Source: an optimization exercise on an open RTL-to-GDS flow (aim: small area). Production flows keep margins and buffers that such runs may drop.
Only simulation tests tie the RTL to the original design; equivalence was not proved.
The series may have gaps, and a smaller design here may also do less where the tests do not look.
No activity file was given, so power comes from the tool's default toggle rates.

`design/flow/config.mk`:
```
export PLATFORM = sky130hd
export DESIGN_NAME = dispatcher
export DESIGN_NICKNAME = dispatcher
export VERILOG_FILES = /design/flow/design.v
export SDC_FILE = /design/flow/constraint.sdc
export NUM_CORES = 4
export LEC_CHECK = 0
export CAP_MARGIN = 20
export CORE_MARGIN = 2
export CORE_UTILIZATION = 40
export SLEW_MARGIN = 20
```
`design/flow/constraint.sdc`:
```
create_clock -name core_clock -period 10.0 [get_ports {clk}]
set_input_delay 2.0000 -clock core_clock [delete_from_list [all_inputs] [get_ports {clk}]]
set_output_delay 2.0000 -clock core_clock [all_outputs]
set_load 0.01 [all_outputs]
```
`design/flow/run.sh`:
```
#!/bin/bash
# synth_recipe.tcl (not shown) runs the flow's synth.tcl, then flattens the netlist and writes it again
# the make line also repeats each setting of config.mk as NAME=value (left out here)
make -C /OpenROAD-flow-scripts/flow DESIGN_CONFIG=/design/flow/config.mk WORK_HOME=/design/flow/orfs CLKGATE_MAP_FILE= SYNTH_SCRIPT=/design/flow/synth_recipe.tcl finish
```
`design/flow/design.v`:
```
module decoder(
    input logic [31:0] Instruction,
    output logic [4:0] RS1,
    output logic [4:0] RS2,
    output logic [4:0] RD,
    output logic [6:0] Opcode,
    output logic [2:0] Func3,
    output logic [6:0] Func7,
	 output logic rd_en
);
localparam logic [6:0] R_TYPE = 7'b0110011; 
localparam logic [6:0] I_TYPE = 7'b0010011; 
localparam logic [6:0] S_TYPE = 7'b0100011;
localparam logic [6:0] B_TYPE = 7'b1100011; 
localparam logic [6:0] J_TYPE = 7'b1101111; 
localparam logic [6:0] U_TYPE = 7'b0010111; 
localparam logic [6:0] JALR   = 7'b1100111;
localparam logic [6:0] LW     = 7'b0000011;
assign Opcode = Instruction[6:0];
assign RD = Instruction[11:7];
assign Func3 = Instruction[14:12];
assign RS1 = Instruction[19:15];
assign RS2 = Instruction[24:20];
assign Func7 = Instruction[31:25];
always_comb begin
	case(Opcode)
		R_TYPE, I_TYPE, U_TYPE, J_TYPE: rd_en = (RD != 0) ? 1'b1:1'b0;
		default : rd_en = 1'b0;
	endcase
end
endmodule
module imm_gen (
    input  logic [31:0] Instruction_i,
    output logic [31:0] Imm_o
);
    localparam logic [6:0] I_TYPE = 7'b0010011;  
    localparam logic [6:0] S_TYPE = 7'b0100011;  
    localparam logic [6:0] B_TYPE = 7'b1100011;  
    localparam logic [6:0] J_TYPE = 7'b1101111;  
    localparam logic [6:0] U_TYPE = 7'b0010111;  
    localparam logic [6:0] JALR   = 7'b1100111;
    localparam logic [6:0] LW     = 7'b0000011;
    always_comb begin
        unique case (Instruction_i[6:0])
            I_TYPE: Imm_o = {{20{Instruction_i[31]}}, Instruction_i[31:20]};
            B_TYPE: Imm_o = {{20{Instruction_i[31]}}, Instruction_i[7], Instruction_i[30:25], Instruction_i[11:8], 1'b0};
            S_TYPE: Imm_o = {{21{Instruction_i[31]}}, Instruction_i[30:25], Instruction_i[11:7]};
            J_TYPE: Imm_o = {{12{Instruction_i[31]}}, Instruction_i[19:12], Instruction_i[20], Instruction_i[30:21], 1'b0};
            U_TYPE: Imm_o = {Instruction_i[31:12], 12'b0};
            JALR :  Imm_o = {{20{Instruction_i[31]}}, Instruction_i[31:20]};
            LW   :  Imm_o = {{20{Instruction_i[31]}}, Instruction_i[31:20]};
            default: Imm_o = 32'h0;
        endcase
    end
endmodule
module addr_calc(
    input logic [31:0] PC,
	input logic [6:0] Opcode,
	input logic [31:0] Imm,
    output logic [31:0] Branch_jump_addr,
	output logic branch,
	output logic jump
);
localparam logic [6:0] B_TYPE = 7'b1100011;
localparam logic [6:0] J_TYPE = 7'b1101111;
always_comb begin
	case(Opcode)
		B_TYPE:
		begin
			Branch_jump_addr = PC + Imm;
			branch 			  = 1'b1;
			jump 				  = 1'b0;
		end
		J_TYPE:
		begin
			Branch_jump_addr = PC + Imm;
			branch 			  = 1'b0;
			jump 				  = 1'b1;
		end
		default:
		begin
			Branch_jump_addr = PC;
			branch 			  = 1'b0;
			jump 				  = 1'b0;
		end
	endcase
end
endmodule
module tag_fifo #(parameter DEPTH=64, DATA_WIDTH=6)(
    input logic 								clk,
    input logic 								rst,
    input logic [DATA_WIDTH-1:0] 		cdb_tag_tf,
    input logic 								cdb_tag_tf_valid,
    input logic 								ren_tf,
    output logic [DATA_WIDTH-1:0] 		tagout_tf,
    output logic 								ff_tf,				 
    output logic 								ef_tf					 
);
logic [DATA_WIDTH-1:0] fifo[DEPTH];
logic [6:0] rp;
logic [6:0] wp;
always_ff @(posedge clk or posedge rst) begin
    if (rst) begin
        rp <= 7'b0000000;
        wp <= 7'b1000000;
        for (int i = 0; i < DEPTH; i++) begin
            fifo[i] <= i[DATA_WIDTH-1:0];
        end
    end
    else begin
        if (!ff_tf & cdb_tag_tf_valid) begin
            fifo[wp[5:0]] <= cdb_tag_tf;
            wp <= wp + 1'b1;
        end
        if (ren_tf) begin
            rp <= rp + 1'b1;
				fifo[rp[5:0]] <= 'b0;
        end
    end
end
assign ef_tf = (wp == rp);
assign ff_tf = ((wp[5:0] == rp[5:0]) & (wp[6] != rp[6]));
assign tagout_tf = rst ? 'b0 : fifo[rp[5:0]];
endmodule
module rst(
    input  logic                clk,
    input  logic                rst,
	 input logic [6:0]			  wdata0_rst,
    input logic [4:0]			  waddr0_rst,
	 input logic 				     wen0_rst,
	 input logic [4:0]			  rsaddr_rst,
	 output logic [5:0]			  rstag_rst,
	 output logic 					  rsvalid_rst,
	 input logic [4:0]			  rtaddr_rst,
	 output logic [5:0]			  rttag_rst,
	 output logic 					  rtvalid_rst,
	 input logic					  cdb_valid,
	 input logic [5:0] 			  cdb_tag_rst,
	 output logic [4:0] 		  	  rd_regfile_rst,
	 output logic 					  write_en_regfile
);
reg [6:0] registers [0:31];
reg [4:0] cdb_clear_addr;
reg       cdb_clear_en;
always_ff @(posedge clk or posedge rst) begin
	if(rst) begin
		for (int i = 0; i < 32; i++)
			registers[i] <= 7'h0;
	end
	else begin
		if(cdb_clear_en)
			registers[cdb_clear_addr] <= 7'h0;
		if(wen0_rst) 
			registers[waddr0_rst] <= wdata0_rst;
	end
end
always_comb begin
  rd_regfile_rst = 5'd0;
  cdb_clear_addr  = 5'd0;
  cdb_clear_en = 1'b0;
  write_en_regfile = 1'b0;	
  if (cdb_valid) begin
		for (int i = 0; i < 32; i++) begin
			 if (registers[i] == {1'b1, cdb_tag_rst}) begin
				  rd_regfile_rst = i[4:0];
				  write_en_regfile = 1'b1;
				  if (!((waddr0_rst == i[4:0]) && wen0_rst)) begin
						cdb_clear_addr = i[4:0];
						cdb_clear_en = 1'b1;
				  end
			 end
		end
  end
end
assign rstag_rst = registers[rsaddr_rst][5:0];
assign rsvalid_rst = registers[rsaddr_rst][6];
assign rttag_rst = registers[rtaddr_rst][5:0];
assign rtvalid_rst = registers[rtaddr_rst][6];
endmodule
module register_file #(
    parameter int ADDR  = 5,
    parameter int WIDTH = 32
)(
    input  logic                clk,
    input  logic                rst,
    input  logic                reg_write,
    input  logic [ADDR-1:0]     Read_reg1,
    input  logic [ADDR-1:0]     Read_reg2,
    input  logic [ADDR-1:0]     Write_reg,
    input  logic [WIDTH-1:0]    Write_Data,
    output logic [WIDTH-1:0]    Read_data1,
    output logic [WIDTH-1:0]    Read_data2
);
    logic [WIDTH-1:0] registers_out [0:(2**ADDR)-1];
    always_ff @(posedge clk or posedge rst) begin
        if (rst) begin
            integer i;
            for (i = 0; i < (2**ADDR); i++) begin
                registers_out[i] <= '0;
            end
            registers_out[2] <= 32'h7fffeffc;  
        end
        else if (reg_write && (Write_reg != 5'h0)) begin
            registers_out[Write_reg] <= Write_Data;
        end
    end
    assign Read_data1 = registers_out[Read_reg1];
    assign Read_data2 = registers_out[Read_reg2];
endmodule
module pkg_dispatch(
    input logic [4:0]               	rs1_decoded, rs2_decoded,
	input logic [31:0]					rs1_data, rs2_data,
	input logic 						rs1_sel_cdb_or_regfile, rs2_sel_cdb_or_regfile,
	input logic [6:0]					Opcode,
	input logic [2:0]					Func3,
	input logic [6:0]					Func7,
	input logic [31:0]					Imm,
	input logic [6:0]					rs1_valid_plus_tag, rs2_valid_plus_tag,
	input logic [5:0]					rd_tag,
	output logic [100:0] 				dispatcher_2_int_queue,
	output logic [119:0] 				dispatcher_2_lw_sw_queue,
	output logic [83:0]					dispatcher_2_mult_or_div,
	output logic						en_div_dispatch,
	output logic 						en_mult_dispatch,
	output logic 						en_store_load_dispatch,
	output logic 					    en_int_dispatch
);
localparam logic [6:0] R_TYPE = 7'b0110011;
localparam logic [6:0] I_TYPE = 7'b0010011;
localparam logic [6:0] S_TYPE = 7'b0100011;
localparam logic [6:0] B_TYPE = 7'b1100011;
localparam logic [6:0] J_TYPE = 7'b1101111;
localparam logic [6:0] U_TYPE = 7'b0010111;
localparam logic [6:0] JALR   = 7'b1100111;
localparam logic [6:0] LW     = 7'b0000011;
localparam logic [6:0] LUI    = 7'b0110111;
logic [31:0] q_rs1_data, q_rs2_data;
logic        q_rs1_data_valid, q_rs2_data_valid;
logic [5:0]  q_rs1_tag, q_rs2_tag, q_rd_tag;
logic [83:0] rsv_data_all;
always_comb begin
	q_rs1_data = rs1_data;
    q_rs2_data = rs2_data;
    q_rs1_tag = rs1_valid_plus_tag[5:0];
    q_rs2_tag = rs2_valid_plus_tag[5:0];
    q_rd_tag = rd_tag;
	if(rs1_decoded == 'b0)
		q_rs1_data_valid = 1'b1;
	else if (rs1_sel_cdb_or_regfile)
		q_rs1_data_valid = 1'b1;
	else
		q_rs1_data_valid = ~rs1_valid_plus_tag[6];
	if(rs2_decoded == 'b0)
		q_rs2_data_valid = 1'b1;
	else if (rs2_sel_cdb_or_regfile)
		q_rs2_data_valid = 1'b1;
	else
		q_rs2_data_valid = ~rs2_valid_plus_tag[6];
	case(Opcode)
		R_TYPE: begin
			if(Func3 == 'h4 && Func7 == 'h1)begin 
				en_div_dispatch 		= 1'b1;
				en_mult_dispatch 		= 1'b0;	 
				en_store_load_dispatch	= 1'b0;
				en_int_dispatch			= 1'b0;	
			end
			else if(Func3 == 'h0 && Func7 == 'h1)begin 
				en_div_dispatch 		= 1'b0;
				en_mult_dispatch 		= 1'b1;	 
				en_store_load_dispatch	= 1'b0;
				en_int_dispatch			= 1'b0;	
			end
			else begin 
				en_div_dispatch 		= 1'b0;
				en_mult_dispatch 		= 1'b0;	 
				en_store_load_dispatch	= 1'b0;
				en_int_dispatch			= 1'b1;	
			end			
		end
		I_TYPE, LUI: begin
			en_div_dispatch 		= 1'b0;
			en_mult_dispatch 		= 1'b0;	 
			en_store_load_dispatch	= 1'b0;
			en_int_dispatch			= 1'b1;	
			q_rs2_data_valid = 1'b1;
			q_rs2_data = Imm;
		end
		LW: begin
			en_div_dispatch 		= 1'b0;
			en_mult_dispatch 		= 1'b0;	 
			en_store_load_dispatch	= 1'b1;
			en_int_dispatch			= 1'b0;	
			q_rs2_data_valid = 1'b1;
		end
		S_TYPE: begin
			en_div_dispatch 		= 1'b0;
			en_mult_dispatch 		= 1'b0;	 
			en_store_load_dispatch	= 1'b1;
			en_int_dispatch			= 1'b0;	
		end
		J_TYPE: begin
			en_div_dispatch 		= 1'b0;
			en_mult_dispatch 		= 1'b0;	 
			en_store_load_dispatch	= 1'b0;
			en_int_dispatch			= 1'b0;	
		end
		JALR, B_TYPE, U_TYPE: begin    
			en_div_dispatch 		= 1'b0;
			en_mult_dispatch 		= 1'b0;	 
			en_store_load_dispatch	= 1'b0;
			en_int_dispatch			= 1'b1;	
		end
		default: begin   
			en_div_dispatch 		= 1'b0;
			en_mult_dispatch 		= 1'b0;	 
			en_store_load_dispatch	= 1'b0;
			en_int_dispatch			= 1'b0;	
		end
	endcase
end
assign rsv_data_all = {q_rs1_data, q_rs2_data, q_rs1_data_valid, q_rs2_data_valid,
                       q_rs1_tag, q_rs2_tag, q_rd_tag};
assign dispatcher_2_int_queue = {rsv_data_all, Opcode, Func3, Func7};
assign dispatcher_2_lw_sw_queue = {rsv_data_all, Imm, ((Opcode == LW) ? 1'b0 : 1'b1), Func3};
assign dispatcher_2_mult_or_div = rsv_data_all;
endmodule
module dispatcher(
    input logic                		clk,
	 input logic 					rst,
	 input logic [31:0]			 	ifetch_pc_plus_four,
	 input logic [31:0]			 	ifetch_instruction,
	 input logic 					ifetch_empty_flag,
	 input logic [6:0]			    cdb_tag,
	 input logic 					cdb_valid,
	 input logic [31:0] 			cdb_data,
	 input logic 					cdb_branch,
	 input logic					cdb_branch_taken,  
	 output logic [31:0]			dispatch_jmp_branch_addr,
	 output logic 					dispatch_jump_branch,
	 output logic					dispatch_ren,	 
	 output logic					en_div_dispatch,
	 output logic 					en_mult_dispatch,
	 output logic 					en_store_load_dispatch,
	 output logic 					en_int_dispatch,
	 output logic [100:0]			dispatcher_2_int_queue,
	 output logic [119:0]			dispatcher_2_lw_sw_queue,
	 output logic [83:0]			dispatcher_2_mult_or_div
);
logic [4:0]  instr_rs1_addr, instr_rs2_addr, instr_rd_addr;
logic [6:0]  instr_opcode;
logic [2:0]  instr_func3;
logic [6:0]  instr_func7;
logic 		 read_enable_w;		 
logic [31:0] Instruction_2_decode; 
logic [5:0]			rs1_tag_W;
logic 				rs1_valid_w;
logic [5:0]			rs2_tag_W;
logic 				rs2_valid_w;
logic [4:0]			rd_regfile_rst_w;
logic   			write_en_regfile_w;
logic [31:0] Imm_o_w;
logic [31:0] Branch_jump_addr_w;
logic branch_signal_W, jump_signal_w;
logic [5:0] Tagout_tf_W;
logic ff_tf_w, et_tf_w;
logic sel_data_rs1, sel_data_rs2;
logic [31:0] rs1_data_dispatcher, rs2_data_dispatcher;
logic [31:0] RS1_regfile, RS2_regfile;
assign Instruction_2_decode = ifetch_empty_flag ? 32'b0 : ifetch_instruction;
decoder instruction_decode(
.Instruction(Instruction_2_decode),
.RS1(instr_rs1_addr), .RS2(instr_rs2_addr), .RD(instr_rd_addr),
.Opcode(instr_opcode), .Func3(instr_func3), .Func7(instr_func7),
.rd_en(read_enable_w)
);
imm_gen imm_gen_module (.Instruction_i(Instruction_2_decode), .Imm_o(Imm_o_w));
addr_calc jump_branch_calc(
.PC(ifetch_pc_plus_four), .Opcode(instr_opcode), .Imm(Imm_o_w),
.Branch_jump_addr(Branch_jump_addr_w), .branch(branch_signal_W), .jump(jump_signal_w) 
);
tag_fifo #(.DEPTH(64), .DATA_WIDTH(6))tag_fifo_module(
.clk(clk), .rst(rst),
.cdb_tag_tf(cdb_tag[5:0]), .cdb_tag_tf_valid(cdb_valid),
.ren_tf(read_enable_w),
.tagout_tf(Tagout_tf_W),
.ff_tf(ff_tf_w), .ef_tf(et_tf_w)				
);
rst rst_module(
.clk(clk),
.rst(rst),
.wdata0_rst({1'b1,Tagout_tf_W}),  
.waddr0_rst(instr_rd_addr),		 
.wen0_rst(read_enable_w),
.rsaddr_rst(instr_rs1_addr),		 
.rstag_rst(rs1_tag_W),
.rsvalid_rst(rs1_valid_w),
.rtaddr_rst(instr_rs2_addr),		 
.rttag_rst(rs2_tag_W),
.rtvalid_rst(rs2_valid_w),
.cdb_valid(cdb_valid),
.cdb_tag_rst(cdb_tag[5:0]),
.rd_regfile_rst(rd_regfile_rst_w),
.write_en_regfile(write_en_regfile_w)
);
register_file #(.ADDR(5), .WIDTH(32))RegFile_module(
.clk(clk),
.rst(rst),
.reg_write(write_en_regfile_w),
.Read_reg1(instr_rs1_addr),
.Read_reg2(instr_rs2_addr),
.Write_reg(rd_regfile_rst_w),
.Write_Data(cdb_data),
.Read_data1(RS1_regfile),
.Read_data2(RS2_regfile)
);
assign sel_data_rs1 = cdb_valid && rs1_valid_w && (cdb_tag[5:0] == rs1_tag_W);
assign rs1_data_dispatcher = sel_data_rs1 ? cdb_data : RS1_regfile;
assign sel_data_rs2 = cdb_valid && rs2_valid_w && (cdb_tag[5:0] == rs2_tag_W);
assign rs2_data_dispatcher = sel_data_rs2 ? cdb_data : RS2_regfile;
pkg_dispatch pkg_dispatch_module(
	.rs1_decoded(instr_rs1_addr), .rs2_decoded(instr_rs2_addr),
	.rs1_data(rs1_data_dispatcher), .rs2_data(rs2_data_dispatcher),
	.rs1_sel_cdb_or_regfile(sel_data_rs1), .rs2_sel_cdb_or_regfile(sel_data_rs2),
	.Opcode(instr_opcode), .Func3(instr_func3), .Func7(instr_func7), .Imm(Imm_o_w),
	.rs1_valid_plus_tag({rs1_valid_w,rs1_tag_W}), .rs2_valid_plus_tag({rs2_valid_w,rs2_tag_W}),
	.rd_tag(Tagout_tf_W),
	.dispatcher_2_int_queue(dispatcher_2_int_queue),
	.dispatcher_2_lw_sw_queue(dispatcher_2_lw_sw_queue),
	.dispatcher_2_mult_or_div(dispatcher_2_mult_or_div),
	.en_div_dispatch(en_div_dispatch),
	.en_mult_dispatch(en_mult_dispatch),
	.en_store_load_dispatch(en_store_load_dispatch),
	.en_int_dispatch(en_int_dispatch)
);
assign dispatch_ren = branch_signal_W ? 1'b0 : 1'b1;
assign dispatch_jump_branch = jump_signal_w | cdb_branch_taken;
assign dispatch_jmp_branch_addr = Branch_jump_addr_w;
endmodule
```
### Metal layers overlaid, run 1

Drawn at 1.5 px/um. Two of the layers only.
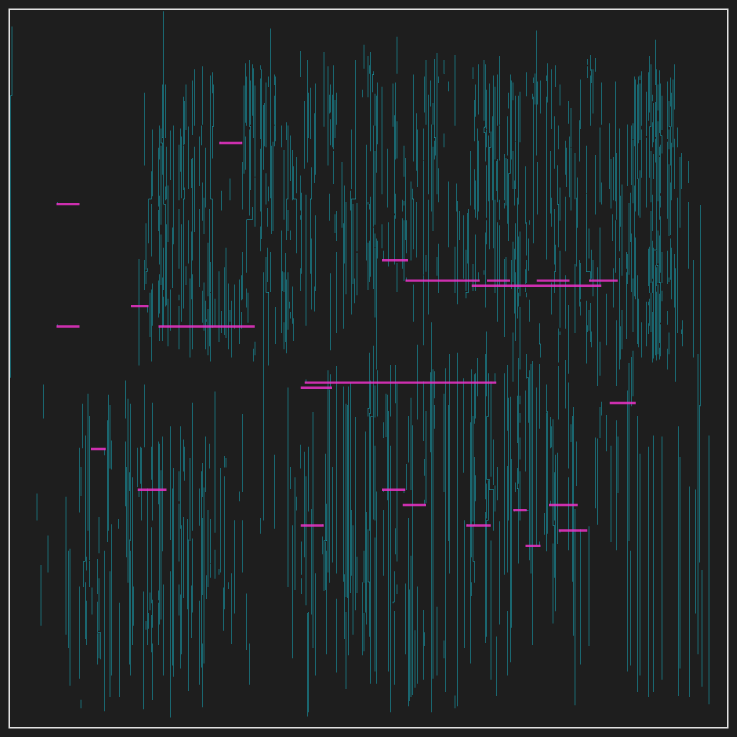
legend:
  met5:
    colour: magenta
    wire_length: 607 um
  met4:
    colour: cyan
    wire_length: 39.3 mm
WL final: 484 mm
GRT Total Usage: 41.1%
routed len/inst: 41.4 um
DR vias: 82064

### The worst timing path, run 1

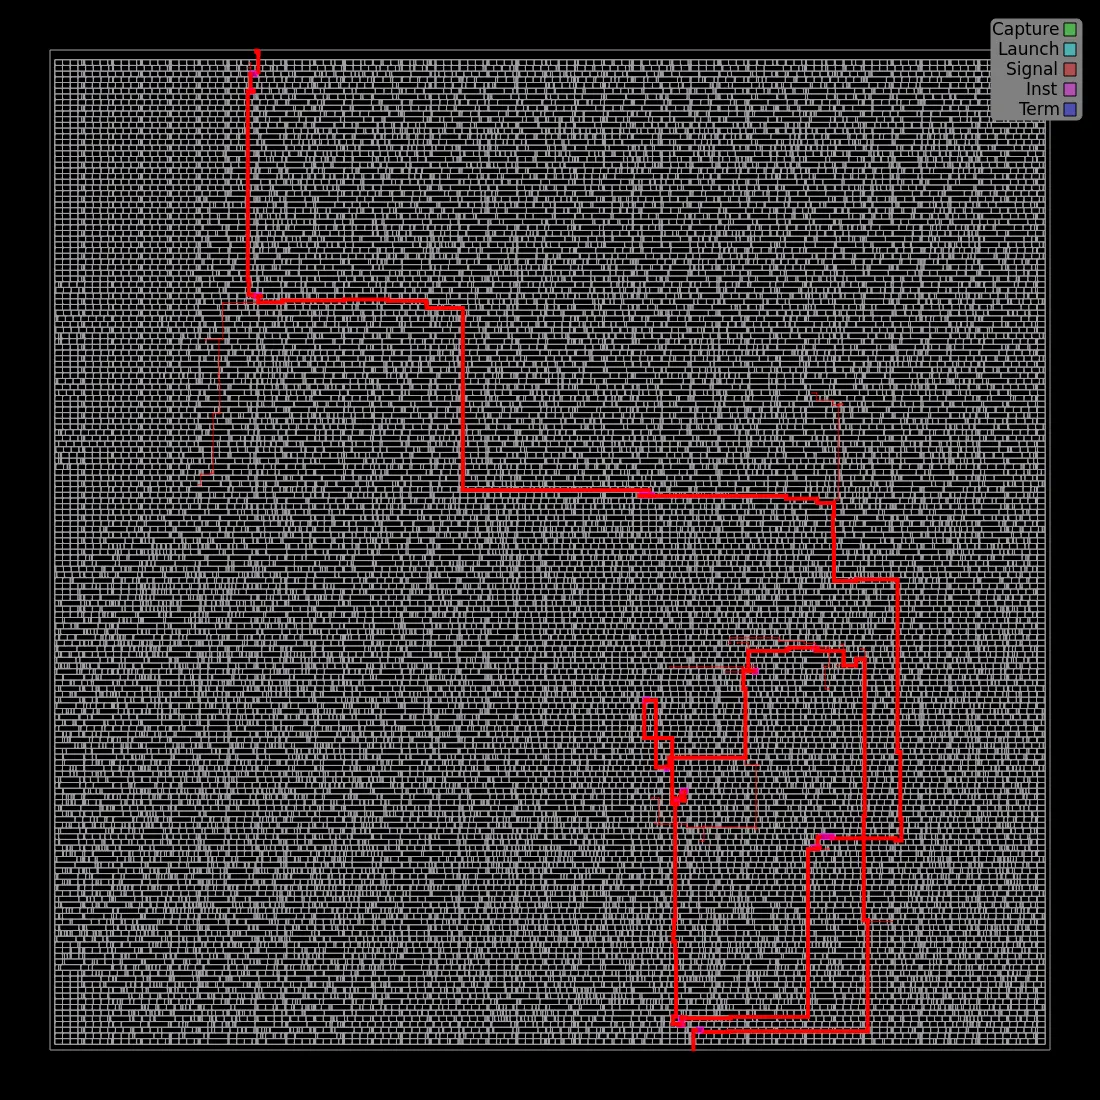
Tmin final: 9.84 ns
fin util: 46.8%
final setup margin: 0.163 ns
sum of negative setup slack: 0 ns

==> results.yml, run 1 <==
job:
  maxCapViolCount: 0
critical_path:
  crit_path_start: "ifetch_instruction[24]"
  start_kind: "input port"
  crit_path_end: "dispatcher_2_lw_sw_queue[69]"
  ff2ff_setup_slack_ns: 4.17
  reg2regPathDepth: 11
  crit_type: "in2out"
  cp_max_fo: 11
  endpoint_kind: "output pin"
  r2r-start: "rst_module.registers[23][1]"
  required_ns: 8.00
yosys:
  yosysSeqAreaShare_pct: 46.2
  synthCells: 8426
  syn_area_mm2: 0.0898
  ys_seq_elements: 1646
  ys_types: 108
  ys.flop_type: "dfrtp_1"
  synth_area_leader_cell: "dfrtp_1"
  yosysTopAreaCellShare_pct: 39.7
clocking:
  post_cts_resize_count: 0
  cts_tree: "built"
  clk_latency_ns: 0.88
  clock_path_buffers: 3
cells_and_area:
  drive_above_1_share_pct: 24.8
  regArea_mm2: 0.0415
  multi_input_area_mm2: 0.0448
  fillers: 20598
  fin_nets: 8708
placement:
  place.port_buffers: 449
  dp.final_hpwl_mm: 310
  gp_congestion: 1.05
routing:
  dr_wl_met2_mm: 203
  drtPass1Iterations: 10
  met3_length_mm: 60.8
  wl_met1_mm: 180
  drt_iter0_drc: 13187
global_routing:
  grt_pass1_vias: 78921
  grt_max_degree: 154
  antenna_found_initial: 30
run_status:
  status: "complete, no violations"
hold_path:
  worstHoldPathType: "reg2reg"
die:
  dieArea_mm2: 0.228
  coreArea_mm2: 0.223
  start_util_pct: 40.3
  std_cell_rows: 173
  dieHeight_um: 478
pwr:
  power_density_mw_per_mm2: 172
timing:
  hold_viol: 0
  fin_crit_sh_pct: 98.4
### Routed metal per tile, run 1

24 x 24 tiles, from white (low) to dark blue (high), scaled to the fullest tile. Values are wire area over tile area, all layers added.
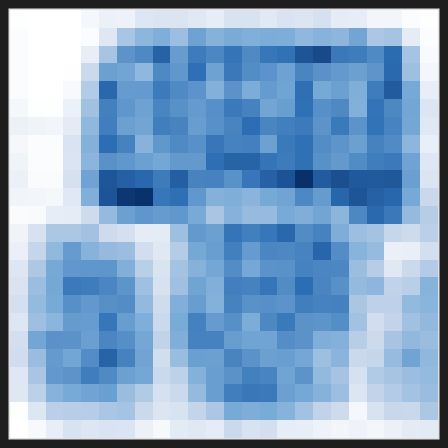
emptiest ninth of the die: upper left
tiles over half the peak: 48%
mean over tiles: 0.38

run 1: synth_stat cells, types with 17 or more instances:
master and n:
a2111oi_0 35, a21oi_1 246, a221oi_1 194, a222oi_1 37
a22o_1 193, a22oi_1 895, and2_1 38, and3_1 77
buf_1 93, buf_2 98, buf_4 196, clkbuf_1 517
dfrtp_1 1425, dfstp_2 221, ha_1 39, inv_1 50
mux2_2 1008, mux2i_1 493, nand2_1 432, nand2b_1 21
nand3_1 207, nand4_1 228, nor2_1 745, nor2b_1 30
nor3_1 94, nor4_1 75, o21ai_0 104, o32a_1 27
or4_1 17, xnor2_1 132, xor2_1 120
run 1: how the worst min path moves through the flow:
stage	from	to	slack [ns]	cells after the start
2_1_floorplan	RegFile_module.registers_out[0][16]	RegFile_module.registers_out[0][16]	0.45	1
3_3_place_gp	RegFile_module.registers_out[0][2]	RegFile_module.registers_out[0][2]	0.39	0
3_5_place_dp	RegFile_module.registers_out[0][12]	RegFile_module.registers_out[0][12]	0.39	0
4_1_cts	RegFile_module.registers_out[0][12]	RegFile_module.registers_out[0][12]	0.40	0
5_1_grt	RegFile_module.registers_out[0][19]	RegFile_module.registers_out[0][19]	0.41	0
6_report	RegFile_module.registers_out[0][19]	RegFile_module.registers_out[0][19]	0.41	0
run 1: worst max-delay path: stages:
cell             delay, ns
clkdlybuf4s50_1       0.77
and2_1                0.47
buf_4                 0.25
and3_1                0.21
a2111oi_0             0.89
nand4_1               0.19
o32a_1                0.44
xor2_1                0.17
or4_1                 0.71
nor2_4                0.17
buf_12                0.17
buf_12                0.18
mux2i_1               0.40
a21oi_1               0.18
clkdlybuf4s50_1       0.54
run 1: final cells by class:
class | instances | area share [%]
diodes | 13 | 0.0312
repair buffers | 856 | 7.55
flip-flops and latches | 1646 | 39.8
multi-input cells | 5821 | 43.0
inverters | 51 | 0.187
well taps | 2975 | 3.57
clock buffers | 283 | 5.19
clock inverters | 60 | 0.702
run 1: power breakdown:
part | switching (mW) | leakage (nW) | internal (mW) | total, mW
sequential | 0.586 | 21.9 | 7.45 | 8.04
combinational | 1.94 | 22.4 | 0.933 | 2.87
clock | 3.01 | 3.01 | 3.99 | 7.01
run 1: logic make-up (layout without fill, tap and decap cells):
group                      after synthesis  in the layout  share of synthesized area [%]
and+or+nand+nor                       2094           2094                           11.4
AOI/OAI and AO/OA                     1918           1918                           16.1
DFF                                   1646           1646                           46.2
muxes                                 1517           1517                           18.3
buffers and inverters                  959           1250                           4.98
xor gates and xnor gates               252            252                           2.46
adders and majority gates               40             40                          0.565
other                                    0             13                              0
run 1: cell usage in the layout, fill, tap and decap left out, drive strengths merged, types with 35 or more instances in the layout:
cell | synthesis | final
inv | 50 | 54
buf | 389 | 426
a2111oi | 35 | 35
clkdlybuf4s50 | 0 | 430
ha | 39 | 39
nor2 | 749 | 749
nor4 | 81 | 81
mux2i | 493 | 493
and3 | 77 | 77
a22oi | 896 | 896
a22o | 193 | 193
clkbuf | 519 | 283
a222oi | 37 | 37
nor3 | 101 | 101
and2 | 39 | 39
nand2 | 432 | 432
nand3 | 207 | 207
nand4 | 230 | 230
dfstp | 221 | 221
xor2 | 120 | 120
mux2 | 1024 | 1024
xnor2 | 132 | 132
dfrtp | 1425 | 1425
clkinv | 1 | 42
a221oi | 194 | 194
a21oi | 252 | 252
o21ai | 113 | 113
run 1: state kept, by name, indices dropped and copies added, names as in the netlist:
name	cells
RegFile_module.registers_out	1024
rst_module.registers	224
tag_fifo_module.fifo	384
tag_fifo_module.rp	7
tag_fifo_module.wp	7
run 1: per-layer routing:
metal,vias to the layer above,global-route usage [%]
met5,-,0.987
met3,1945,13.4
li1,31734,-
met4,48,26.9
met2,6735,59.9
met1,41602,51.9
run 1: metrics by stage:
step | cells | hold slack (ns) | power (mW) | worst slack (ns) | area, um2
finish | 11705 | 0.406 | 17.9 | 0.163 | 104000
global route | 11695 | 0.413 | 18.4 | 0.0888 | 104000
CTS | 11691 | 0.404 | 17.8 | 0.140 | 104000
detailed placement | 11348 | 0.390 | 10.9 | 0.149 | 98100
global placement | 11348 | 0.385 | 10.8 | 0.156 | 98100
floorplan | 8426 | 0.447 | 9.54 | -14.71 | 89900
### Pin map, run 1

Drawn at 1 px/um. Pins as bars across the die edge, other pins in grey.
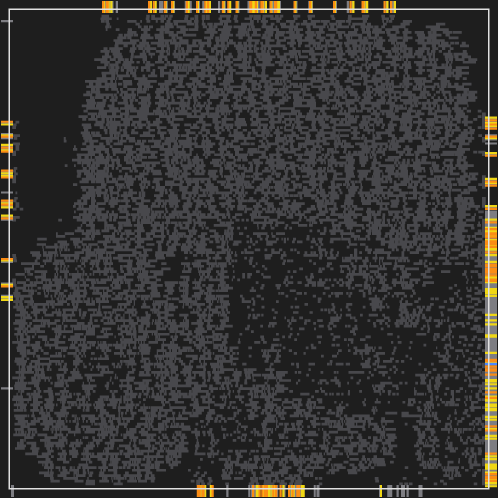

--- run 2 (changed files replaced; the others as in run 1) ---
==> design/flow/design.v <==
module dispatcher(
	input  logic         clk,
	input  logic         rst,
	input  logic [31:0]  ifetch_pc_plus_four,
	input  logic [31:0]  ifetch_instruction,
	input  logic         ifetch_empty_flag,
	input  logic [6:0]   cdb_tag,
	input  logic         cdb_valid,
	input  logic [31:0]  cdb_data,
	input  logic         cdb_branch,
	input  logic         cdb_branch_taken,
	output logic [31:0]  dispatch_jmp_branch_addr,
	output logic         dispatch_jump_branch,
	output logic         dispatch_ren,
	output logic         en_div_dispatch,
	output logic         en_mult_dispatch,
	output logic         en_store_load_dispatch,
	output logic         en_int_dispatch,
	output logic [100:0] dispatcher_2_int_queue,
	output logic [119:0] dispatcher_2_lw_sw_queue,
	output logic [83:0]  dispatcher_2_mult_or_div
);
logic [31:0] instr;
assign instr = ifetch_empty_flag ? 32'b0 : ifetch_instruction;
logic [6:0] opc;
logic [4:0] rd, rs1, rs2;
logic [2:0] f3;
logic [6:0] f7;
assign opc = instr[6:0];
assign rd  = instr[11:7];
assign f3  = instr[14:12];
assign rs1 = instr[19:15];
assign rs2 = instr[24:20];
assign f7  = instr[31:25];
logic is_r, is_i, is_s, is_b, is_j, is_u, is_jalr, is_lw, is_lui;
assign is_r    = (opc == 7'b0110011);
assign is_i    = (opc == 7'b0010011);
assign is_s    = (opc == 7'b0100011);
assign is_b    = (opc == 7'b1100011);
assign is_j    = (opc == 7'b1101111);
assign is_u    = (opc == 7'b0010111);
assign is_jalr = (opc == 7'b1100111);
assign is_lw   = (opc == 7'b0000011);
assign is_lui  = (opc == 7'b0110111);
logic rename;
assign rename = (is_r | is_i | is_u | is_j) & (rd != 5'd0);
logic [31:0] imm_i, imm_s, imm_b, imm_j, imm_u, imm;
assign imm_i = {{20{instr[31]}}, instr[31:20]};
assign imm_s = {{21{instr[31]}}, instr[30:25], instr[11:7]};
assign imm_b = {{20{instr[31]}}, instr[7], instr[30:25], instr[11:8], 1'b0};
assign imm_j = {{12{instr[31]}}, instr[19:12], instr[20], instr[30:21], 1'b0};
assign imm_u = {instr[31:12], 12'b0};
assign imm = ({32{is_i | is_jalr | is_lw}} & imm_i) |
             ({32{is_s}} & imm_s) |
             ({32{is_b}} & imm_b) |
             ({32{is_j}} & imm_j) |
             ({32{is_u}} & imm_u);
logic [31:0] bj_imm;
assign bj_imm = ({32{is_b}} & imm_b) | ({32{is_j}} & imm_j);
assign dispatch_jmp_branch_addr = ifetch_pc_plus_four + bj_imm;
assign dispatch_jump_branch = is_j | cdb_branch_taken;
assign dispatch_ren = ~is_b;
logic md;
assign md = (f7 == 7'h01);
assign en_div_dispatch        = is_r & md & (f3 == 3'h4);
assign en_mult_dispatch       = is_r & md & (f3 == 3'h0);
assign en_int_dispatch        = (is_r & ~(md & (f3 == 3'h4 || f3 == 3'h0))) |
                                is_i | is_lui | is_jalr | is_b | is_u;
assign en_store_load_dispatch = is_lw | is_s;
logic [5:0] fifo [0:63];
logic [5:0] rp, wp;
logic       lap;        
logic [5:0] head;
always_ff @(posedge clk) begin
	if (cdb_valid)
		fifo[wp] <= cdb_tag[5:0];
end
always_ff @(posedge clk or posedge rst) begin
	if (rst) begin
		rp  <= 6'd0;
		wp  <= 6'd0;
		lap <= 1'b0;
	end else begin
		if (cdb_valid) begin
			wp <= wp + 6'd1;
			if (wp == 6'd63)
				lap <= 1'b1;
		end
		if (rename)
			rp <= rp + 6'd1;
	end
end
assign head = (lap || (rp < wp)) ? fifo[rp] : rp;
logic [31:1] rs_v;
logic [5:0]  rs_tag [1:31];
logic [31:1] match, ren_sel, sel1, sel2;
always_comb begin
	for (int i = 1; i < 32; i++) begin
		ren_sel[i] = rename && (rd == i[4:0]);
		sel1[i]    = (rs1 == i[4:0]);
		sel2[i]    = (rs2 == i[4:0]);
		match[i]   = cdb_valid && rs_v[i] && (rs_tag[i] == cdb_tag[5:0]);
	end
end
always_ff @(posedge clk or posedge rst) begin
	if (rst)
		rs_v <= '0;
	else
		rs_v <= ren_sel | (rs_v & ~match);
end
always_ff @(posedge clk) begin
	for (int i = 1; i < 32; i++)
		if (ren_sel[i])
			rs_tag[i] <= head;
end
logic [31:0] rf [1:31];
logic [31:0] wdata;
assign wdata = rst ? 32'h0 : cdb_data;
always_ff @(posedge clk) begin
	for (int i = 1; i < 32; i++)
		if (rst || match[i])
			rf[i] <= (i == 2) ? (rst ? 32'h7fffeffc : cdb_data) : wdata;
end
logic [31:0] rf1, rf2;
logic [5:0]  t1, t2;
logic        v1, v2;
always_comb begin
	rf1 = '0; rf2 = '0; t1 = '0; t2 = '0; v1 = 1'b0; v2 = 1'b0;
	for (int i = 1; i < 32; i++) begin
		rf1 = rf1 | ({32{sel1[i]}} & rf[i]);
		rf2 = rf2 | ({32{sel2[i]}} & rf[i]);
		t1  = t1  | ({6{sel1[i]}} & rs_tag[i]);
		t2  = t2  | ({6{sel2[i]}} & rs_tag[i]);
		v1  = v1  | (sel1[i] & rs_v[i]);
		v2  = v2  | (sel2[i] & rs_v[i]);
	end
end
logic [5:0]  tag1, tag2;
logic        fwd1, fwd2;
logic [31:0] d1, d2, q_d2;
logic        q_v1, q_v2;
assign tag1 = {6{v1}} & t1;
assign tag2 = {6{v2}} & t2;
assign fwd1 = cdb_valid & v1 & (t1 == cdb_tag[5:0]);
assign fwd2 = cdb_valid & v2 & (t2 == cdb_tag[5:0]);
assign d1 = fwd1 ? cdb_data : rf1;
assign d2 = fwd2 ? cdb_data : rf2;
assign q_v1 = ~v1 | fwd1;
assign q_v2 = (is_i | is_lui | is_lw) | ~v2 | fwd2;
assign q_d2 = (is_i | is_lui) ? imm : d2;
logic [83:0] q;
assign q = {d1, q_d2, q_v1, q_v2, tag1, tag2, head};
assign dispatcher_2_int_queue   = {q, opc, f3, f7};
assign dispatcher_2_lw_sw_queue = {q, imm, ~is_lw, f3};
assign dispatcher_2_mult_or_div = q;
endmodule
### Pin map, run 2

Drawn at 1 px/um. Pins as bars across the die edge, other pins in grey.
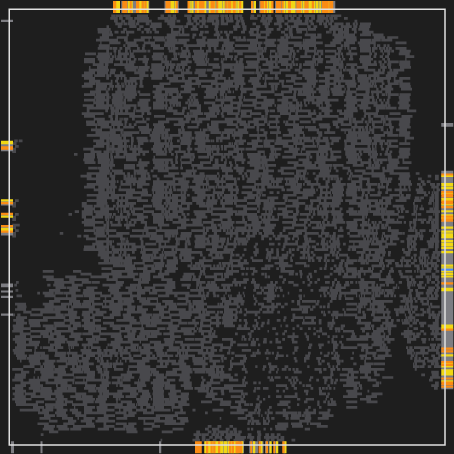
legend:
  en_int_dispatch:
    colour: blue
    pins: 1
    direction: output
    edge: right
  dispatcher_2_lw_sw_queue:
    colour: yellow
    pins: 120
    direction: output
    edge: 54 top, 39 right, 21 bottom, 6 left
  dispatcher_2_int_queue:
    colour: orange
    pins: 101
    direction: output
    edge: 54 top, 21 bottom, 20 right, 6 left
all pins by edge: 190 top, 162 right, 73 bottom, 27 left

### Metal layers overlaid, run 2

Drawn at 2 px/um. Two of the layers only.
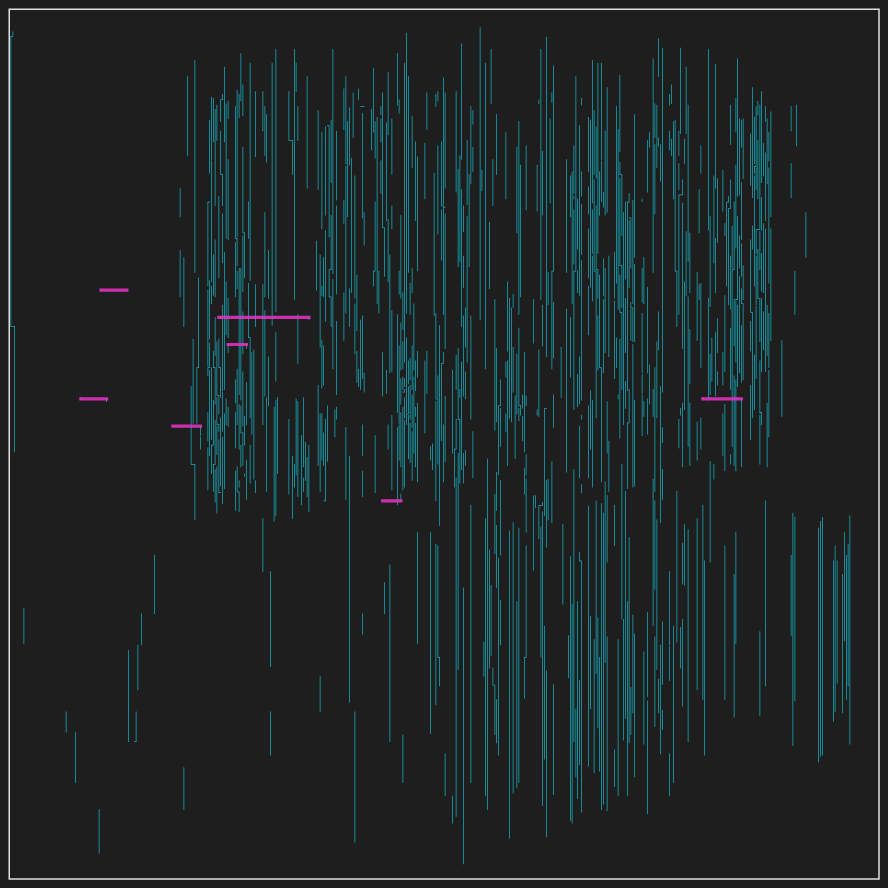
legend:
  met5:
    colour: magenta
    wire_length: 122 um
  met4:
    colour: cyan
    wire_length: 28.8 mm
routed len/inst: 41.8 um
GRT Total Usage: 35.7%
DR vias: 58559

==> results.yml, run 2 <==
yosys:
  yosysSeqAreaShare_pct: 64.9
  ys_types: 72
  yosysMostFrequentCell: "edfxtp_1"
  ys.flop_type: "edfxtp_1"
  synthCells: 5356
  ys_seq_elements: 1606
  synth_area_leader_cell: "edfxtp_1"
cells_and_area:
  largest_register: "rf"
  largest_register_ffs: 992
  drive_above_1_share_pct: 14.0
  reg.largest.list: "rf x992, fifo x384, rs_tag x186"
  fillers: 15995
timing:
  hold_ws_ns: 0.480
  hold_viol: 0
run_status:
  status: "complete, no violations"
critical_path:
  endpoint_kind: "output pin"
placement:
  pre_cts_ws_ns: 0.670
  dp.final_hpwl_mm: 196
clocking:
  post_cts_resize_count: 0
pwr:
  power_density_mw_per_mm2: 188
  power.total_mw: 16.3
die:
  dieHeight_um: 434
  dieArea_mm2: 0.188
  std_cell_rows: 157
global_routing:
  antenna_found_initial: 14
job:
  maxCapViolCount: 0
### The worst timing path, run 2

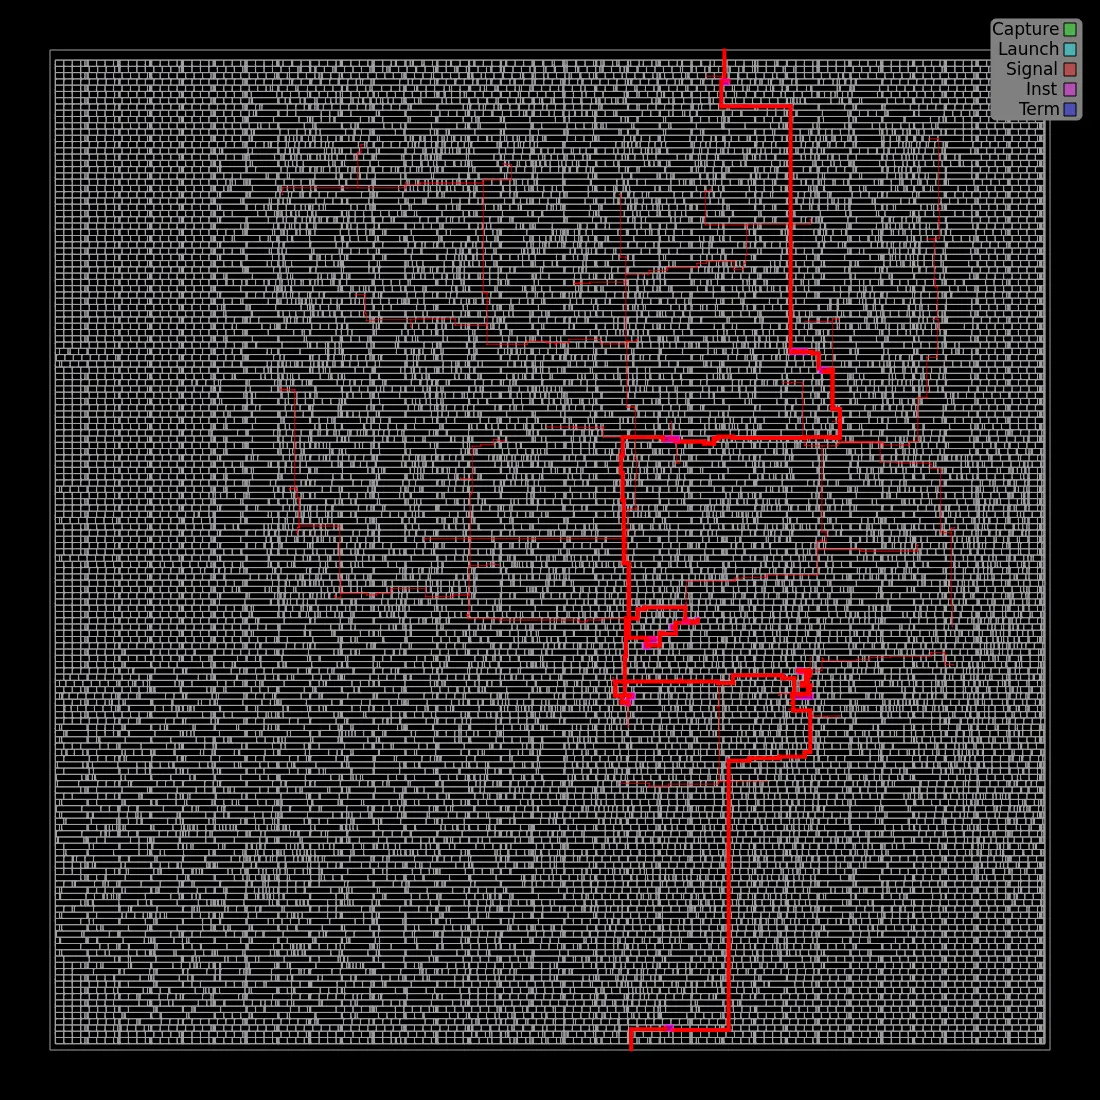
Post-Layout Cell Count: 8284
final setup margin: 0.389 ns
fin util: 47.4%
Tmin final: 9.61 ns

## run 2: cell families after synthesis
family | after synthesis | share of synthesized area, %
buffers and inverters | 579 | 3.91
xor gates and xnor gates | 228 | 2.70
DFF | 1606 | 64.9
muxes | 165 | 4.39
and+or+nand+nor | 1391 | 9.52
AOI/OAI and AO/OA | 1349 | 14.0
adders and majority gates | 38 | 0.653
## run 2: path summary, 6_finish.rpt
| check | startpoint | end | slack, ns | cells after the start |
|---|---|---|---|---|
| max | ifetch_instruction[20] | dispatcher_2_mult_or_div[22] | 0.39 | 14 |
| min | lap | lap | 0.48 | 2 |
| max reg2reg | rp[1] | rs_tag[20][0] | 5.61 | 5 |
| min reg2reg | lap | lap | 0.48 | 2 |
| max in group asynchronous | rst | rp[1] | 7.27 | 3 |
| min in group asynchronous | rst | rs_v[5] | 1.38 | 2 |
## run 2: cell type report
type                       count  share of cell area (%)
antenna                       12                  0.0346
clock buffer                 214                    5.26
clock inverter                99                    1.25
inverter                      29                   0.128
multi-input combinational   3171                    27.2
sequential                  1606                    55.3
tap                         2464                    3.55
timing repair buffer         689                    7.36
## run 2: where the power goes
part	switching [mW]	internal, mW
combinational	1.09	0.629
clock	2.82	3.66
sequential	0.256	7.87
total	4.17	12.2
## run 2: worst max-delay path, stage by stage
cell and delay [ns]:
clkdlybuf4s50_1 0.87, buf_4 0.40, nor4b_4 0.79, and2_2 0.29, buf_4 0.80, a22oi_1 0.16, nand3_1 0.16, or4_1 0.16
o211ai_1 0.12, or4_4 0.61, buf_12 0.22, o311a_1 0.34, buf_12 0.16, clkdlybuf4s50_1 0.47
## run 2: metal layers
layer	part of all wire, %	global-route usage (%)	vias up
met5	0.035	0	-
met3	15	13.1	1627
met2	42	51.0	6027
met1	35	45.4	28811
li1	-	-	22080
met4	8.3	23.6	14
## run 2: through the flow
step                area (um2)  utilization [%]  std cells
finish                   86900             47.4       8284
global route             86900             47.3       8273
CTS                      86800             47.3       8271
detailed placement       81200             44.3       7958
global placement         81200             44.2       7958
floorplan                74000                -       5356
### Routed metal per tile, run 2

22 x 22 tiles, from white (low) to dark blue (high), scaled to the fullest tile. Values are wire area over tile area, all layers added.
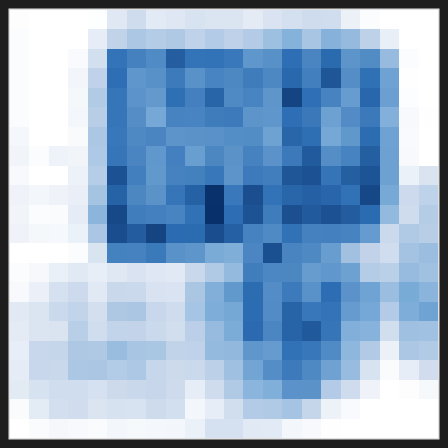

--- run 3 (changed files replaced; the others as in run 2) ---
removed: design/flow/run.sh
==> design/flow/design.v <==
module dsp_aoi222 (
	input  logic a0, b0, a1, b1, a2, b2,
	output logic y
);
assign y = ~((a0 & b0) | (a1 & b1) | (a2 & b2));
endmodule
module dsp_aoi22 (
	input  logic a0, b0, a1, b1,
	output logic y
);
assign y = ~((a0 & b0) | (a1 & b1));
endmodule
module dsp_ao22 (
	input  logic a0, b0, a1, b1,
	output logic y
);
assign y = (a0 & b0) | (a1 & b1);
endmodule
module dsp_aoi_or #(parameter int N = 32) (
	input  logic [N-1:0] sel,
	input  logic [N-1:0] dat,
	output logic [(N+2)/3-1:0] y
);
localparam int G = N / 3;
genvar g;
generate
	for (g = 0; g < G; g++) begin : grp
		dsp_aoi222 u (.a0(sel[3*g]), .b0(dat[3*g]), .a1(sel[3*g+1]), .b1(dat[3*g+1]),
		              .a2(sel[3*g+2]), .b2(dat[3*g+2]), .y(y[g]));
	end
	if (N % 3 == 2) begin : rem2
		dsp_aoi22 u (.a0(sel[N-2]), .b0(dat[N-2]), .a1(sel[N-1]), .b1(dat[N-1]), .y(y[G]));
	end
	if (N % 3 == 1) begin : rem1
		assign y[G] = ~(sel[N-1] & dat[N-1]);
	end
endgenerate
endmodule
module dispatcher(
	input  logic         clk,
	input  logic         rst,
	input  logic [31:0]  ifetch_pc_plus_four,
	input  logic [31:0]  ifetch_instruction,
	input  logic         ifetch_empty_flag,
	input  logic [6:0]   cdb_tag,
	input  logic         cdb_valid,
	input  logic [31:0]  cdb_data,
	input  logic         cdb_branch,
	input  logic         cdb_branch_taken,
	output logic [31:0]  dispatch_jmp_branch_addr,
	output logic         dispatch_jump_branch,
	output logic         dispatch_ren,
	output logic         en_div_dispatch,
	output logic         en_mult_dispatch,
	output logic         en_store_load_dispatch,
	output logic         en_int_dispatch,
	output logic [100:0] dispatcher_2_int_queue,
	output logic [119:0] dispatcher_2_lw_sw_queue,
	output logic [83:0]  dispatcher_2_mult_or_div
);
genvar gi, gj, gb;
logic [31:0] instr;
assign instr = ifetch_empty_flag ? 32'b0 : ifetch_instruction;
logic [6:0] opc;
logic [4:0] rd, rs1, rs2;
logic [2:0] f3;
logic [6:0] f7;
assign opc = instr[6:0];
assign rd  = instr[11:7];
assign f3  = instr[14:12];
assign rs1 = instr[19:15];
assign rs2 = instr[24:20];
assign f7  = instr[31:25];
logic is_r, is_i, is_s, is_b, is_j, is_u, is_jalr, is_lw, is_lui;
assign is_r    = (opc == 7'b0110011);
assign is_i    = (opc == 7'b0010011);
assign is_s    = (opc == 7'b0100011);
assign is_b    = (opc == 7'b1100011);
assign is_j    = (opc == 7'b1101111);
assign is_u    = (opc == 7'b0010111);
assign is_jalr = (opc == 7'b1100111);
assign is_lw   = (opc == 7'b0000011);
assign is_lui  = (opc == 7'b0110111);
logic rename;
assign rename = (is_r | is_i | is_u | is_j) & (rd != 5'd0);
logic [31:0] imm_i, imm_s, imm_b, imm_j, imm_u, imm;
assign imm_i = {{20{instr[31]}}, instr[31:20]};
assign imm_s = {{21{instr[31]}}, instr[30:25], instr[11:7]};
assign imm_b = {{20{instr[31]}}, instr[7], instr[30:25], instr[11:8], 1'b0};
assign imm_j = {{12{instr[31]}}, instr[19:12], instr[20], instr[30:21], 1'b0};
assign imm_u = {instr[31:12], 12'b0};
assign imm = ({32{is_i | is_jalr | is_lw}} & imm_i) |
             ({32{is_s}} & imm_s) |
             ({32{is_b}} & imm_b) |
             ({32{is_j}} & imm_j) |
             ({32{is_u}} & imm_u);
logic [31:0] bj_imm;
assign bj_imm = {32{is_b | is_j}} & imm;
assign dispatch_jmp_branch_addr = ifetch_pc_plus_four + bj_imm;
assign dispatch_jump_branch = is_j | cdb_branch_taken;
assign dispatch_ren = ~is_b;
logic md;
assign md = (f7 == 7'h01);
assign en_div_dispatch        = is_r & md & (f3 == 3'h4);
assign en_mult_dispatch       = is_r & md & (f3 == 3'h0);
assign en_int_dispatch        = (is_r & ~(md & (f3 == 3'h4 || f3 == 3'h0))) |
                                is_i | is_lui | is_jalr | is_b | is_u;
assign en_store_load_dispatch = is_lw | is_s;
logic [5:0]  fifo [0:63];
logic [5:0]  rp, wp;
logic        lap;         
logic        written;     
logic [63:0] fwe;         
logic [63:0] rsel;        
logic [5:0]  head;
always_comb begin
	for (int j = 0; j < 64; j++) begin
		fwe[j]  = cdb_valid && (wp == j[5:0]);
		rsel[j] = written && (rp == j[5:0]);
	end
end
generate
	for (gj = 0; gj < 64; gj++) begin : fslot
		logic [5:0] nxt;
		for (gb = 0; gb < 6; gb++) begin : fbit
			dsp_ao22 u (.a0(fifo[gj][gb]), .b0(~fwe[gj]), .a1(cdb_tag[gb]), .b1(fwe[gj]), .y(nxt[gb]));
		end
		always_ff @(posedge clk) fifo[gj] <= nxt;
	end
endgenerate
always_ff @(posedge clk or posedge rst) begin
	if (rst) begin
		rp  <= 6'd0;
		wp  <= 6'd0;
		lap <= 1'b0;
	end else begin
		if (cdb_valid) begin
			wp <= wp + 6'd1;
			if (wp == 6'd63)
				lap <= 1'b1;
		end
		if (rename)
			rp <= rp + 6'd1;
	end
end
assign written = lap || (rp < wp);
generate
	for (gb = 0; gb < 6; gb++) begin : hbit
		logic [64:0] s, d;
		logic [21:0] y;
		for (gj = 0; gj < 64; gj++) begin : col
			assign d[gj] = fifo[gj][gb];
		end
		assign s = {~written, rsel};
		assign d[64] = rp[gb];
		dsp_aoi_or #(.N(65)) u (.sel(s), .dat(d), .y(y));
		assign head[gb] = ~&y;
	end
endgenerate
logic [31:1] rs_v;
logic [5:0]  rs_tag [1:31];
logic [31:1] match, ren_sel, sel1, sel2;
always_comb begin
	for (int i = 1; i < 32; i++) begin
		ren_sel[i] = rename && (rd == i[4:0]);
		sel1[i]    = (rs1 == i[4:0]);
		sel2[i]    = (rs2 == i[4:0]);
		match[i]   = cdb_valid && rs_v[i] && (rs_tag[i] == cdb_tag[5:0]);
	end
end
always_ff @(posedge clk or posedge rst) begin
	if (rst)
		rs_v <= '0;
	else
		rs_v <= ren_sel | (rs_v & ~match);
end
generate
	for (gi = 1; gi < 32; gi++) begin : rslot
		logic [5:0] nxt;
		for (gb = 0; gb < 6; gb++) begin : tbit
			dsp_ao22 u (.a0(rs_tag[gi][gb]), .b0(~ren_sel[gi]), .a1(head[gb]), .b1(ren_sel[gi]), .y(nxt[gb]));
		end
		always_ff @(posedge clk) rs_tag[gi] <= nxt;
	end
endgenerate
logic [7:0] rt1, rt2;
generate
	for (gb = 0; gb < 8; gb++) begin : rtbit
		logic [30:0] d;
		logic [10:0] y1, y2;
		for (gi = 1; gi < 32; gi++) begin : col
			if (gb == 7) begin : m
				assign d[gi-1] = match[gi];
			end else if (gb == 6) begin : v
				assign d[gi-1] = rs_v[gi];
			end else begin : t
				assign d[gi-1] = rs_tag[gi][gb];
			end
		end
		dsp_aoi_or #(.N(31)) u1 (.sel(sel1), .dat(d), .y(y1));
		dsp_aoi_or #(.N(31)) u2 (.sel(sel2), .dat(d), .y(y2));
		assign rt1[gb] = ~&y1;
		assign rt2[gb] = ~&y2;
	end
endgenerate
logic        v1, v2;
logic [5:0]  t1, t2, tag1, tag2;
logic        fwd1, fwd2, imm2, fwd2g;
assign v1 = rt1[6];
assign v2 = rt2[6];
assign t1 = rt1[5:0];
assign t2 = rt2[5:0];
assign tag1 = {6{v1}} & t1;
assign tag2 = {6{v2}} & t2;
assign fwd1 = rt1[7];
assign fwd2 = rt2[7];
assign imm2 = is_i | is_lui;        
assign fwd2g = fwd2 & ~imm2;
logic [31:0] rf [1:31];
logic [31:1] rf_we;
logic [31:0] wdata, wdata2;
assign rf_we  = {31{rst}} | match;
assign wdata  = rst ? 32'h0 : cdb_data;
assign wdata2 = rst ? 32'h7fffeffc : cdb_data;
generate
	for (gi = 1; gi < 32; gi++) begin : rfrow
		logic [31:0] nxt;
		for (gb = 0; gb < 32; gb++) begin : rfbit
			dsp_ao22 u (.a0(rf[gi][gb]), .b0(~rf_we[gi]), .a1((gi == 2) ? wdata2[gb] : wdata[gb]),
			            .b1(rf_we[gi]), .y(nxt[gb]));
		end
		always_ff @(posedge clk) rf[gi] <= nxt;
	end
endgenerate
logic [31:1] s1g, s2g;
assign s1g = sel1 & {31{~fwd1}};
assign s2g = sel2 & {31{~(fwd2 | imm2)}};
logic [31:0] d1, d2;
generate
	for (gb = 0; gb < 32; gb++) begin : rfrd
		logic [31:0] sa, da;
		logic [32:0] sb, db;
		logic [10:0] ya, yb;
		for (gi = 1; gi < 32; gi++) begin : col
			assign da[gi-1] = rf[gi][gb];
			assign db[gi-1] = rf[gi][gb];
		end
		assign sa = {fwd1, s1g};
		assign da[31] = cdb_data[gb];
		assign sb = {imm2, fwd2g, s2g};
		assign db[32:31] = {imm[gb], cdb_data[gb]};
		dsp_aoi_or #(.N(32)) ua (.sel(sa), .dat(da), .y(ya));
		dsp_aoi_or #(.N(33)) ub (.sel(sb), .dat(db), .y(yb));
		assign d1[gb] = ~&ya;
		assign d2[gb] = ~&yb;
	end
endgenerate
logic q_v1, q_v2;
assign q_v1 = ~v1 | fwd1;
assign q_v2 = (is_i | is_lui | is_lw) | ~v2 | fwd2;
logic [83:0] q;
assign q = {d1, d2, q_v1, q_v2, tag1, tag2, head};
assign dispatcher_2_int_queue   = {q, opc, f3, f7};
assign dispatcher_2_lw_sw_queue = {q, imm, ~is_lw, f3};
assign dispatcher_2_mult_or_div = q;
endmodule
==> design/flow/flow/run.sh <==
#!/bin/bash
# The standard layout (standard.sh), with the port buffers made of the
# smallest buffer cell instead of the resizer's default choice.
set -euo pipefail
export BUFFER_PORTS_ARGS="-buffer_cell sky130_fd_sc_hd__buf_1"
bash standard.sh > standard.log 2>&1
==> design/flow/standard.sh <==
#!/bin/bash
# synth_recipe.tcl (not shown) runs the flow's synth.tcl, then flattens the netlist and writes it again
# the make line also repeats each setting of config.mk as NAME=value (left out here)
make -C /OpenROAD-flow-scripts/flow DESIGN_CONFIG=/design/flow/config.mk WORK_HOME=/design/flow/orfs CLKGATE_MAP_FILE= SYNTH_SCRIPT=/design/flow/synth_recipe.tcl "${@:-finish}"
==> design/flow/config.mk <==
export PLATFORM = sky130hd
export DESIGN_NAME = dispatcher
export DESIGN_NICKNAME = dispatcher
export VERILOG_FILES = /design/flow/design.v
export SDC_FILE = /design/flow/constraint.sdc
export NUM_CORES = 4
export LEC_CHECK = 0
export CAP_MARGIN = 20
export CORE_MARGIN = 2
export CORE_UTILIZATION = 40
export SLEW_MARGIN = 20
export SYNTH_HIERARCHICAL = 1
export SYNTH_MINIMUM_KEEP_SIZE = 0
### Routed metal per tile, run 3

Drawn at 1 px/um. 21 x 21 tiles, from white (low) to dark blue (high), scaled to the fullest tile. Values are wire area over tile area, all layers added.
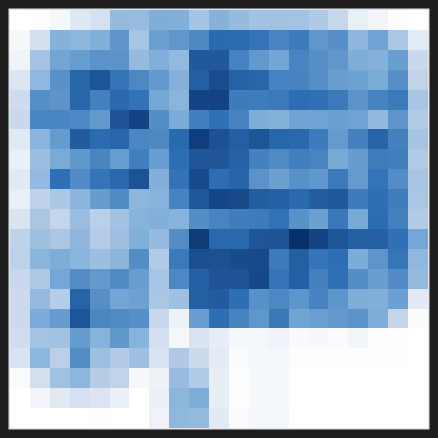
fullest tile: 0.71
tiles over half the peak: 51%
nearly empty tiles: 10%
densest ninth of the die: centre

### Metal layers overlaid, run 3

Drawn at 2 px/um. Two of the layers only.
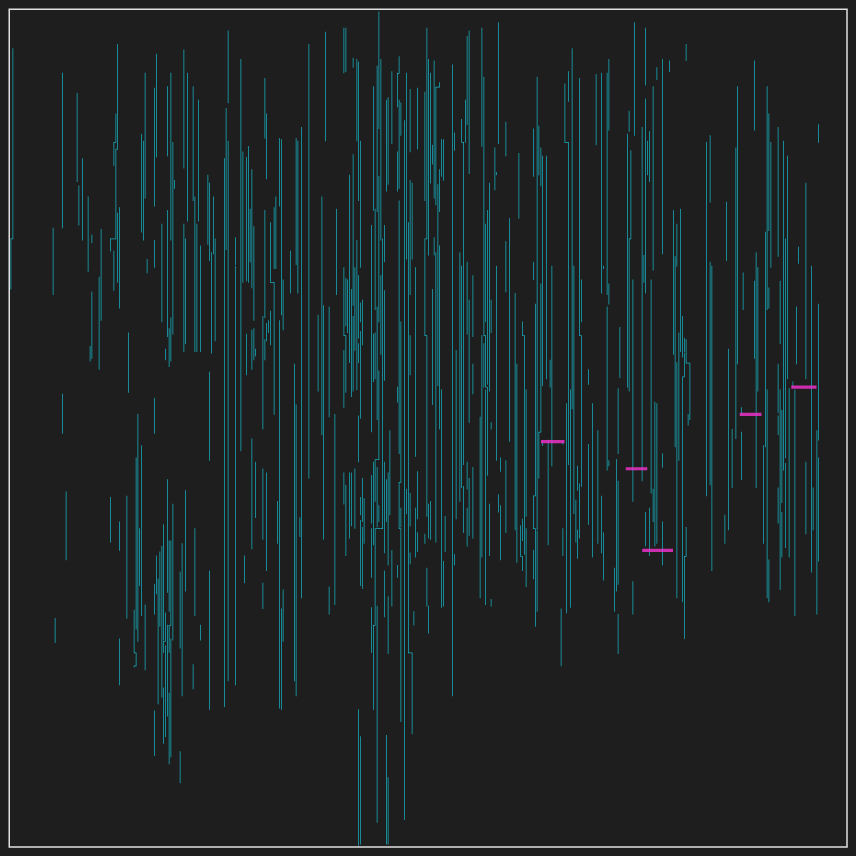
legend:
  met4:
    colour: cyan
    wire_length: 24.8 mm
  met5:
    colour: magenta
    wire_length: 53.4 um

### The worst timing path, run 3

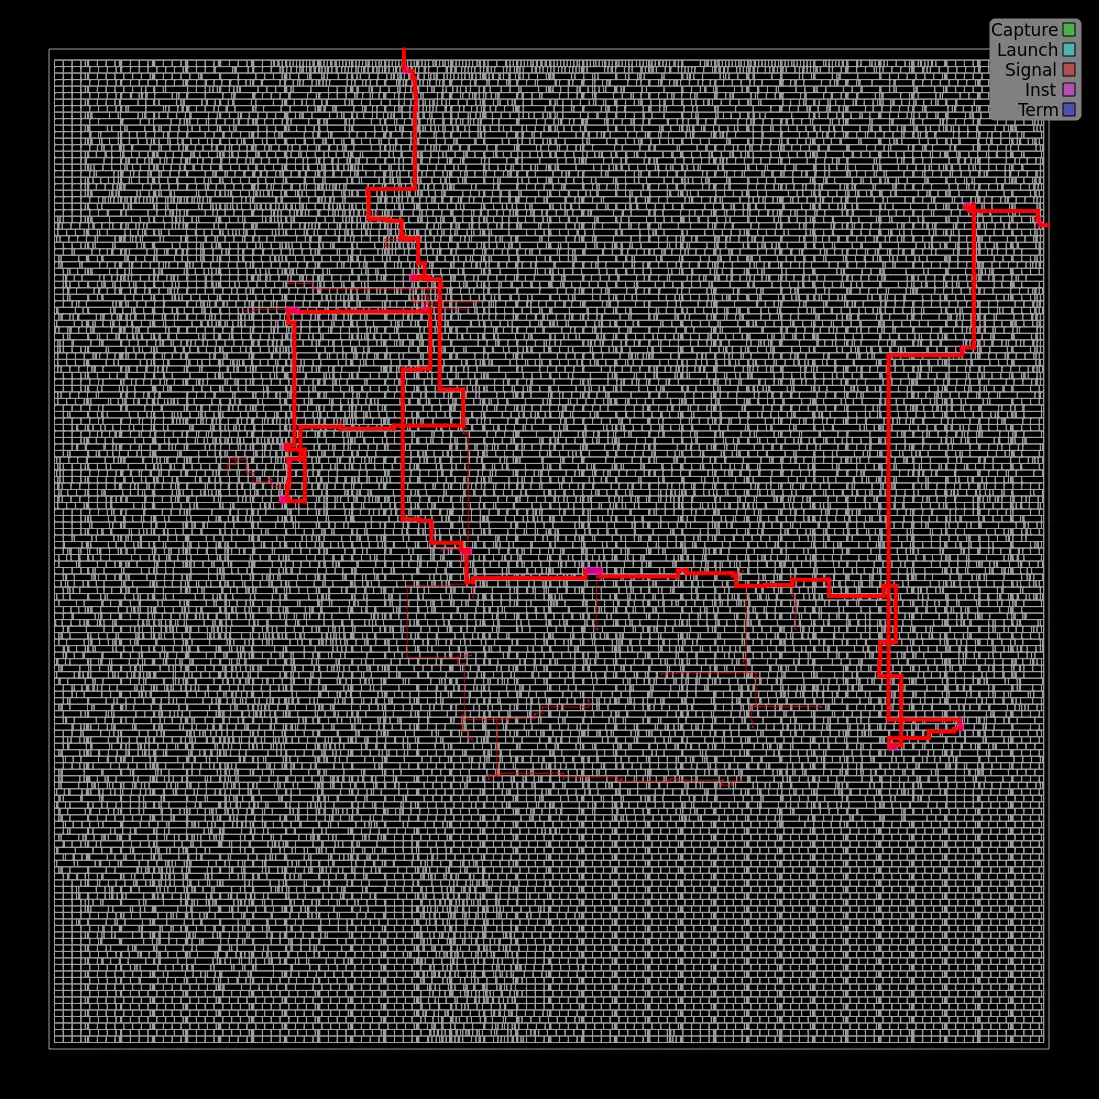
Post-Layout Cell Count: 9307
Tmin final: 9.81 ns
final setup margin: 0.194 ns

==> results.yml, run 3 <==
run_status:
  status: "complete, no violations"
routing:
  met3_length_mm: 39.9
  wl_met1_mm: 121
  wl_per_cell_um: 34.7
  topRoutingLayerUsed: "met5"
  vias: 68251
cells_and_area:
  utilization_pct: 47.1
  final_common_cell: "a22o_1"
  largest_register: "rf"
  reg.largest.list: "rf x992, fifo x384, rs_tag x186"
  fin_area_mm2: 0.0800
  fin_nets: 7088
pwr:
  power_density_mw_per_mm2: 208
yosys:
  ys.flop_type: "dfxtp_1"
  syn_area_mm2: 0.0686
  synth_area_leader_cell: "dfxtp_1"
  yosysTopAreaCellShare_pct: 45.6
clocking:
  clock_path_buffers: 3
  post_cts_resize_count: 0
hold_path:
  min_from: "fifo[30][5]"
  holdPathEnd: "fifo[30][5]"
  whs_path_depth: 1
critical_path:
  crit_type: "in2out"
  path_cells: "clkbuf_2 > nor2b_1 > nand2_1 > nor2_1 > a222oi_1 > nand4_1 > nor3_1 > buf_4 > nand3_1 > nor2_4 > buf_12 > a222oi_1 > nand4_1 > nor2_1 > nand4_1 > buf_1"
  r2r_end: "rs_tag[19][3]"
  r2r-start: "wp[2]"
  cp_max_fo: 24
  endpoint_kind: "output pin"
job:
  maxCapViolCount: 0
global_routing:
  antenna_found_initial: 28
placement:
  dp.final_hpwl_mm: 214
  place.port_buffers: 449
  gp_congestion: 0.981
  pre_cts_ws_ns: 0.735
timing:
  fin_crit_sh_pct: 98.1
die:
  std_cell_rows: 151
## run 3: cell types whose count changed after synthesis, moves of 164 or more
cell / change
a222oi_1: +887
a22o_1: +1556
a22oi_1: -994
clkbuf_1: -221
dfxtp_1: +1562
edfxtp_1: -1562
inv_1: +164
nand4_1: +172
## run 3: worst max-delay path by stage
stage	start	end	slack (ns)	depth (start not counted)
6_report	ifetch_empty_flag	dispatcher_2_lw_sw_queue[98]	0.19	16
5_1_grt	ifetch_empty_flag	dispatcher_2_lw_sw_queue[98]	0.26	17
4_1_cts	ifetch_empty_flag	dispatcher_2_lw_sw_queue[118]	0.74	17
3_5_place_dp	ifetch_empty_flag	dispatcher_2_lw_sw_queue[118]	0.74	17
3_3_place_gp	ifetch_empty_flag	dispatch_jmp_branch_addr[25]	0.79	17
2_1_floorplan	ifetch_empty_flag	dispatcher_2_lw_sw_queue[100]	0.85	19
## run 3: cell families (layout without fill, tap and decap cells)
group / count (synthesis) / in the layout / synth area share [%]
compound gates: 2802 / 2802 / 36.9
xor+xnor: 222 / 222 / 2.84
fa+ha+maj: 45 / 45 / 0.832
buf+inv: 463 / 1205 / 3.55
flops: 1606 / 1606 / 47.2
mux: 4 / 4 / 0.0639
other cells: 1 / 22 / 0.00547
simple gates: 1183 / 1183 / 8.63
## run 3: critical path: cells and delay by family
family / cells / cell delay [ns]
and+or+nand+nor: 10 / 4.10
buffers and inverters: 4 / 0.92
AOI/OAI and AO/OA: 2 / 0.74
## run 3: area by class of cell
type                       count  area (um2)  share of cell area [%]
timing repair buffer         705        3990                    4.98
clock buffer                 253        4990                    6.24
clock inverter                54         604                   0.755
tap                         2218        2780                    3.47
sequential                  1606       32400                    40.5
multi-input combinational   4257       34500                    43.1
inverter                     193         726                   0.907
antenna                       21        52.6                  0.0657
## run 3: modules after synthesis (local to each module, per instance), excerpt
module | flops+latches | cells inside
dsp_ao22 | 0 | 1
dsp_aoi22 | 0 | 1
dsp_aoi222 | 0 | 1
dispatcher | 1606 | 3752
## run 3: routing by layer
metal  global-route usage, %  up-vias
li1                        -    28306
met1                    45.4    33576
met2                    50.8     5386
met3                    8.29      973
met4                    24.5       10
met5                       0        -
## run 3: power breakdown
group	total, mW	internal (mW)	switching, mW
sequential	7.80	7.21	0.586
combinational	2.42	0.943	1.47
clock	6.43	3.65	2.79
total	16.6	11.8	4.84
### I/O nets highlighted, run 3

Drawn at 1.5 px/um.
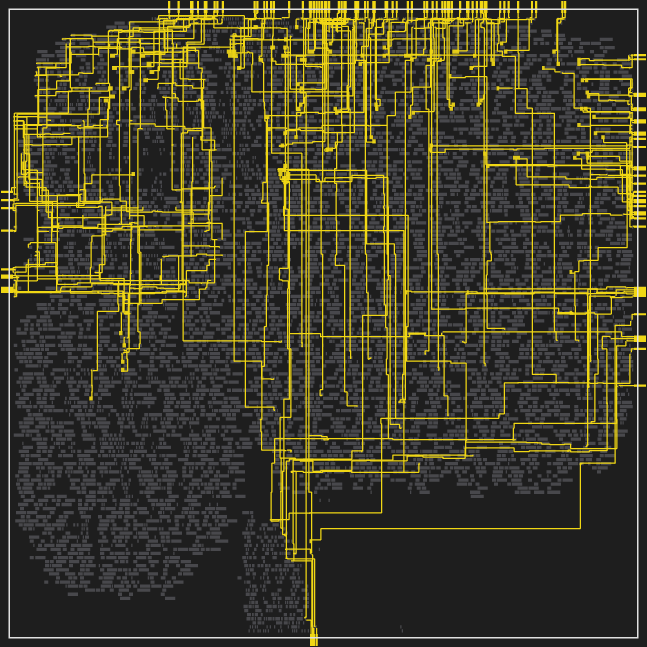

## Run 4: what changed since run 3
--- a/design/flow/design.v
+++ b/design/flow/design.v
@@ -205,7 +205,7 @@
 endgenerate
 logic        v1, v2;
 logic [5:0]  t1, t2, tag1, tag2;
-logic        fwd1, fwd2, imm2, fwd2g;
+logic        fwd1, fwd2, imm2;
 assign v1 = rt1[6];
 assign v2 = rt2[6];
 assign t1 = rt1[5:0];
@@ -215,7 +215,6 @@
 assign fwd1 = rt1[7];
 assign fwd2 = rt2[7];
 assign imm2 = is_i | is_lui;        
-assign fwd2g = fwd2 & ~imm2;
 logic [31:0] rf [1:31];
 logic [31:1] rf_we;
 logic [31:0] wdata, wdata2;
@@ -232,27 +231,18 @@
 		always_ff @(posedge clk) rf[gi] <= nxt;
 	end
 endgenerate
-logic [31:1] s1g, s2g;
-assign s1g = sel1 & {31{~fwd1}};
-assign s2g = sel2 & {31{~(fwd2 | imm2)}};
 logic [31:0] d1, d2;
 generate
 	for (gb = 0; gb < 32; gb++) begin : rfrd
-		logic [31:0] sa, da;
-		logic [32:0] sb, db;
+		logic [30:0] da;
 		logic [10:0] ya, yb;
 		for (gi = 1; gi < 32; gi++) begin : col
 			assign da[gi-1] = rf[gi][gb];
-			assign db[gi-1] = rf[gi][gb];
-		end
-		assign sa = {fwd1, s1g};
-		assign da[31] = cdb_data[gb];
-		assign sb = {imm2, fwd2g, s2g};
-		assign db[32:31] = {imm[gb], cdb_data[gb]};
-		dsp_aoi_or #(.N(32)) ua (.sel(sa), .dat(da), .y(ya));
-		dsp_aoi_or #(.N(33)) ub (.sel(sb), .dat(db), .y(yb));
-		assign d1[gb] = ~&ya;
-		assign d2[gb] = ~&yb;
+		end
+		dsp_aoi_or #(.N(31)) ua (.sel(sel1), .dat(da), .y(ya));
+		dsp_aoi_or #(.N(31)) ub (.sel(sel2), .dat(da), .y(yb));
+		assign d1[gb] = fwd1 ? cdb_data[gb] : ~&ya;
+		assign d2[gb] = imm2 ? imm[gb] : fwd2 ? cdb_data[gb] : ~&yb;
 	end
 endgenerate
 logic q_v1, q_v2;
==> design/flow/flow/run.sh (replaced) <==
#!/bin/bash
# The standard layout (standard.sh), with
# - the port buffers made of the smallest buffer cell instead of the
#   resizer's default choice;
# - clock tree synthesis with small clock buffers, larger sink clusters and
#   no dummy loads.
set -euo pipefail
export BUFFER_PORTS_ARGS="-buffer_cell sky130_fd_sc_hd__buf_1"
export CTS_ARGS="-sink_clustering_enable -repair_clock_nets -dont_use_dummy_load -buf_list {sky130_fd_sc_hd__clkbuf_8 sky130_fd_sc_hd__clkbuf_16} -sink_clustering_size 20 -sink_clustering_max_diameter 60"
bash standard.sh > standard.log 2>&1
--- a/design/flow/config.mk
+++ b/design/flow/config.mk
@@ -7,7 +7,7 @@
 export LEC_CHECK = 0
 export CAP_MARGIN = 20
 export CORE_MARGIN = 2
-export CORE_UTILIZATION = 40
+export CORE_UTILIZATION = 55
 export SLEW_MARGIN = 20
 export SYNTH_HIERARCHICAL = 1
 export SYNTH_MINIMUM_KEEP_SIZE = 0
### I/O nets highlighted, run 4

Drawn at 2 px/um.
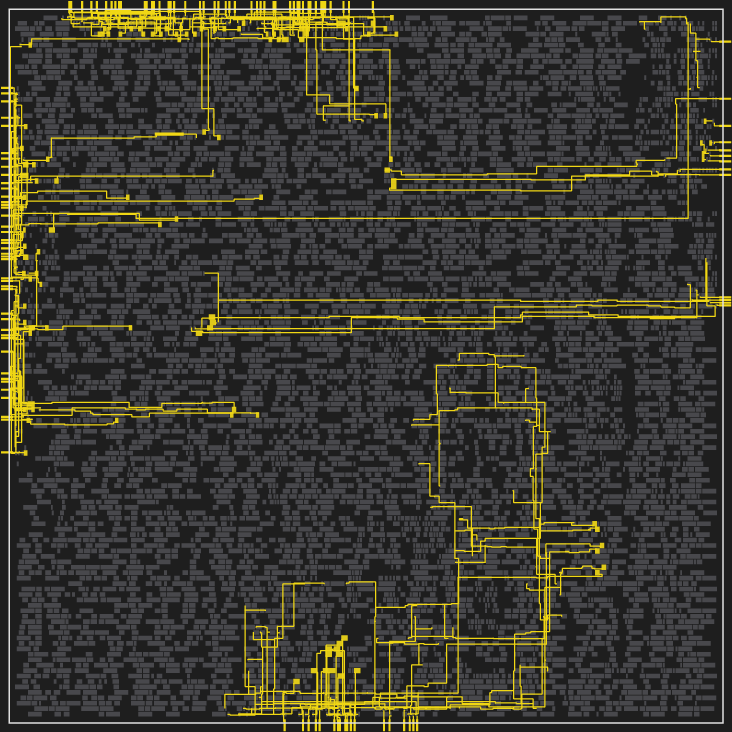
legend:
  dispatcher_2_lw_sw_queue:
    colour: yellow
    bits: 120
    direction: output
    end_cells: 120
    buffers: 127
    wire: 11300 um
num ports: 452
port bufs: 449

### Metal layers overlaid, run 4

Drawn at 2 px/um. Two of the layers only.
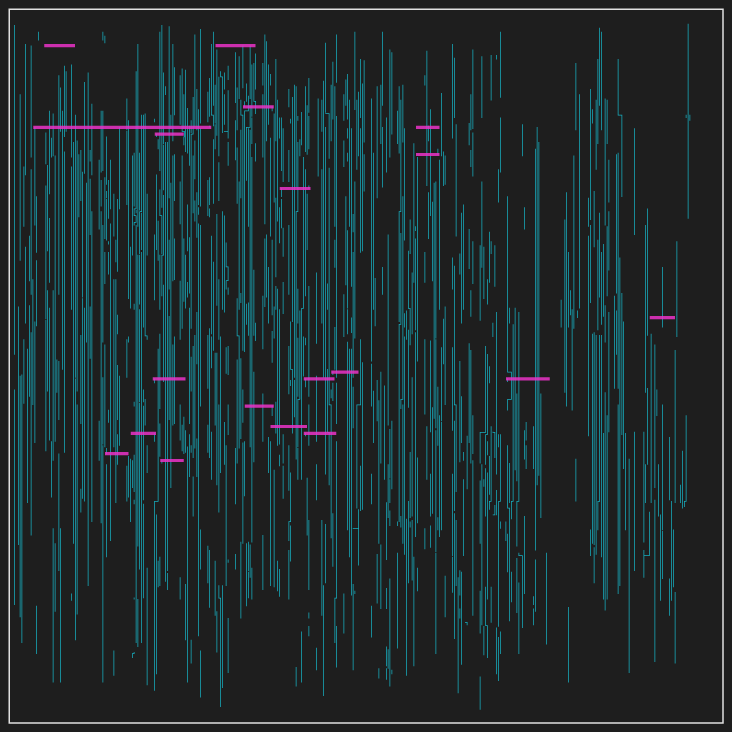
legend:
  met4:
    colour: cyan
    wire_length: 32.3 mm
  met5:
    colour: magenta
    wire_length: 328 um
WL final: 328 mm
DR vias: 69086
routed len/inst: 38.5 um

### Routed metal per tile, run 4

Drawn at 1 px/um. 36 x 36 tiles, from white (low) to dark blue (high), scaled to the fullest tile. Values are wire area over tile area, all layers added.
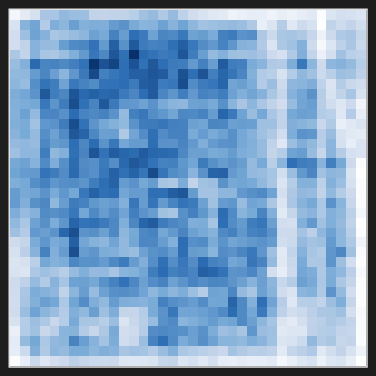
fullest tile: 1.0
nearly empty tiles: 0.70%
mean over tiles: 0.49
tiles over half the peak: 46%

==> results.yml, run 4 <==
placement:
  gp_congestion: 0.998
  dp.final_hpwl_mm: 209
timing:
  hold_viol: 0
  fin_crit_ns: 9.22
  hold_ws_ns: 0.486
  fin_crit_sh_pct: 92.2
  setup_tns_ns: 0
pwr:
  power.total_mw: 14.7
  power_density_mw_per_mm2: 194
critical_path:
  cp_common_cell: "buf_4"
  crit_type: "in2out"
  arrival_ns: 7.22
  path_cells: "clkbuf_2 > buf_4 > nor2b_1 > nand2b_1 > nor2_4 > buf_4 > a222oi_1 > nand3_1 > nor3_1 > a21oi_1 > buf_1"
  cp_max_fo: 24
  start_kind: "input port"
  crit_path_start: "ifetch_empty_flag"
  required_ns: 8.00
  r2r-start: "wp[2]"
  crit_path_max_incr_delay_ns: 0.89
job:
  maxCapViolCount: 0
yosys:
  synth_area_leader_cell: "dfxtp_1"
  ys_types: 71
  yosysSeqAreaShare_pct: 47.5
  ys.flop_type: "dfxtp_1"
  yosysWarnings: 13
  yosysMostFrequentCell: "a22o_1"
  synthArstFlopShare_pct: 2.74
  ys_top_cells_by_count: "1566 x a22o_1, 1562 x dfxtp_1, 926 x a222oi_1"
  yosysTopAreaCellShare_pct: 45.8
  ys_seq_elements: 1606
  syn_area_mm2: 0.0682
clocking:
  clk_latency_ns: 0.78
  clock_path_buffers: 3
  post_cts_resize_count: 0
  cts_tree: "built"
cells_and_area:
  reg.largest.list: "rf x992, fifo x384, rs_tag x186"
  final_common_cell: "a22o_1"
  fin_nets: 7021
  largest_register: "rf"
  drive_above_1_share_pct: 7.68
  final_cell_mix: "1566 x a22o_1, 1562 x dfxtp_1, 926 x a222oi_1"
  final_cells: 8519
  largest_register_ffs: 992
hold_path:
  min_from: "fifo[56][3]"
  worstHoldPathType: "reg2reg"
die:
  std_cell_rows: 129
  dieArea_mm2: 0.127
  coreArea_mm2: 0.123
  dieHeight_um: 356
  start_util_pct: 55.3
global_routing:
  antenna_found_initial: 27
  grt_pass1_vias: 62431
  grt_max_degree: 66
run_status:
  status: "complete, no violations"
routing:
  drtPass1Iterations: 14
[run 4: cells by family (layout without fill, tap and decap cells)]
group                    after synthesis  in the layout  synth area share (%)
flip-flops                          1606           1606                  47.5
AND/OR/NAND/NOR                     1246           1246                  9.00
other                                  1             18               0.00550
buffers and inverters                451            962                  3.47
AO/OA/AOI/OAI                       2779           2779                  36.3
adder cells (fa/ha/maj)               45             45                 0.837
multiplexers                           1              1                0.0147
XOR/XNOR                             225            225                  2.90
[run 4: critical path, delay by kind of cell]
kind                   cells  cell delay (ns)
and+or+nand+nor            5             2.66
buffers and inverters      4             1.67
AOI/OAI and AO/OA          2             0.84
[run 4: final timing paths]
path                                                 end  slack [ns]  depth (start not counted)
setup / recovery           dispatcher_2_lw_sw_queue[114]        0.78                         11
max in group asynchronous                        rs_v[2]        7.47                          4
setup reg to reg                            rs_tag[2][4]        3.42                         14
min in group asynchronous                       rs_v[11]        1.65                          3
hold / removal                               fifo[56][3]        0.49                          1
hold reg to reg                              fifo[56][3]        0.49                          1
[run 4: area by class of cell]
class	instances	area, um2
Antenna cell	17	42.5
Sequential cell	1606	32400
Tap cell	1637	2050
Timing Repair Buffer	657	3330
Clock buffer	130	3250
Multi-Input combinational cell	4297	34200
Fill cell	10495	47500
Inverter	175	658
[run 4: routing by layer]
metal / track usage (%) / wire length [um] / part of all wire [%] / vias to the layer above
met3: 20.2 / 51300 / 16 / 1672
met5: 0.556 / 327 / 0.10 / -
met4: 39.3 / 32300 / 9.9 / 38
li1: - / - / - / 27921
met2: 69.7 / 133000 / 40 / 6429
met1: 57.4 / 111000 / 34 / 33026
[run 4: power breakdown]
part	switching (mW)	internal (mW)	total, mW
Clock	2.30	2.29	4.59
Sequential	0.577	7.20	7.77
Combinational	1.40	0.910	2.31
Total	4.28	10.4	14.7
[run 4: per-module statistics from Yosys, one instance, submodules excluded, a selection]
module      flops+latches  area, um2  copies in the design
dsp_ao22                0       8.76                  1562
dispatcher           1606      44900                     1
dsp_aoi222              0       10.0                   926
dsp_aoi22               0       12.5                     6
[run 4: per-stage QoR]
step / util [%] / area (um2) / worst slack [ns]
after CTS: 61.5 / 75800 / 1.18
after global placement: 58.8 / 72500 / 1.22
final: 61.5 / 75900 / 0.784
after floorplan: - / 68200 / 2.26
after global routing: 61.5 / 75800 / 0.722
after detailed placement: 58.8 / 72500 / 1.20
### The worst timing path, run 4

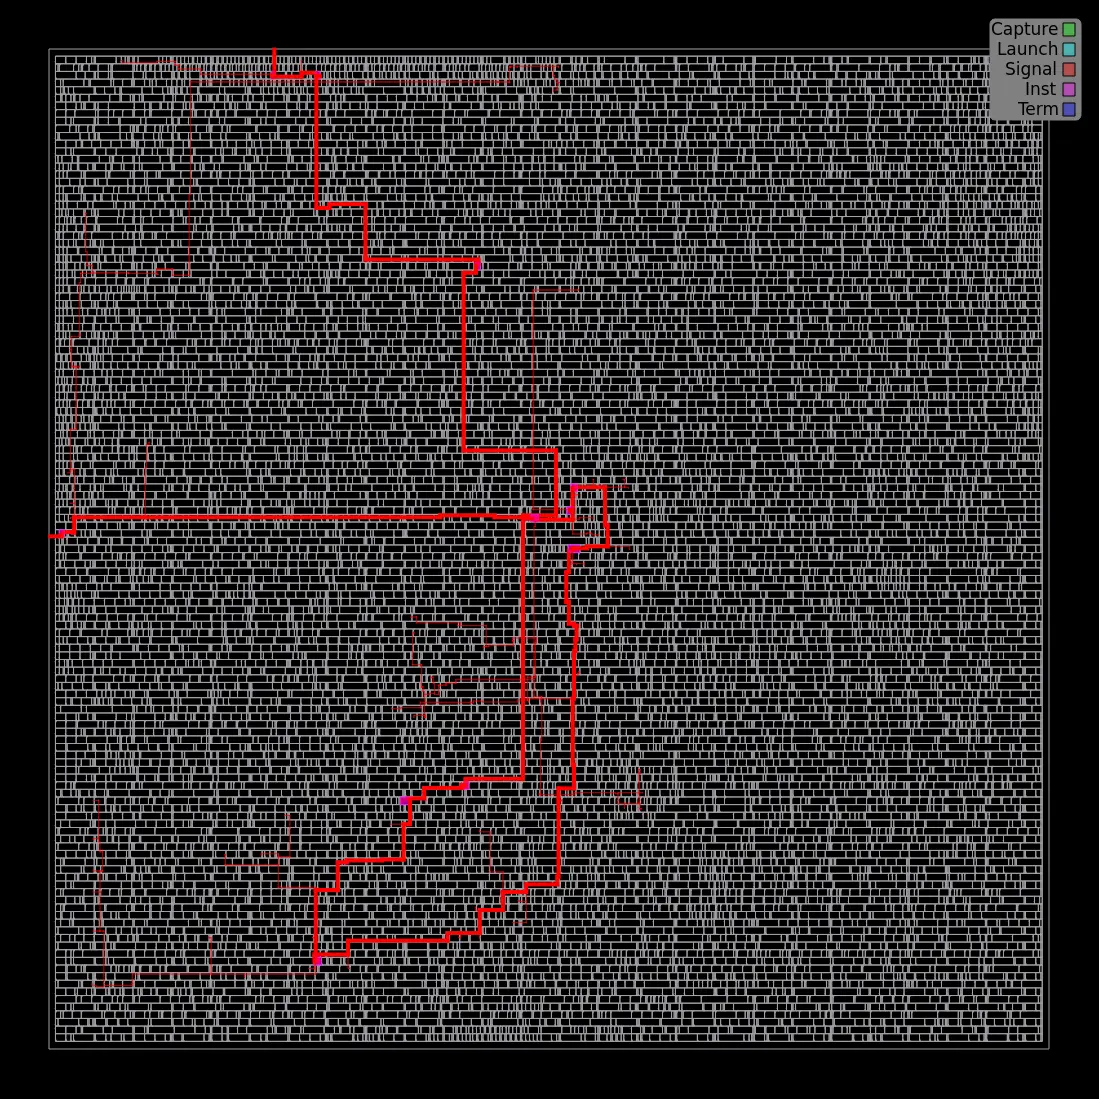

## Run 5: what changed since run 4
--- a/design/flow/config.mk
+++ b/design/flow/config.mk
@@ -5,9 +5,9 @@
 export SDC_FILE = /design/flow/constraint.sdc
 export NUM_CORES = 4
 export LEC_CHECK = 0
-export CAP_MARGIN = 20
+export CAP_MARGIN = 5
 export CORE_MARGIN = 2
 export CORE_UTILIZATION = 55
-export SLEW_MARGIN = 20
+export SLEW_MARGIN = 5
 export SYNTH_HIERARCHICAL = 1
 export SYNTH_MINIMUM_KEEP_SIZE = 0
### The worst timing path, run 5

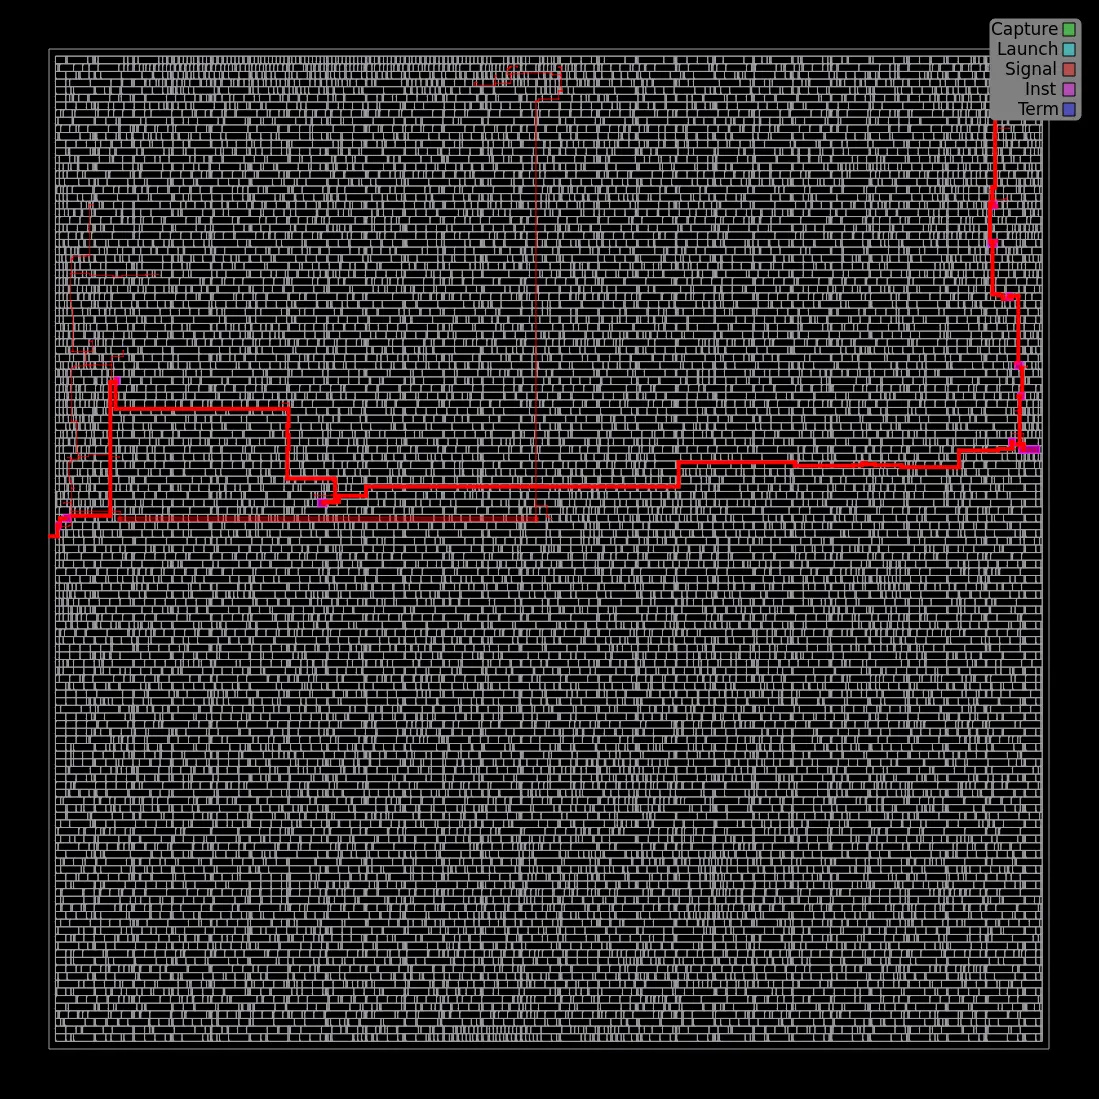
Post-Layout Cell Count: 8507
Tmin final: 9.09 ns
fin util: 61.3%
final setup margin: 0.911 ns

### Pin map, run 5

Drawn at 1.5 px/um. Pins as bars across the die edge, other pins in grey.
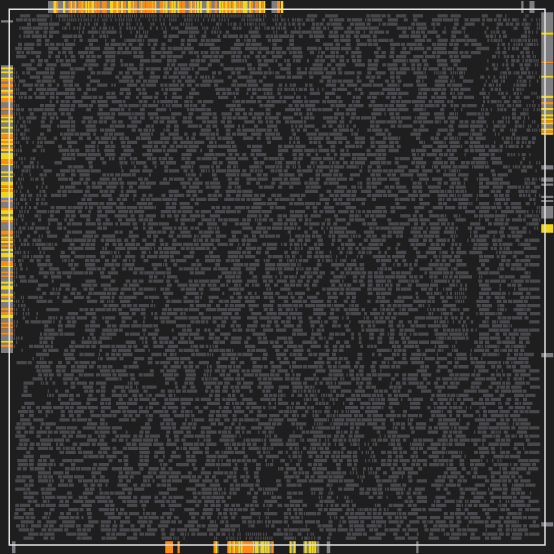
legend:
  dispatcher_2_int_queue:
    colour: orange
    pins: 101
    direction: output
    edge: 45 top, 34 left, 18 bottom, 4 right
  en_int_dispatch:
    colour: blue
    pins: 1
    direction: output
    edge: left
  dispatcher_2_lw_sw_queue:
    colour: yellow
    pins: 120
    direction: output
    edge: 47 top, 42 left, 18 bottom, 13 right
all pins by edge: 168 top, 142 left, 81 right, 61 bottom

### I/O nets highlighted, run 5

Drawn at 2 px/um.
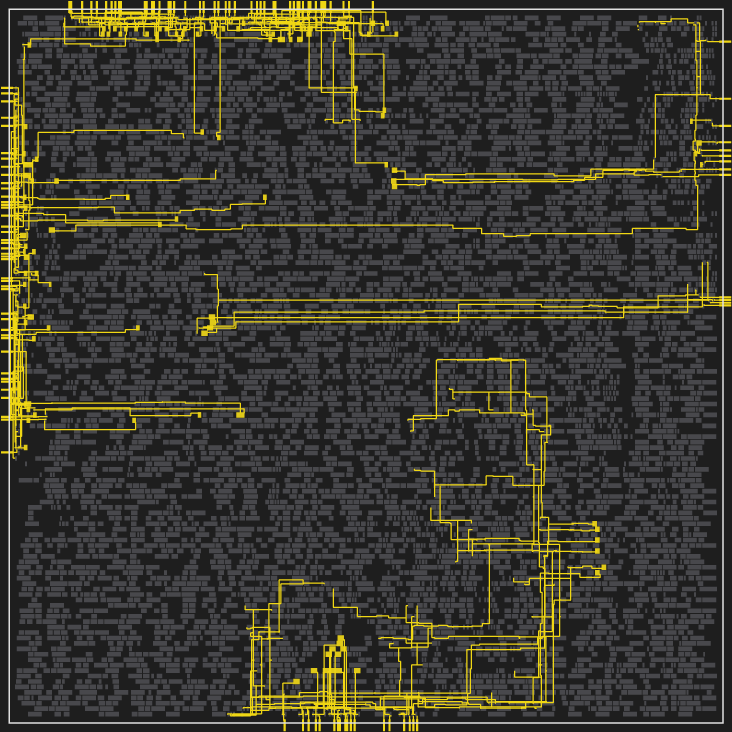
legend:
  dispatcher_2_lw_sw_queue:
    colour: yellow
    bits: 120
    direction: output
    end_cells: 120
    buffers: 126
    wire: 11400 um

==> results.yml, run 5 <==
routing:
  vias: 68763
  wl_per_cell_um: 38.3
critical_path:
  ff2ff_setup_slack_ns: 3.43
  endpoint_kind: "output pin"
  path_cells: "clkbuf_2 > nand3b_1 > a21oi_1 > a22o_1 > nand2b_1 > fa_1 > nand2b_1 > a21o_1 > a31oi_1 > o311ai_1 > a31oi_1 > o41ai_1 > a311oi_1 > buf_1"
  r2r_end: "rs_tag[7][4]"
  crit_path_end: "dispatch_jmp_branch_addr[28]"
global_routing:
  grt_pass1_vias: 62130
die:
  std_cell_rows: 129
  io_pins: 452
  start_util_pct: 55.3
timing:
  fin_crit_sh_pct: 90.9
  setup_tns_ns: 0
  slew_violations: 13
  hold_ws_ns: 0.488
cells_and_area:
  largest_register: "rf"
placement:
  place_area_mm2: 0.0725
  gp_congestion: 0.998
yosys:
  synth_area_leader_cell: "dfxtp_1"
  synthCells: 6354
run_status:
  status: "finished with violations"
  so_faults: "max-capacitance violations, max-slew violations"
clocking:
  post_cts_resize_count: 0
  clk_latency_ns: 0.77
  clock_path_buffers: 3
job:
  maxCapViolCount: 2
pwr:
  power_density_mw_per_mm2: 191
## run 5: cells by family after synthesis
| family | share of synthesized area [%] |
|---|---|
| AOI/OAI and AO/OA | 36.3 |
| DFF | 47.5 |
| and+or+nand+nor | 9.00 |
| buffers and inverters | 3.47 |
| xor gates and xnor gates | 2.90 |
| adders and majority gates | 0.837 |
| other | 0.00550 |
| muxes | 0.0147 |
## run 5: through the flow
step	std cells	util, %	setup slack (ns)
after floorplan	6354	-	2.26
after global placement	8369	58.8	1.22
after detailed placement	8369	58.8	1.17
after CTS	8490	61.2	1.15
after global routing	8490	61.2	0.773
final	8507	61.3	0.911
## run 5: critical path, delay by kind of cell
family / cells / cell delay, ns
AOI/OAI and AO/OA: 8 / 2.98
and+or+nand+nor: 3 / 0.95
buffers and inverters: 2 / 0.68
adders and majority gates: 1 / 0.46
## run 5: area by class of cell
cell class / count / area, um2 / area share, %
tap: 1637 / 2050 / 2.71
clock buffer: 121 / 3030 / 4.01
timing repair buffer: 654 / 3280 / 4.33
sequential: 1606 / 32400 / 42.8
antenna: 17 / 42.5 / 0.0563
multi-input combinational: 4297 / 34100 / 45.2
inverter: 175 / 658 / 0.871
## run 5: worst min path at each step
stage / from / end / depth (start not counted)
floorplan: lap / lap / 1
global placement: fifo[50][5] / fifo[50][5] / 1
detailed placement: fifo[46][5] / fifo[46][5] / 1
CTS: fifo[14][4] / fifo[14][4] / 1
global route: fifo[62][2] / fifo[62][2] / 1
finish: fifo[14][2] / fifo[14][2] / 1
## run 5: report_power, final
part	switching (mW)	internal, mW	total [mW]
logic	1.40	0.908	2.30
clock network	2.25	2.11	4.37
registers	0.574	7.20	7.77
total	4.22	10.2	14.4
## run 5: metal layers
| layer | wire, um | track usage (%) |
|---|---|---|
| met2 | 131000 | 68.6 |
| met1 | 112000 | 57.9 |
| met3 | 49600 | 18.9 |
| met5 | 261 | 0.0741 |
| met4 | 33100 | 39.5 |
## run 5: Yosys stat by module (local to each module, per instance), a selection
| module | flops+latches | copies in the design | cells inside |
|---|---|---|---|
| dsp_aoi222 | 0 | 926 | 1 |
| dsp_ao22 | 0 | 1562 | 1 |
| dsp_aoi22 | 0 | 6 | 1 |
| dispatcher | 1606 | 1 | 3780 |
### Routed metal per tile, run 5

Drawn at 1 px/um. 36 x 36 tiles, from white (low) to dark blue (high), scaled to the fullest tile. Values are wire area over tile area, all layers added.
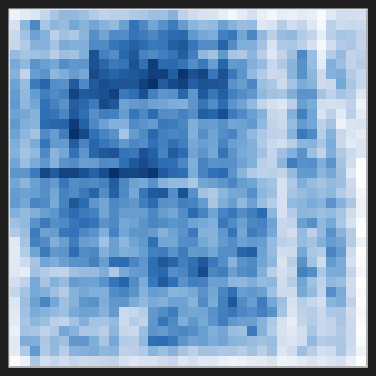

## Run 6: what changed since run 5
==> design/flow/flow/run.sh (replaced) <==
#!/bin/bash
# The standard layout (standard.sh), with
# - the port buffers made of the smallest buffer cell instead of the
#   resizer's default choice;
# - clock tree synthesis with small clock buffers, larger sink clusters and
#   no dummy loads.
set -euo pipefail
export BUFFER_PORTS_ARGS="-buffer_cell sky130_fd_sc_hd__buf_1"
export CTS_ARGS="-sink_clustering_enable -repair_clock_nets -dont_use_dummy_load -buf_list {sky130_fd_sc_hd__clkbuf_16} -sink_clustering_size 28 -sink_clustering_max_diameter 80"
bash standard.sh > standard.log 2>&1
==> design/flow/config.mk (replaced) <==
export PLATFORM = sky130hd
export DESIGN_NAME = dispatcher
export DESIGN_NICKNAME = dispatcher
export VERILOG_FILES = /design/flow/design.v
export SDC_FILE = /design/flow/constraint.sdc
export NUM_CORES = 4
export LEC_CHECK = 0
export CAP_MARGIN = 20
export CORE_MARGIN = 2
export CORE_UTILIZATION = 65
export SLEW_MARGIN = 20
export SYNTH_HIERARCHICAL = 1
export SYNTH_MINIMUM_KEEP_SIZE = 0
### Routed metal per tile, run 6

Drawn at 1 px/um. 33 x 33 tiles, from white (low) to dark blue (high), scaled to the fullest tile. Values are wire area over tile area, all layers added.
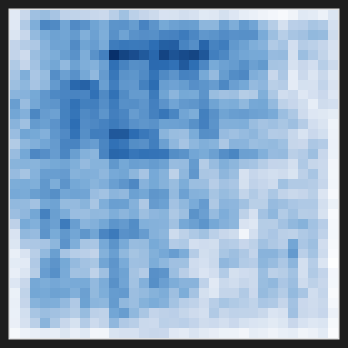
densest ninth of the die: top centre
tiles over half the peak: 34%
nearly empty tiles: 0.10%
mean over tiles: 0.58
emptiest ninth of the die: lower right

### The worst timing path, run 6

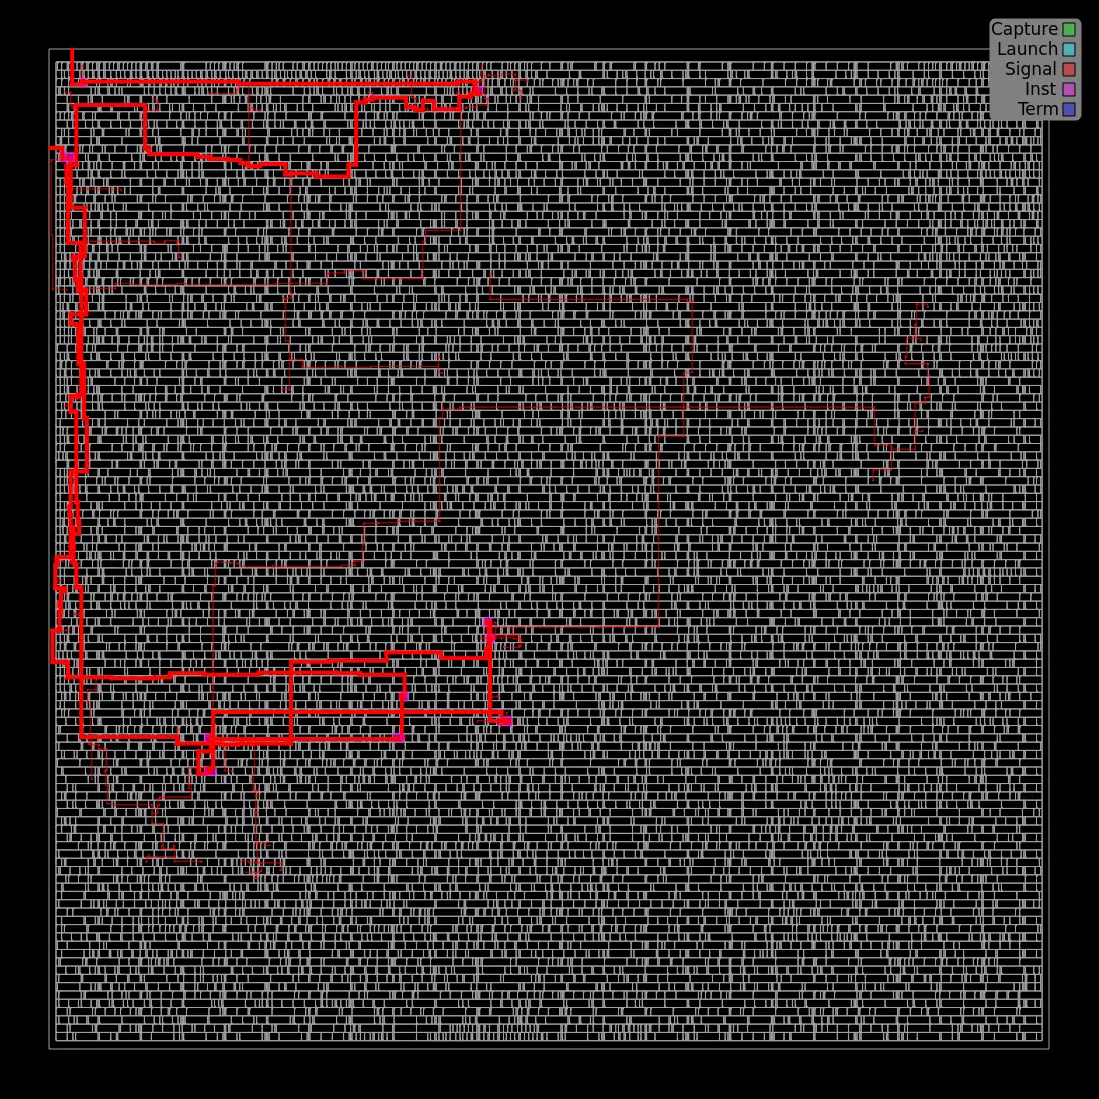
final setup margin: 0.522 ns
Post-Layout Cell Count: 8228
Tmin final: 9.48 ns
fin util: 71.4%

==> results.yml, run 6 <==
placement:
  pre_cts_ws_ns: 1.42
  gp_congestion: 1.03
  dp.cells: 8129
  dp.final_hpwl_mm: 201
critical_path:
  reg2regPathDepth: 14
  arrival_ns: 7.48
  r2r-start: "wp[2]"
  endpoint_kind: "output pin"
  crit_type: "in2out"
  required_ns: 8.00
  ff2ff_setup_slack_ns: 3.82
  r2r_end: "rs_tag[31][2]"
  crit_path_end: "dispatcher_2_int_queue[87]"
routing:
  drtPass1Iterations: 27
  wl_per_cell_um: 37.8
  drt_iter0_drc: 20771
yosys:
  yosysMostFrequentCell: "a22o_1"
  yosysWarnings: 13
  ys_top_cells_by_count: "1566 x a22o_1, 1562 x dfxtp_1, 926 x a222oi_1"
  yosysSeqAreaShare_pct: 47.5
  yosysTopAreaCellShare_pct: 45.8
  ys_seq_elements: 1606
  synthCells: 6354
  synthArstFlopShare_pct: 2.74
  synth_area_leader_cell: "dfxtp_1"
  syn_area_mm2: 0.0682
timing:
  setup_tns_ns: 0
cells_and_area:
  drive_above_1_share_pct: 6.92
  final_common_cell: "a22o_1"
  fin_nets: 6975
  largest_register_ffs: 992
  largest_register: "rf"
  reg.largest.list: "rf x992, fifo x384, rs_tag x186"
die:
  start_util_pct: 65.7
  dieHeight_um: 328
  std_cell_rows: 118
global_routing:
  antenna_found_initial: 31
  top_usage_layer: "met2"
  grt_pass1_vias: 63557
  met2_usage_pct: 72.7
  use_met3_pct: 28.8
clocking:
  clk_latency_ns: 0.71
  clock_path_buffers: 3
  post_cts_resize_count: 0
pwr:
  power.total_mw: 13.4
run_status:
  status: "finished with violations"
  so_faults: "max-capacitance violations"
job:
  maxCapViolCount: 1
hold_path:
  worstHoldPathType: "reg2reg"
### I/O nets highlighted, run 6

Drawn at 2 px/um.
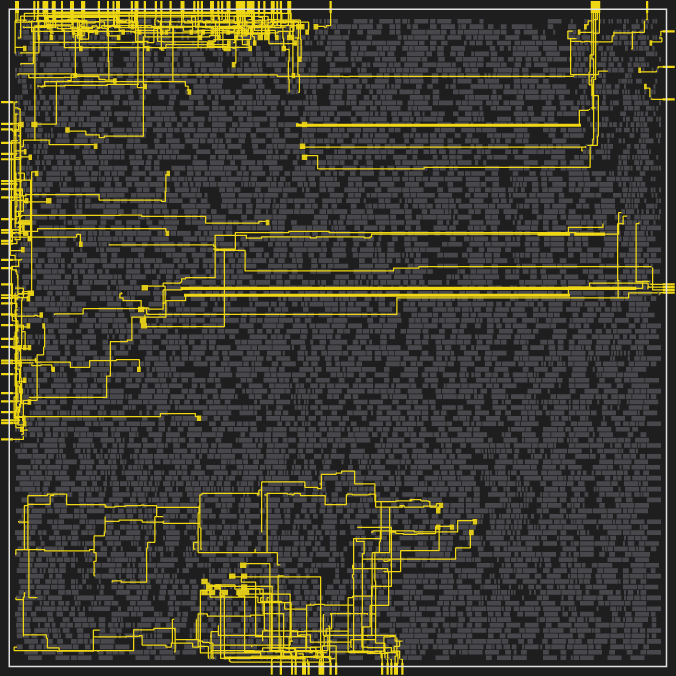
legend:
  dispatcher_2_lw_sw_queue:
    colour: yellow
    bits: 120
    direction: output
    end_cells: 120
    buffers: 126
    wire: 12100 um

## run 6: cell counts after synthesis
Identical to the previous run, type by type.
## run 6: layout make-up
class,count,area (um2)
multi-input cells,4297,34100
flip-flops and latches,1606,32400
fillers,7870,29700
repair buffers,672,3480
clock buffers,69,1730
well taps,1380,1730
inverters,175,658
diodes,29,72.6
## run 6: per-layer routing
layer,part of all wire [%],vias to the layer above
li1,-,27810
met2,38,7327
met4,9.8,57
met3,18,2142
met5,0.47,-
met1,33,33097
## run 6: per-module statistics from Yosys, one instance, submodules excluded, a selection
module / times used / cell area (um2)
dsp_ao22: 1562 / 8.76
dsp_aoi22: 6 / 12.5
dsp_aoi222: 926 / 10.0
dispatcher: 1 / 44900
## run 6: report_power, final
| part | internal (mW) | switching [mW] | total [mW] | leakage [nW] |
|---|---|---|---|---|
| sequential | 7.19 | 0.574 | 7.77 | 13.5 |
| combinational | 0.911 | 1.40 | 2.31 | 14.4 |
| clock | 1.25 | 2.03 | 3.28 | 0.850 |
| total | 9.35 | 4.01 | 13.4 | 28.7 |
## run 6: logic make-up (layout without fill, tap and decap cells)
family | Yosys count | count (layout) | share of synthesized area (%)
buffers and inverters | 451 | 916 | 3.47
and+or+nand+nor | 1246 | 1246 | 9.00
AOI/OAI and AO/OA | 2779 | 2779 | 36.3
muxes | 1 | 1 | 0.0147
other | 1 | 30 | 0.00550
DFF | 1606 | 1606 | 47.5
adders and majority gates | 45 | 45 | 0.837
xor gates and xnor gates | 225 | 225 | 2.90
## run 6: through the flow
step	instance area [um2]	hold WS (ns)
final	74100	0.492
after global routing	74000	0.509
after CTS	74000	0.495
after detailed placement	72300	0.469
after global placement	72300	0.465
after floorplan	68200	0.454
## run 6: worst min path at each step
stage                  endpoint  slack, ns  cells past startpoint
floorplan                   lap       0.45                      1
global placement    fifo[24][5]       0.47                      1
detailed placement   fifo[6][5]       0.47                      1
CTS                  fifo[1][5]       0.50                      1
global route        fifo[62][4]       0.51                      1
finish              fifo[37][4]       0.49                      1
## run 6: worst max-delay path, stage by stage
cell and delay (ns):
clkbuf_2 0.11, buf_4 0.32, nor2b_1 0.96, nand2b_1 0.74, nor2_4 1.12, a222oi_1 0.26
nand4_1 0.27, nor3_2 0.08, buf_4 0.32, a21oi_1 0.86, buf_1 0.23
### Pin map, run 6

Drawn at 1.5 px/um. Pins as bars across the die edge, other pins in grey.
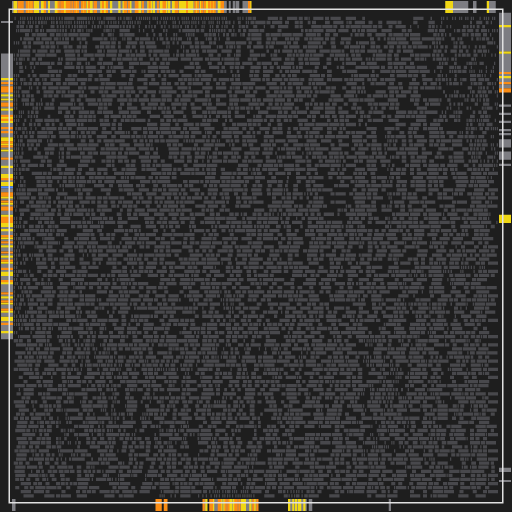

## Run 7: what changed since run 6
--- a/design/flow/flow/run.sh
+++ b/design/flow/flow/run.sh
@@ -2,7 +2,7 @@
 # The standard layout (standard.sh), with
 # - the port buffers made of the smallest buffer cell instead of the
 #   resizer's default choice;
-# - clock tree synthesis with small clock buffers, larger sink clusters and
+# - clock tree synthesis with one clock buffer type, larger sink clusters and
 #   no dummy loads.
 set -euo pipefail
 export BUFFER_PORTS_ARGS="-buffer_cell sky130_fd_sc_hd__buf_1"
--- a/design/flow/config.mk
+++ b/design/flow/config.mk
@@ -7,7 +7,7 @@
 export LEC_CHECK = 0
 export CAP_MARGIN = 20
 export CORE_MARGIN = 2
-export CORE_UTILIZATION = 65
+export CORE_UTILIZATION = 58
 export SLEW_MARGIN = 20
 export SYNTH_HIERARCHICAL = 1
 export SYNTH_MINIMUM_KEEP_SIZE = 0
### Pin map, run 7

Drawn at 1.5 px/um. Pins as bars across the die edge, other pins in grey.
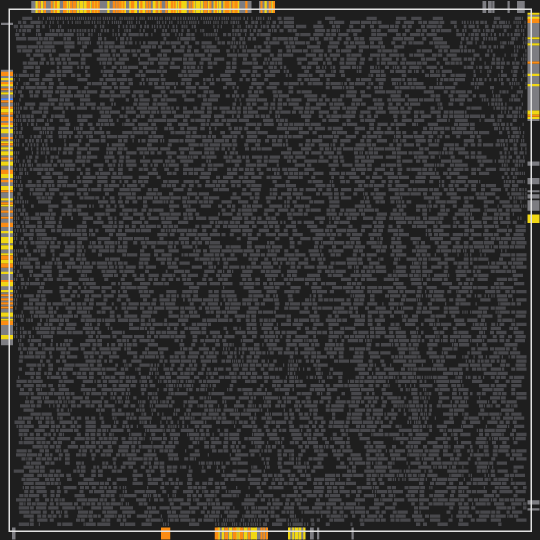
legend:
  dispatcher_2_int_queue:
    colour: orange
    pins: 101
    direction: output
    edge: 46 top, 33 left, 18 bottom, 4 right
  dispatcher_2_lw_sw_queue:
    colour: yellow
    pins: 120
    direction: output
    edge: 51 top, 38 left, 18 bottom, 13 right
  en_int_dispatch:
    colour: blue
    pins: 1
    direction: output
    edge: left
Die Ht: 347 um
chip width: 347 um

### I/O nets highlighted, run 7

Drawn at 2 px/um.
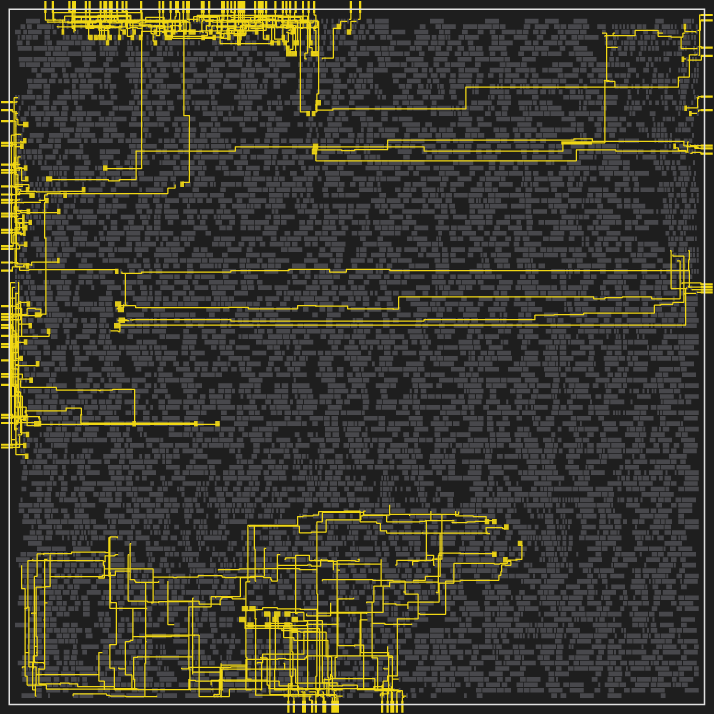
legend:
  dispatcher_2_lw_sw_queue:
    colour: yellow
    bits: 120
    direction: output
    end_cells: 120
    buffers: 128
    wire: 11600 um

### Metal layers overlaid, run 7

Drawn at 2 px/um. Two of the layers only.
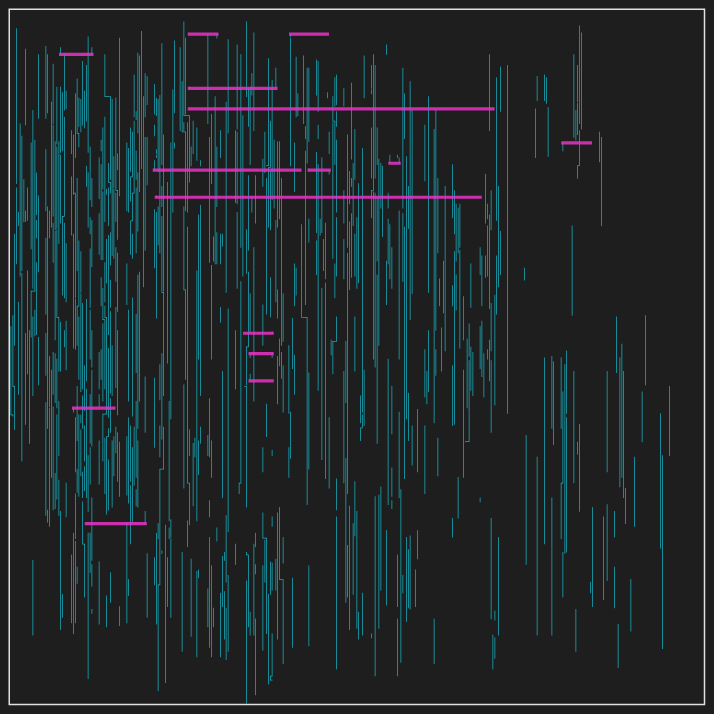
legend:
  met4:
    colour: cyan
    wire_length: 22.6 mm
  met5:
    colour: magenta
    wire_length: 592 um

==> results.yml, run 7 <==
run_status:
  status: "complete, no violations"
pwr:
  p_sw_share_pct: 29.7
  p_comb_share_pct: 16.7
yosys:
  synthCells: 6354
  synth_area_leader_cell: "dfxtp_1"
  ys_seq_elements: 1606
  syn_area_mm2: 0.0682
  ys_types: 71
  synth_compound_area_share_pct: 36.3
  synth_top_family_by_area: "compound AO/OA/AOI/OAI gates"
  yosysMostFrequentCell: "a22o_1"
global_routing:
  antenna_found_initial: 23
  grt_max_degree: 66
  grt_use_total_pct: 47.9
cells_and_area:
  fillers: 9648
  largest_register_ffs: 992
  multi_input_area_mm2: 0.0341
routing:
  dr_wl_met2_mm: 123
  wl_met1_mm: 108
  drt_iter0_drc: 17232
  drtPass1Iterations: 15
die:
  io_pins: 452
  std_cell_rows: 125
timing:
  setup_tns_ns: 0
placement:
  place.port_buffers: 449
hold_path:
  worstHoldPathType: "reg2reg"
critical_path:
  crit_path_max_incr_delay_ns: 0.67
  endpoint_kind: "output pin"
clocking:
  clk_latency_ns: 0.73
[run 7: final timing paths]
check,slack [ns],start,endpoint,cells after the start
min in group asynchronous,1.95,rst,wp[1],3
min,0.49,fifo[30][3],fifo[30][3],1
min reg2reg,0.49,fifo[30][3],fifo[30][3],1
max reg2reg,3.90,wp[2],rs_tag[23][2],14
max in group asynchronous,7.07,rst,rs_v[27],4
max,1.09,ifetch_instruction[2],dispatch_jmp_branch_addr[28],15
[run 7: final cells by class]
class	count	area share, %
Inverter	175	0.887
Sequential cell	1606	43.6
Tap cell	1524	2.57
Timing Repair Buffer	656	4.48
Antenna cell	8	0.0270
Multi-Input combinational cell	4297	45.9
Clock buffer	75	2.53
[run 7: per-module statistics from Yosys (local to each module, per instance), a selection]
| module | flops+latches | times used | area, um2 | cells inside |
|---|---|---|---|---|
| dsp_ao22 | 0 | 1562 | 8.76 | 1 |
| dispatcher | 1606 | 1 | 44900 | 3780 |
| dsp_aoi222 | 0 | 926 | 10.0 | 1 |
| dsp_aoi22 | 0 | 6 | 12.5 | 1 |
[run 7: power by group through the flow]
stage	clock, mW	sequential, mW	combinational [mW]
finish	3.43	7.76	2.25
global placement	0	7.84	2.11
floorplan	0	7.69	1.49
detailed placement	0	7.86	2.16
global route	3.62	7.84	2.33
CTS	3.39	7.73	2.15
[run 7: per-stage QoR]
stage / power (mW) / utilization (%) / std cells
final: 13.4 / 63.8 / 8341
after global routing: 13.8 / 63.8 / 8336
after CTS: 13.3 / 63.7 / 8331
after detailed placement: 10.0 / 62.1 / 8256
after global placement: 9.95 / 62.1 / 8256
after floorplan: 9.18 / - / 6354
[run 7: routing by layer]
metal  track usage [%]  up-vias
met5              1.92        -
met3              21.6     1437
met1              59.8    32559
met4              28.7       30
met2              67.4     6086
li1                  -    27762
[run 7: cell families after synthesis]
group / count (synthesis)
other: 1
adders and majority gates: 45
buffers and inverters: 451
muxes: 1
DFF: 1606
AOI/OAI and AO/OA: 2779
xor gates and xnor gates: 225
and+or+nand+nor: 1246
[run 7: worst max-delay path, delay by kind of cell]
kind / cells / cell delay (ns)
fa+ha+maj: 1 / 0.45
simple gates: 5 / 1.63
buf+inv: 2 / 0.43
compound gates: 7 / 2.37

==> what the ideal ports hide <==
In the flow no input, the clock included, has a driving cell. The finished layouts below were timed again as built, in two steps. Step 1, drivers: a clkbuf_16 drives clk and a buf_2 each remaining input, both assumed. Step 2, shift: input delay + t, output delay - t, t = (earliest + latest rising clock arrival at the registers) / 2. This alone moves slack from input paths to output paths. a / b / c = no drivers / after step 1 / after step 2; a / b = the first two.
run | t (ns) | setup slack, ns | worst setup path after step 2 | worst register clock-pin slew, ns
run 1 | 0.938 | 0.163 / 0.139 / 0.139 | input to output | 0.09 / 0.09
run 2 | 0.902 | 0.389 / 0.357 / 0.357 | input to output | 0.07 / 0.07
run 3 | 0.904 | 0.194 / 0.170 / 0.170 | input to output | 0.07 / 0.07
run 4 | 0.858 | 0.784 / 0.762 / 0.762 | input to output | 0.09 / 0.09
run 5 | 0.839 | 0.911 / 0.888 / 0.888 | input to output | 0.09 / 0.09
run 6 | 0.762 | 0.522 / 0.498 / 0.498 | input to output | 0.12 / 0.12
run 7 | 0.780 | 1.092 / 1.053 / 1.053 | input to output | 0.11 / 0.11
For run 7, which loses most, drivers alone change the setup slack by -0.039 ns; drivers and shift together by -0.039 ns.
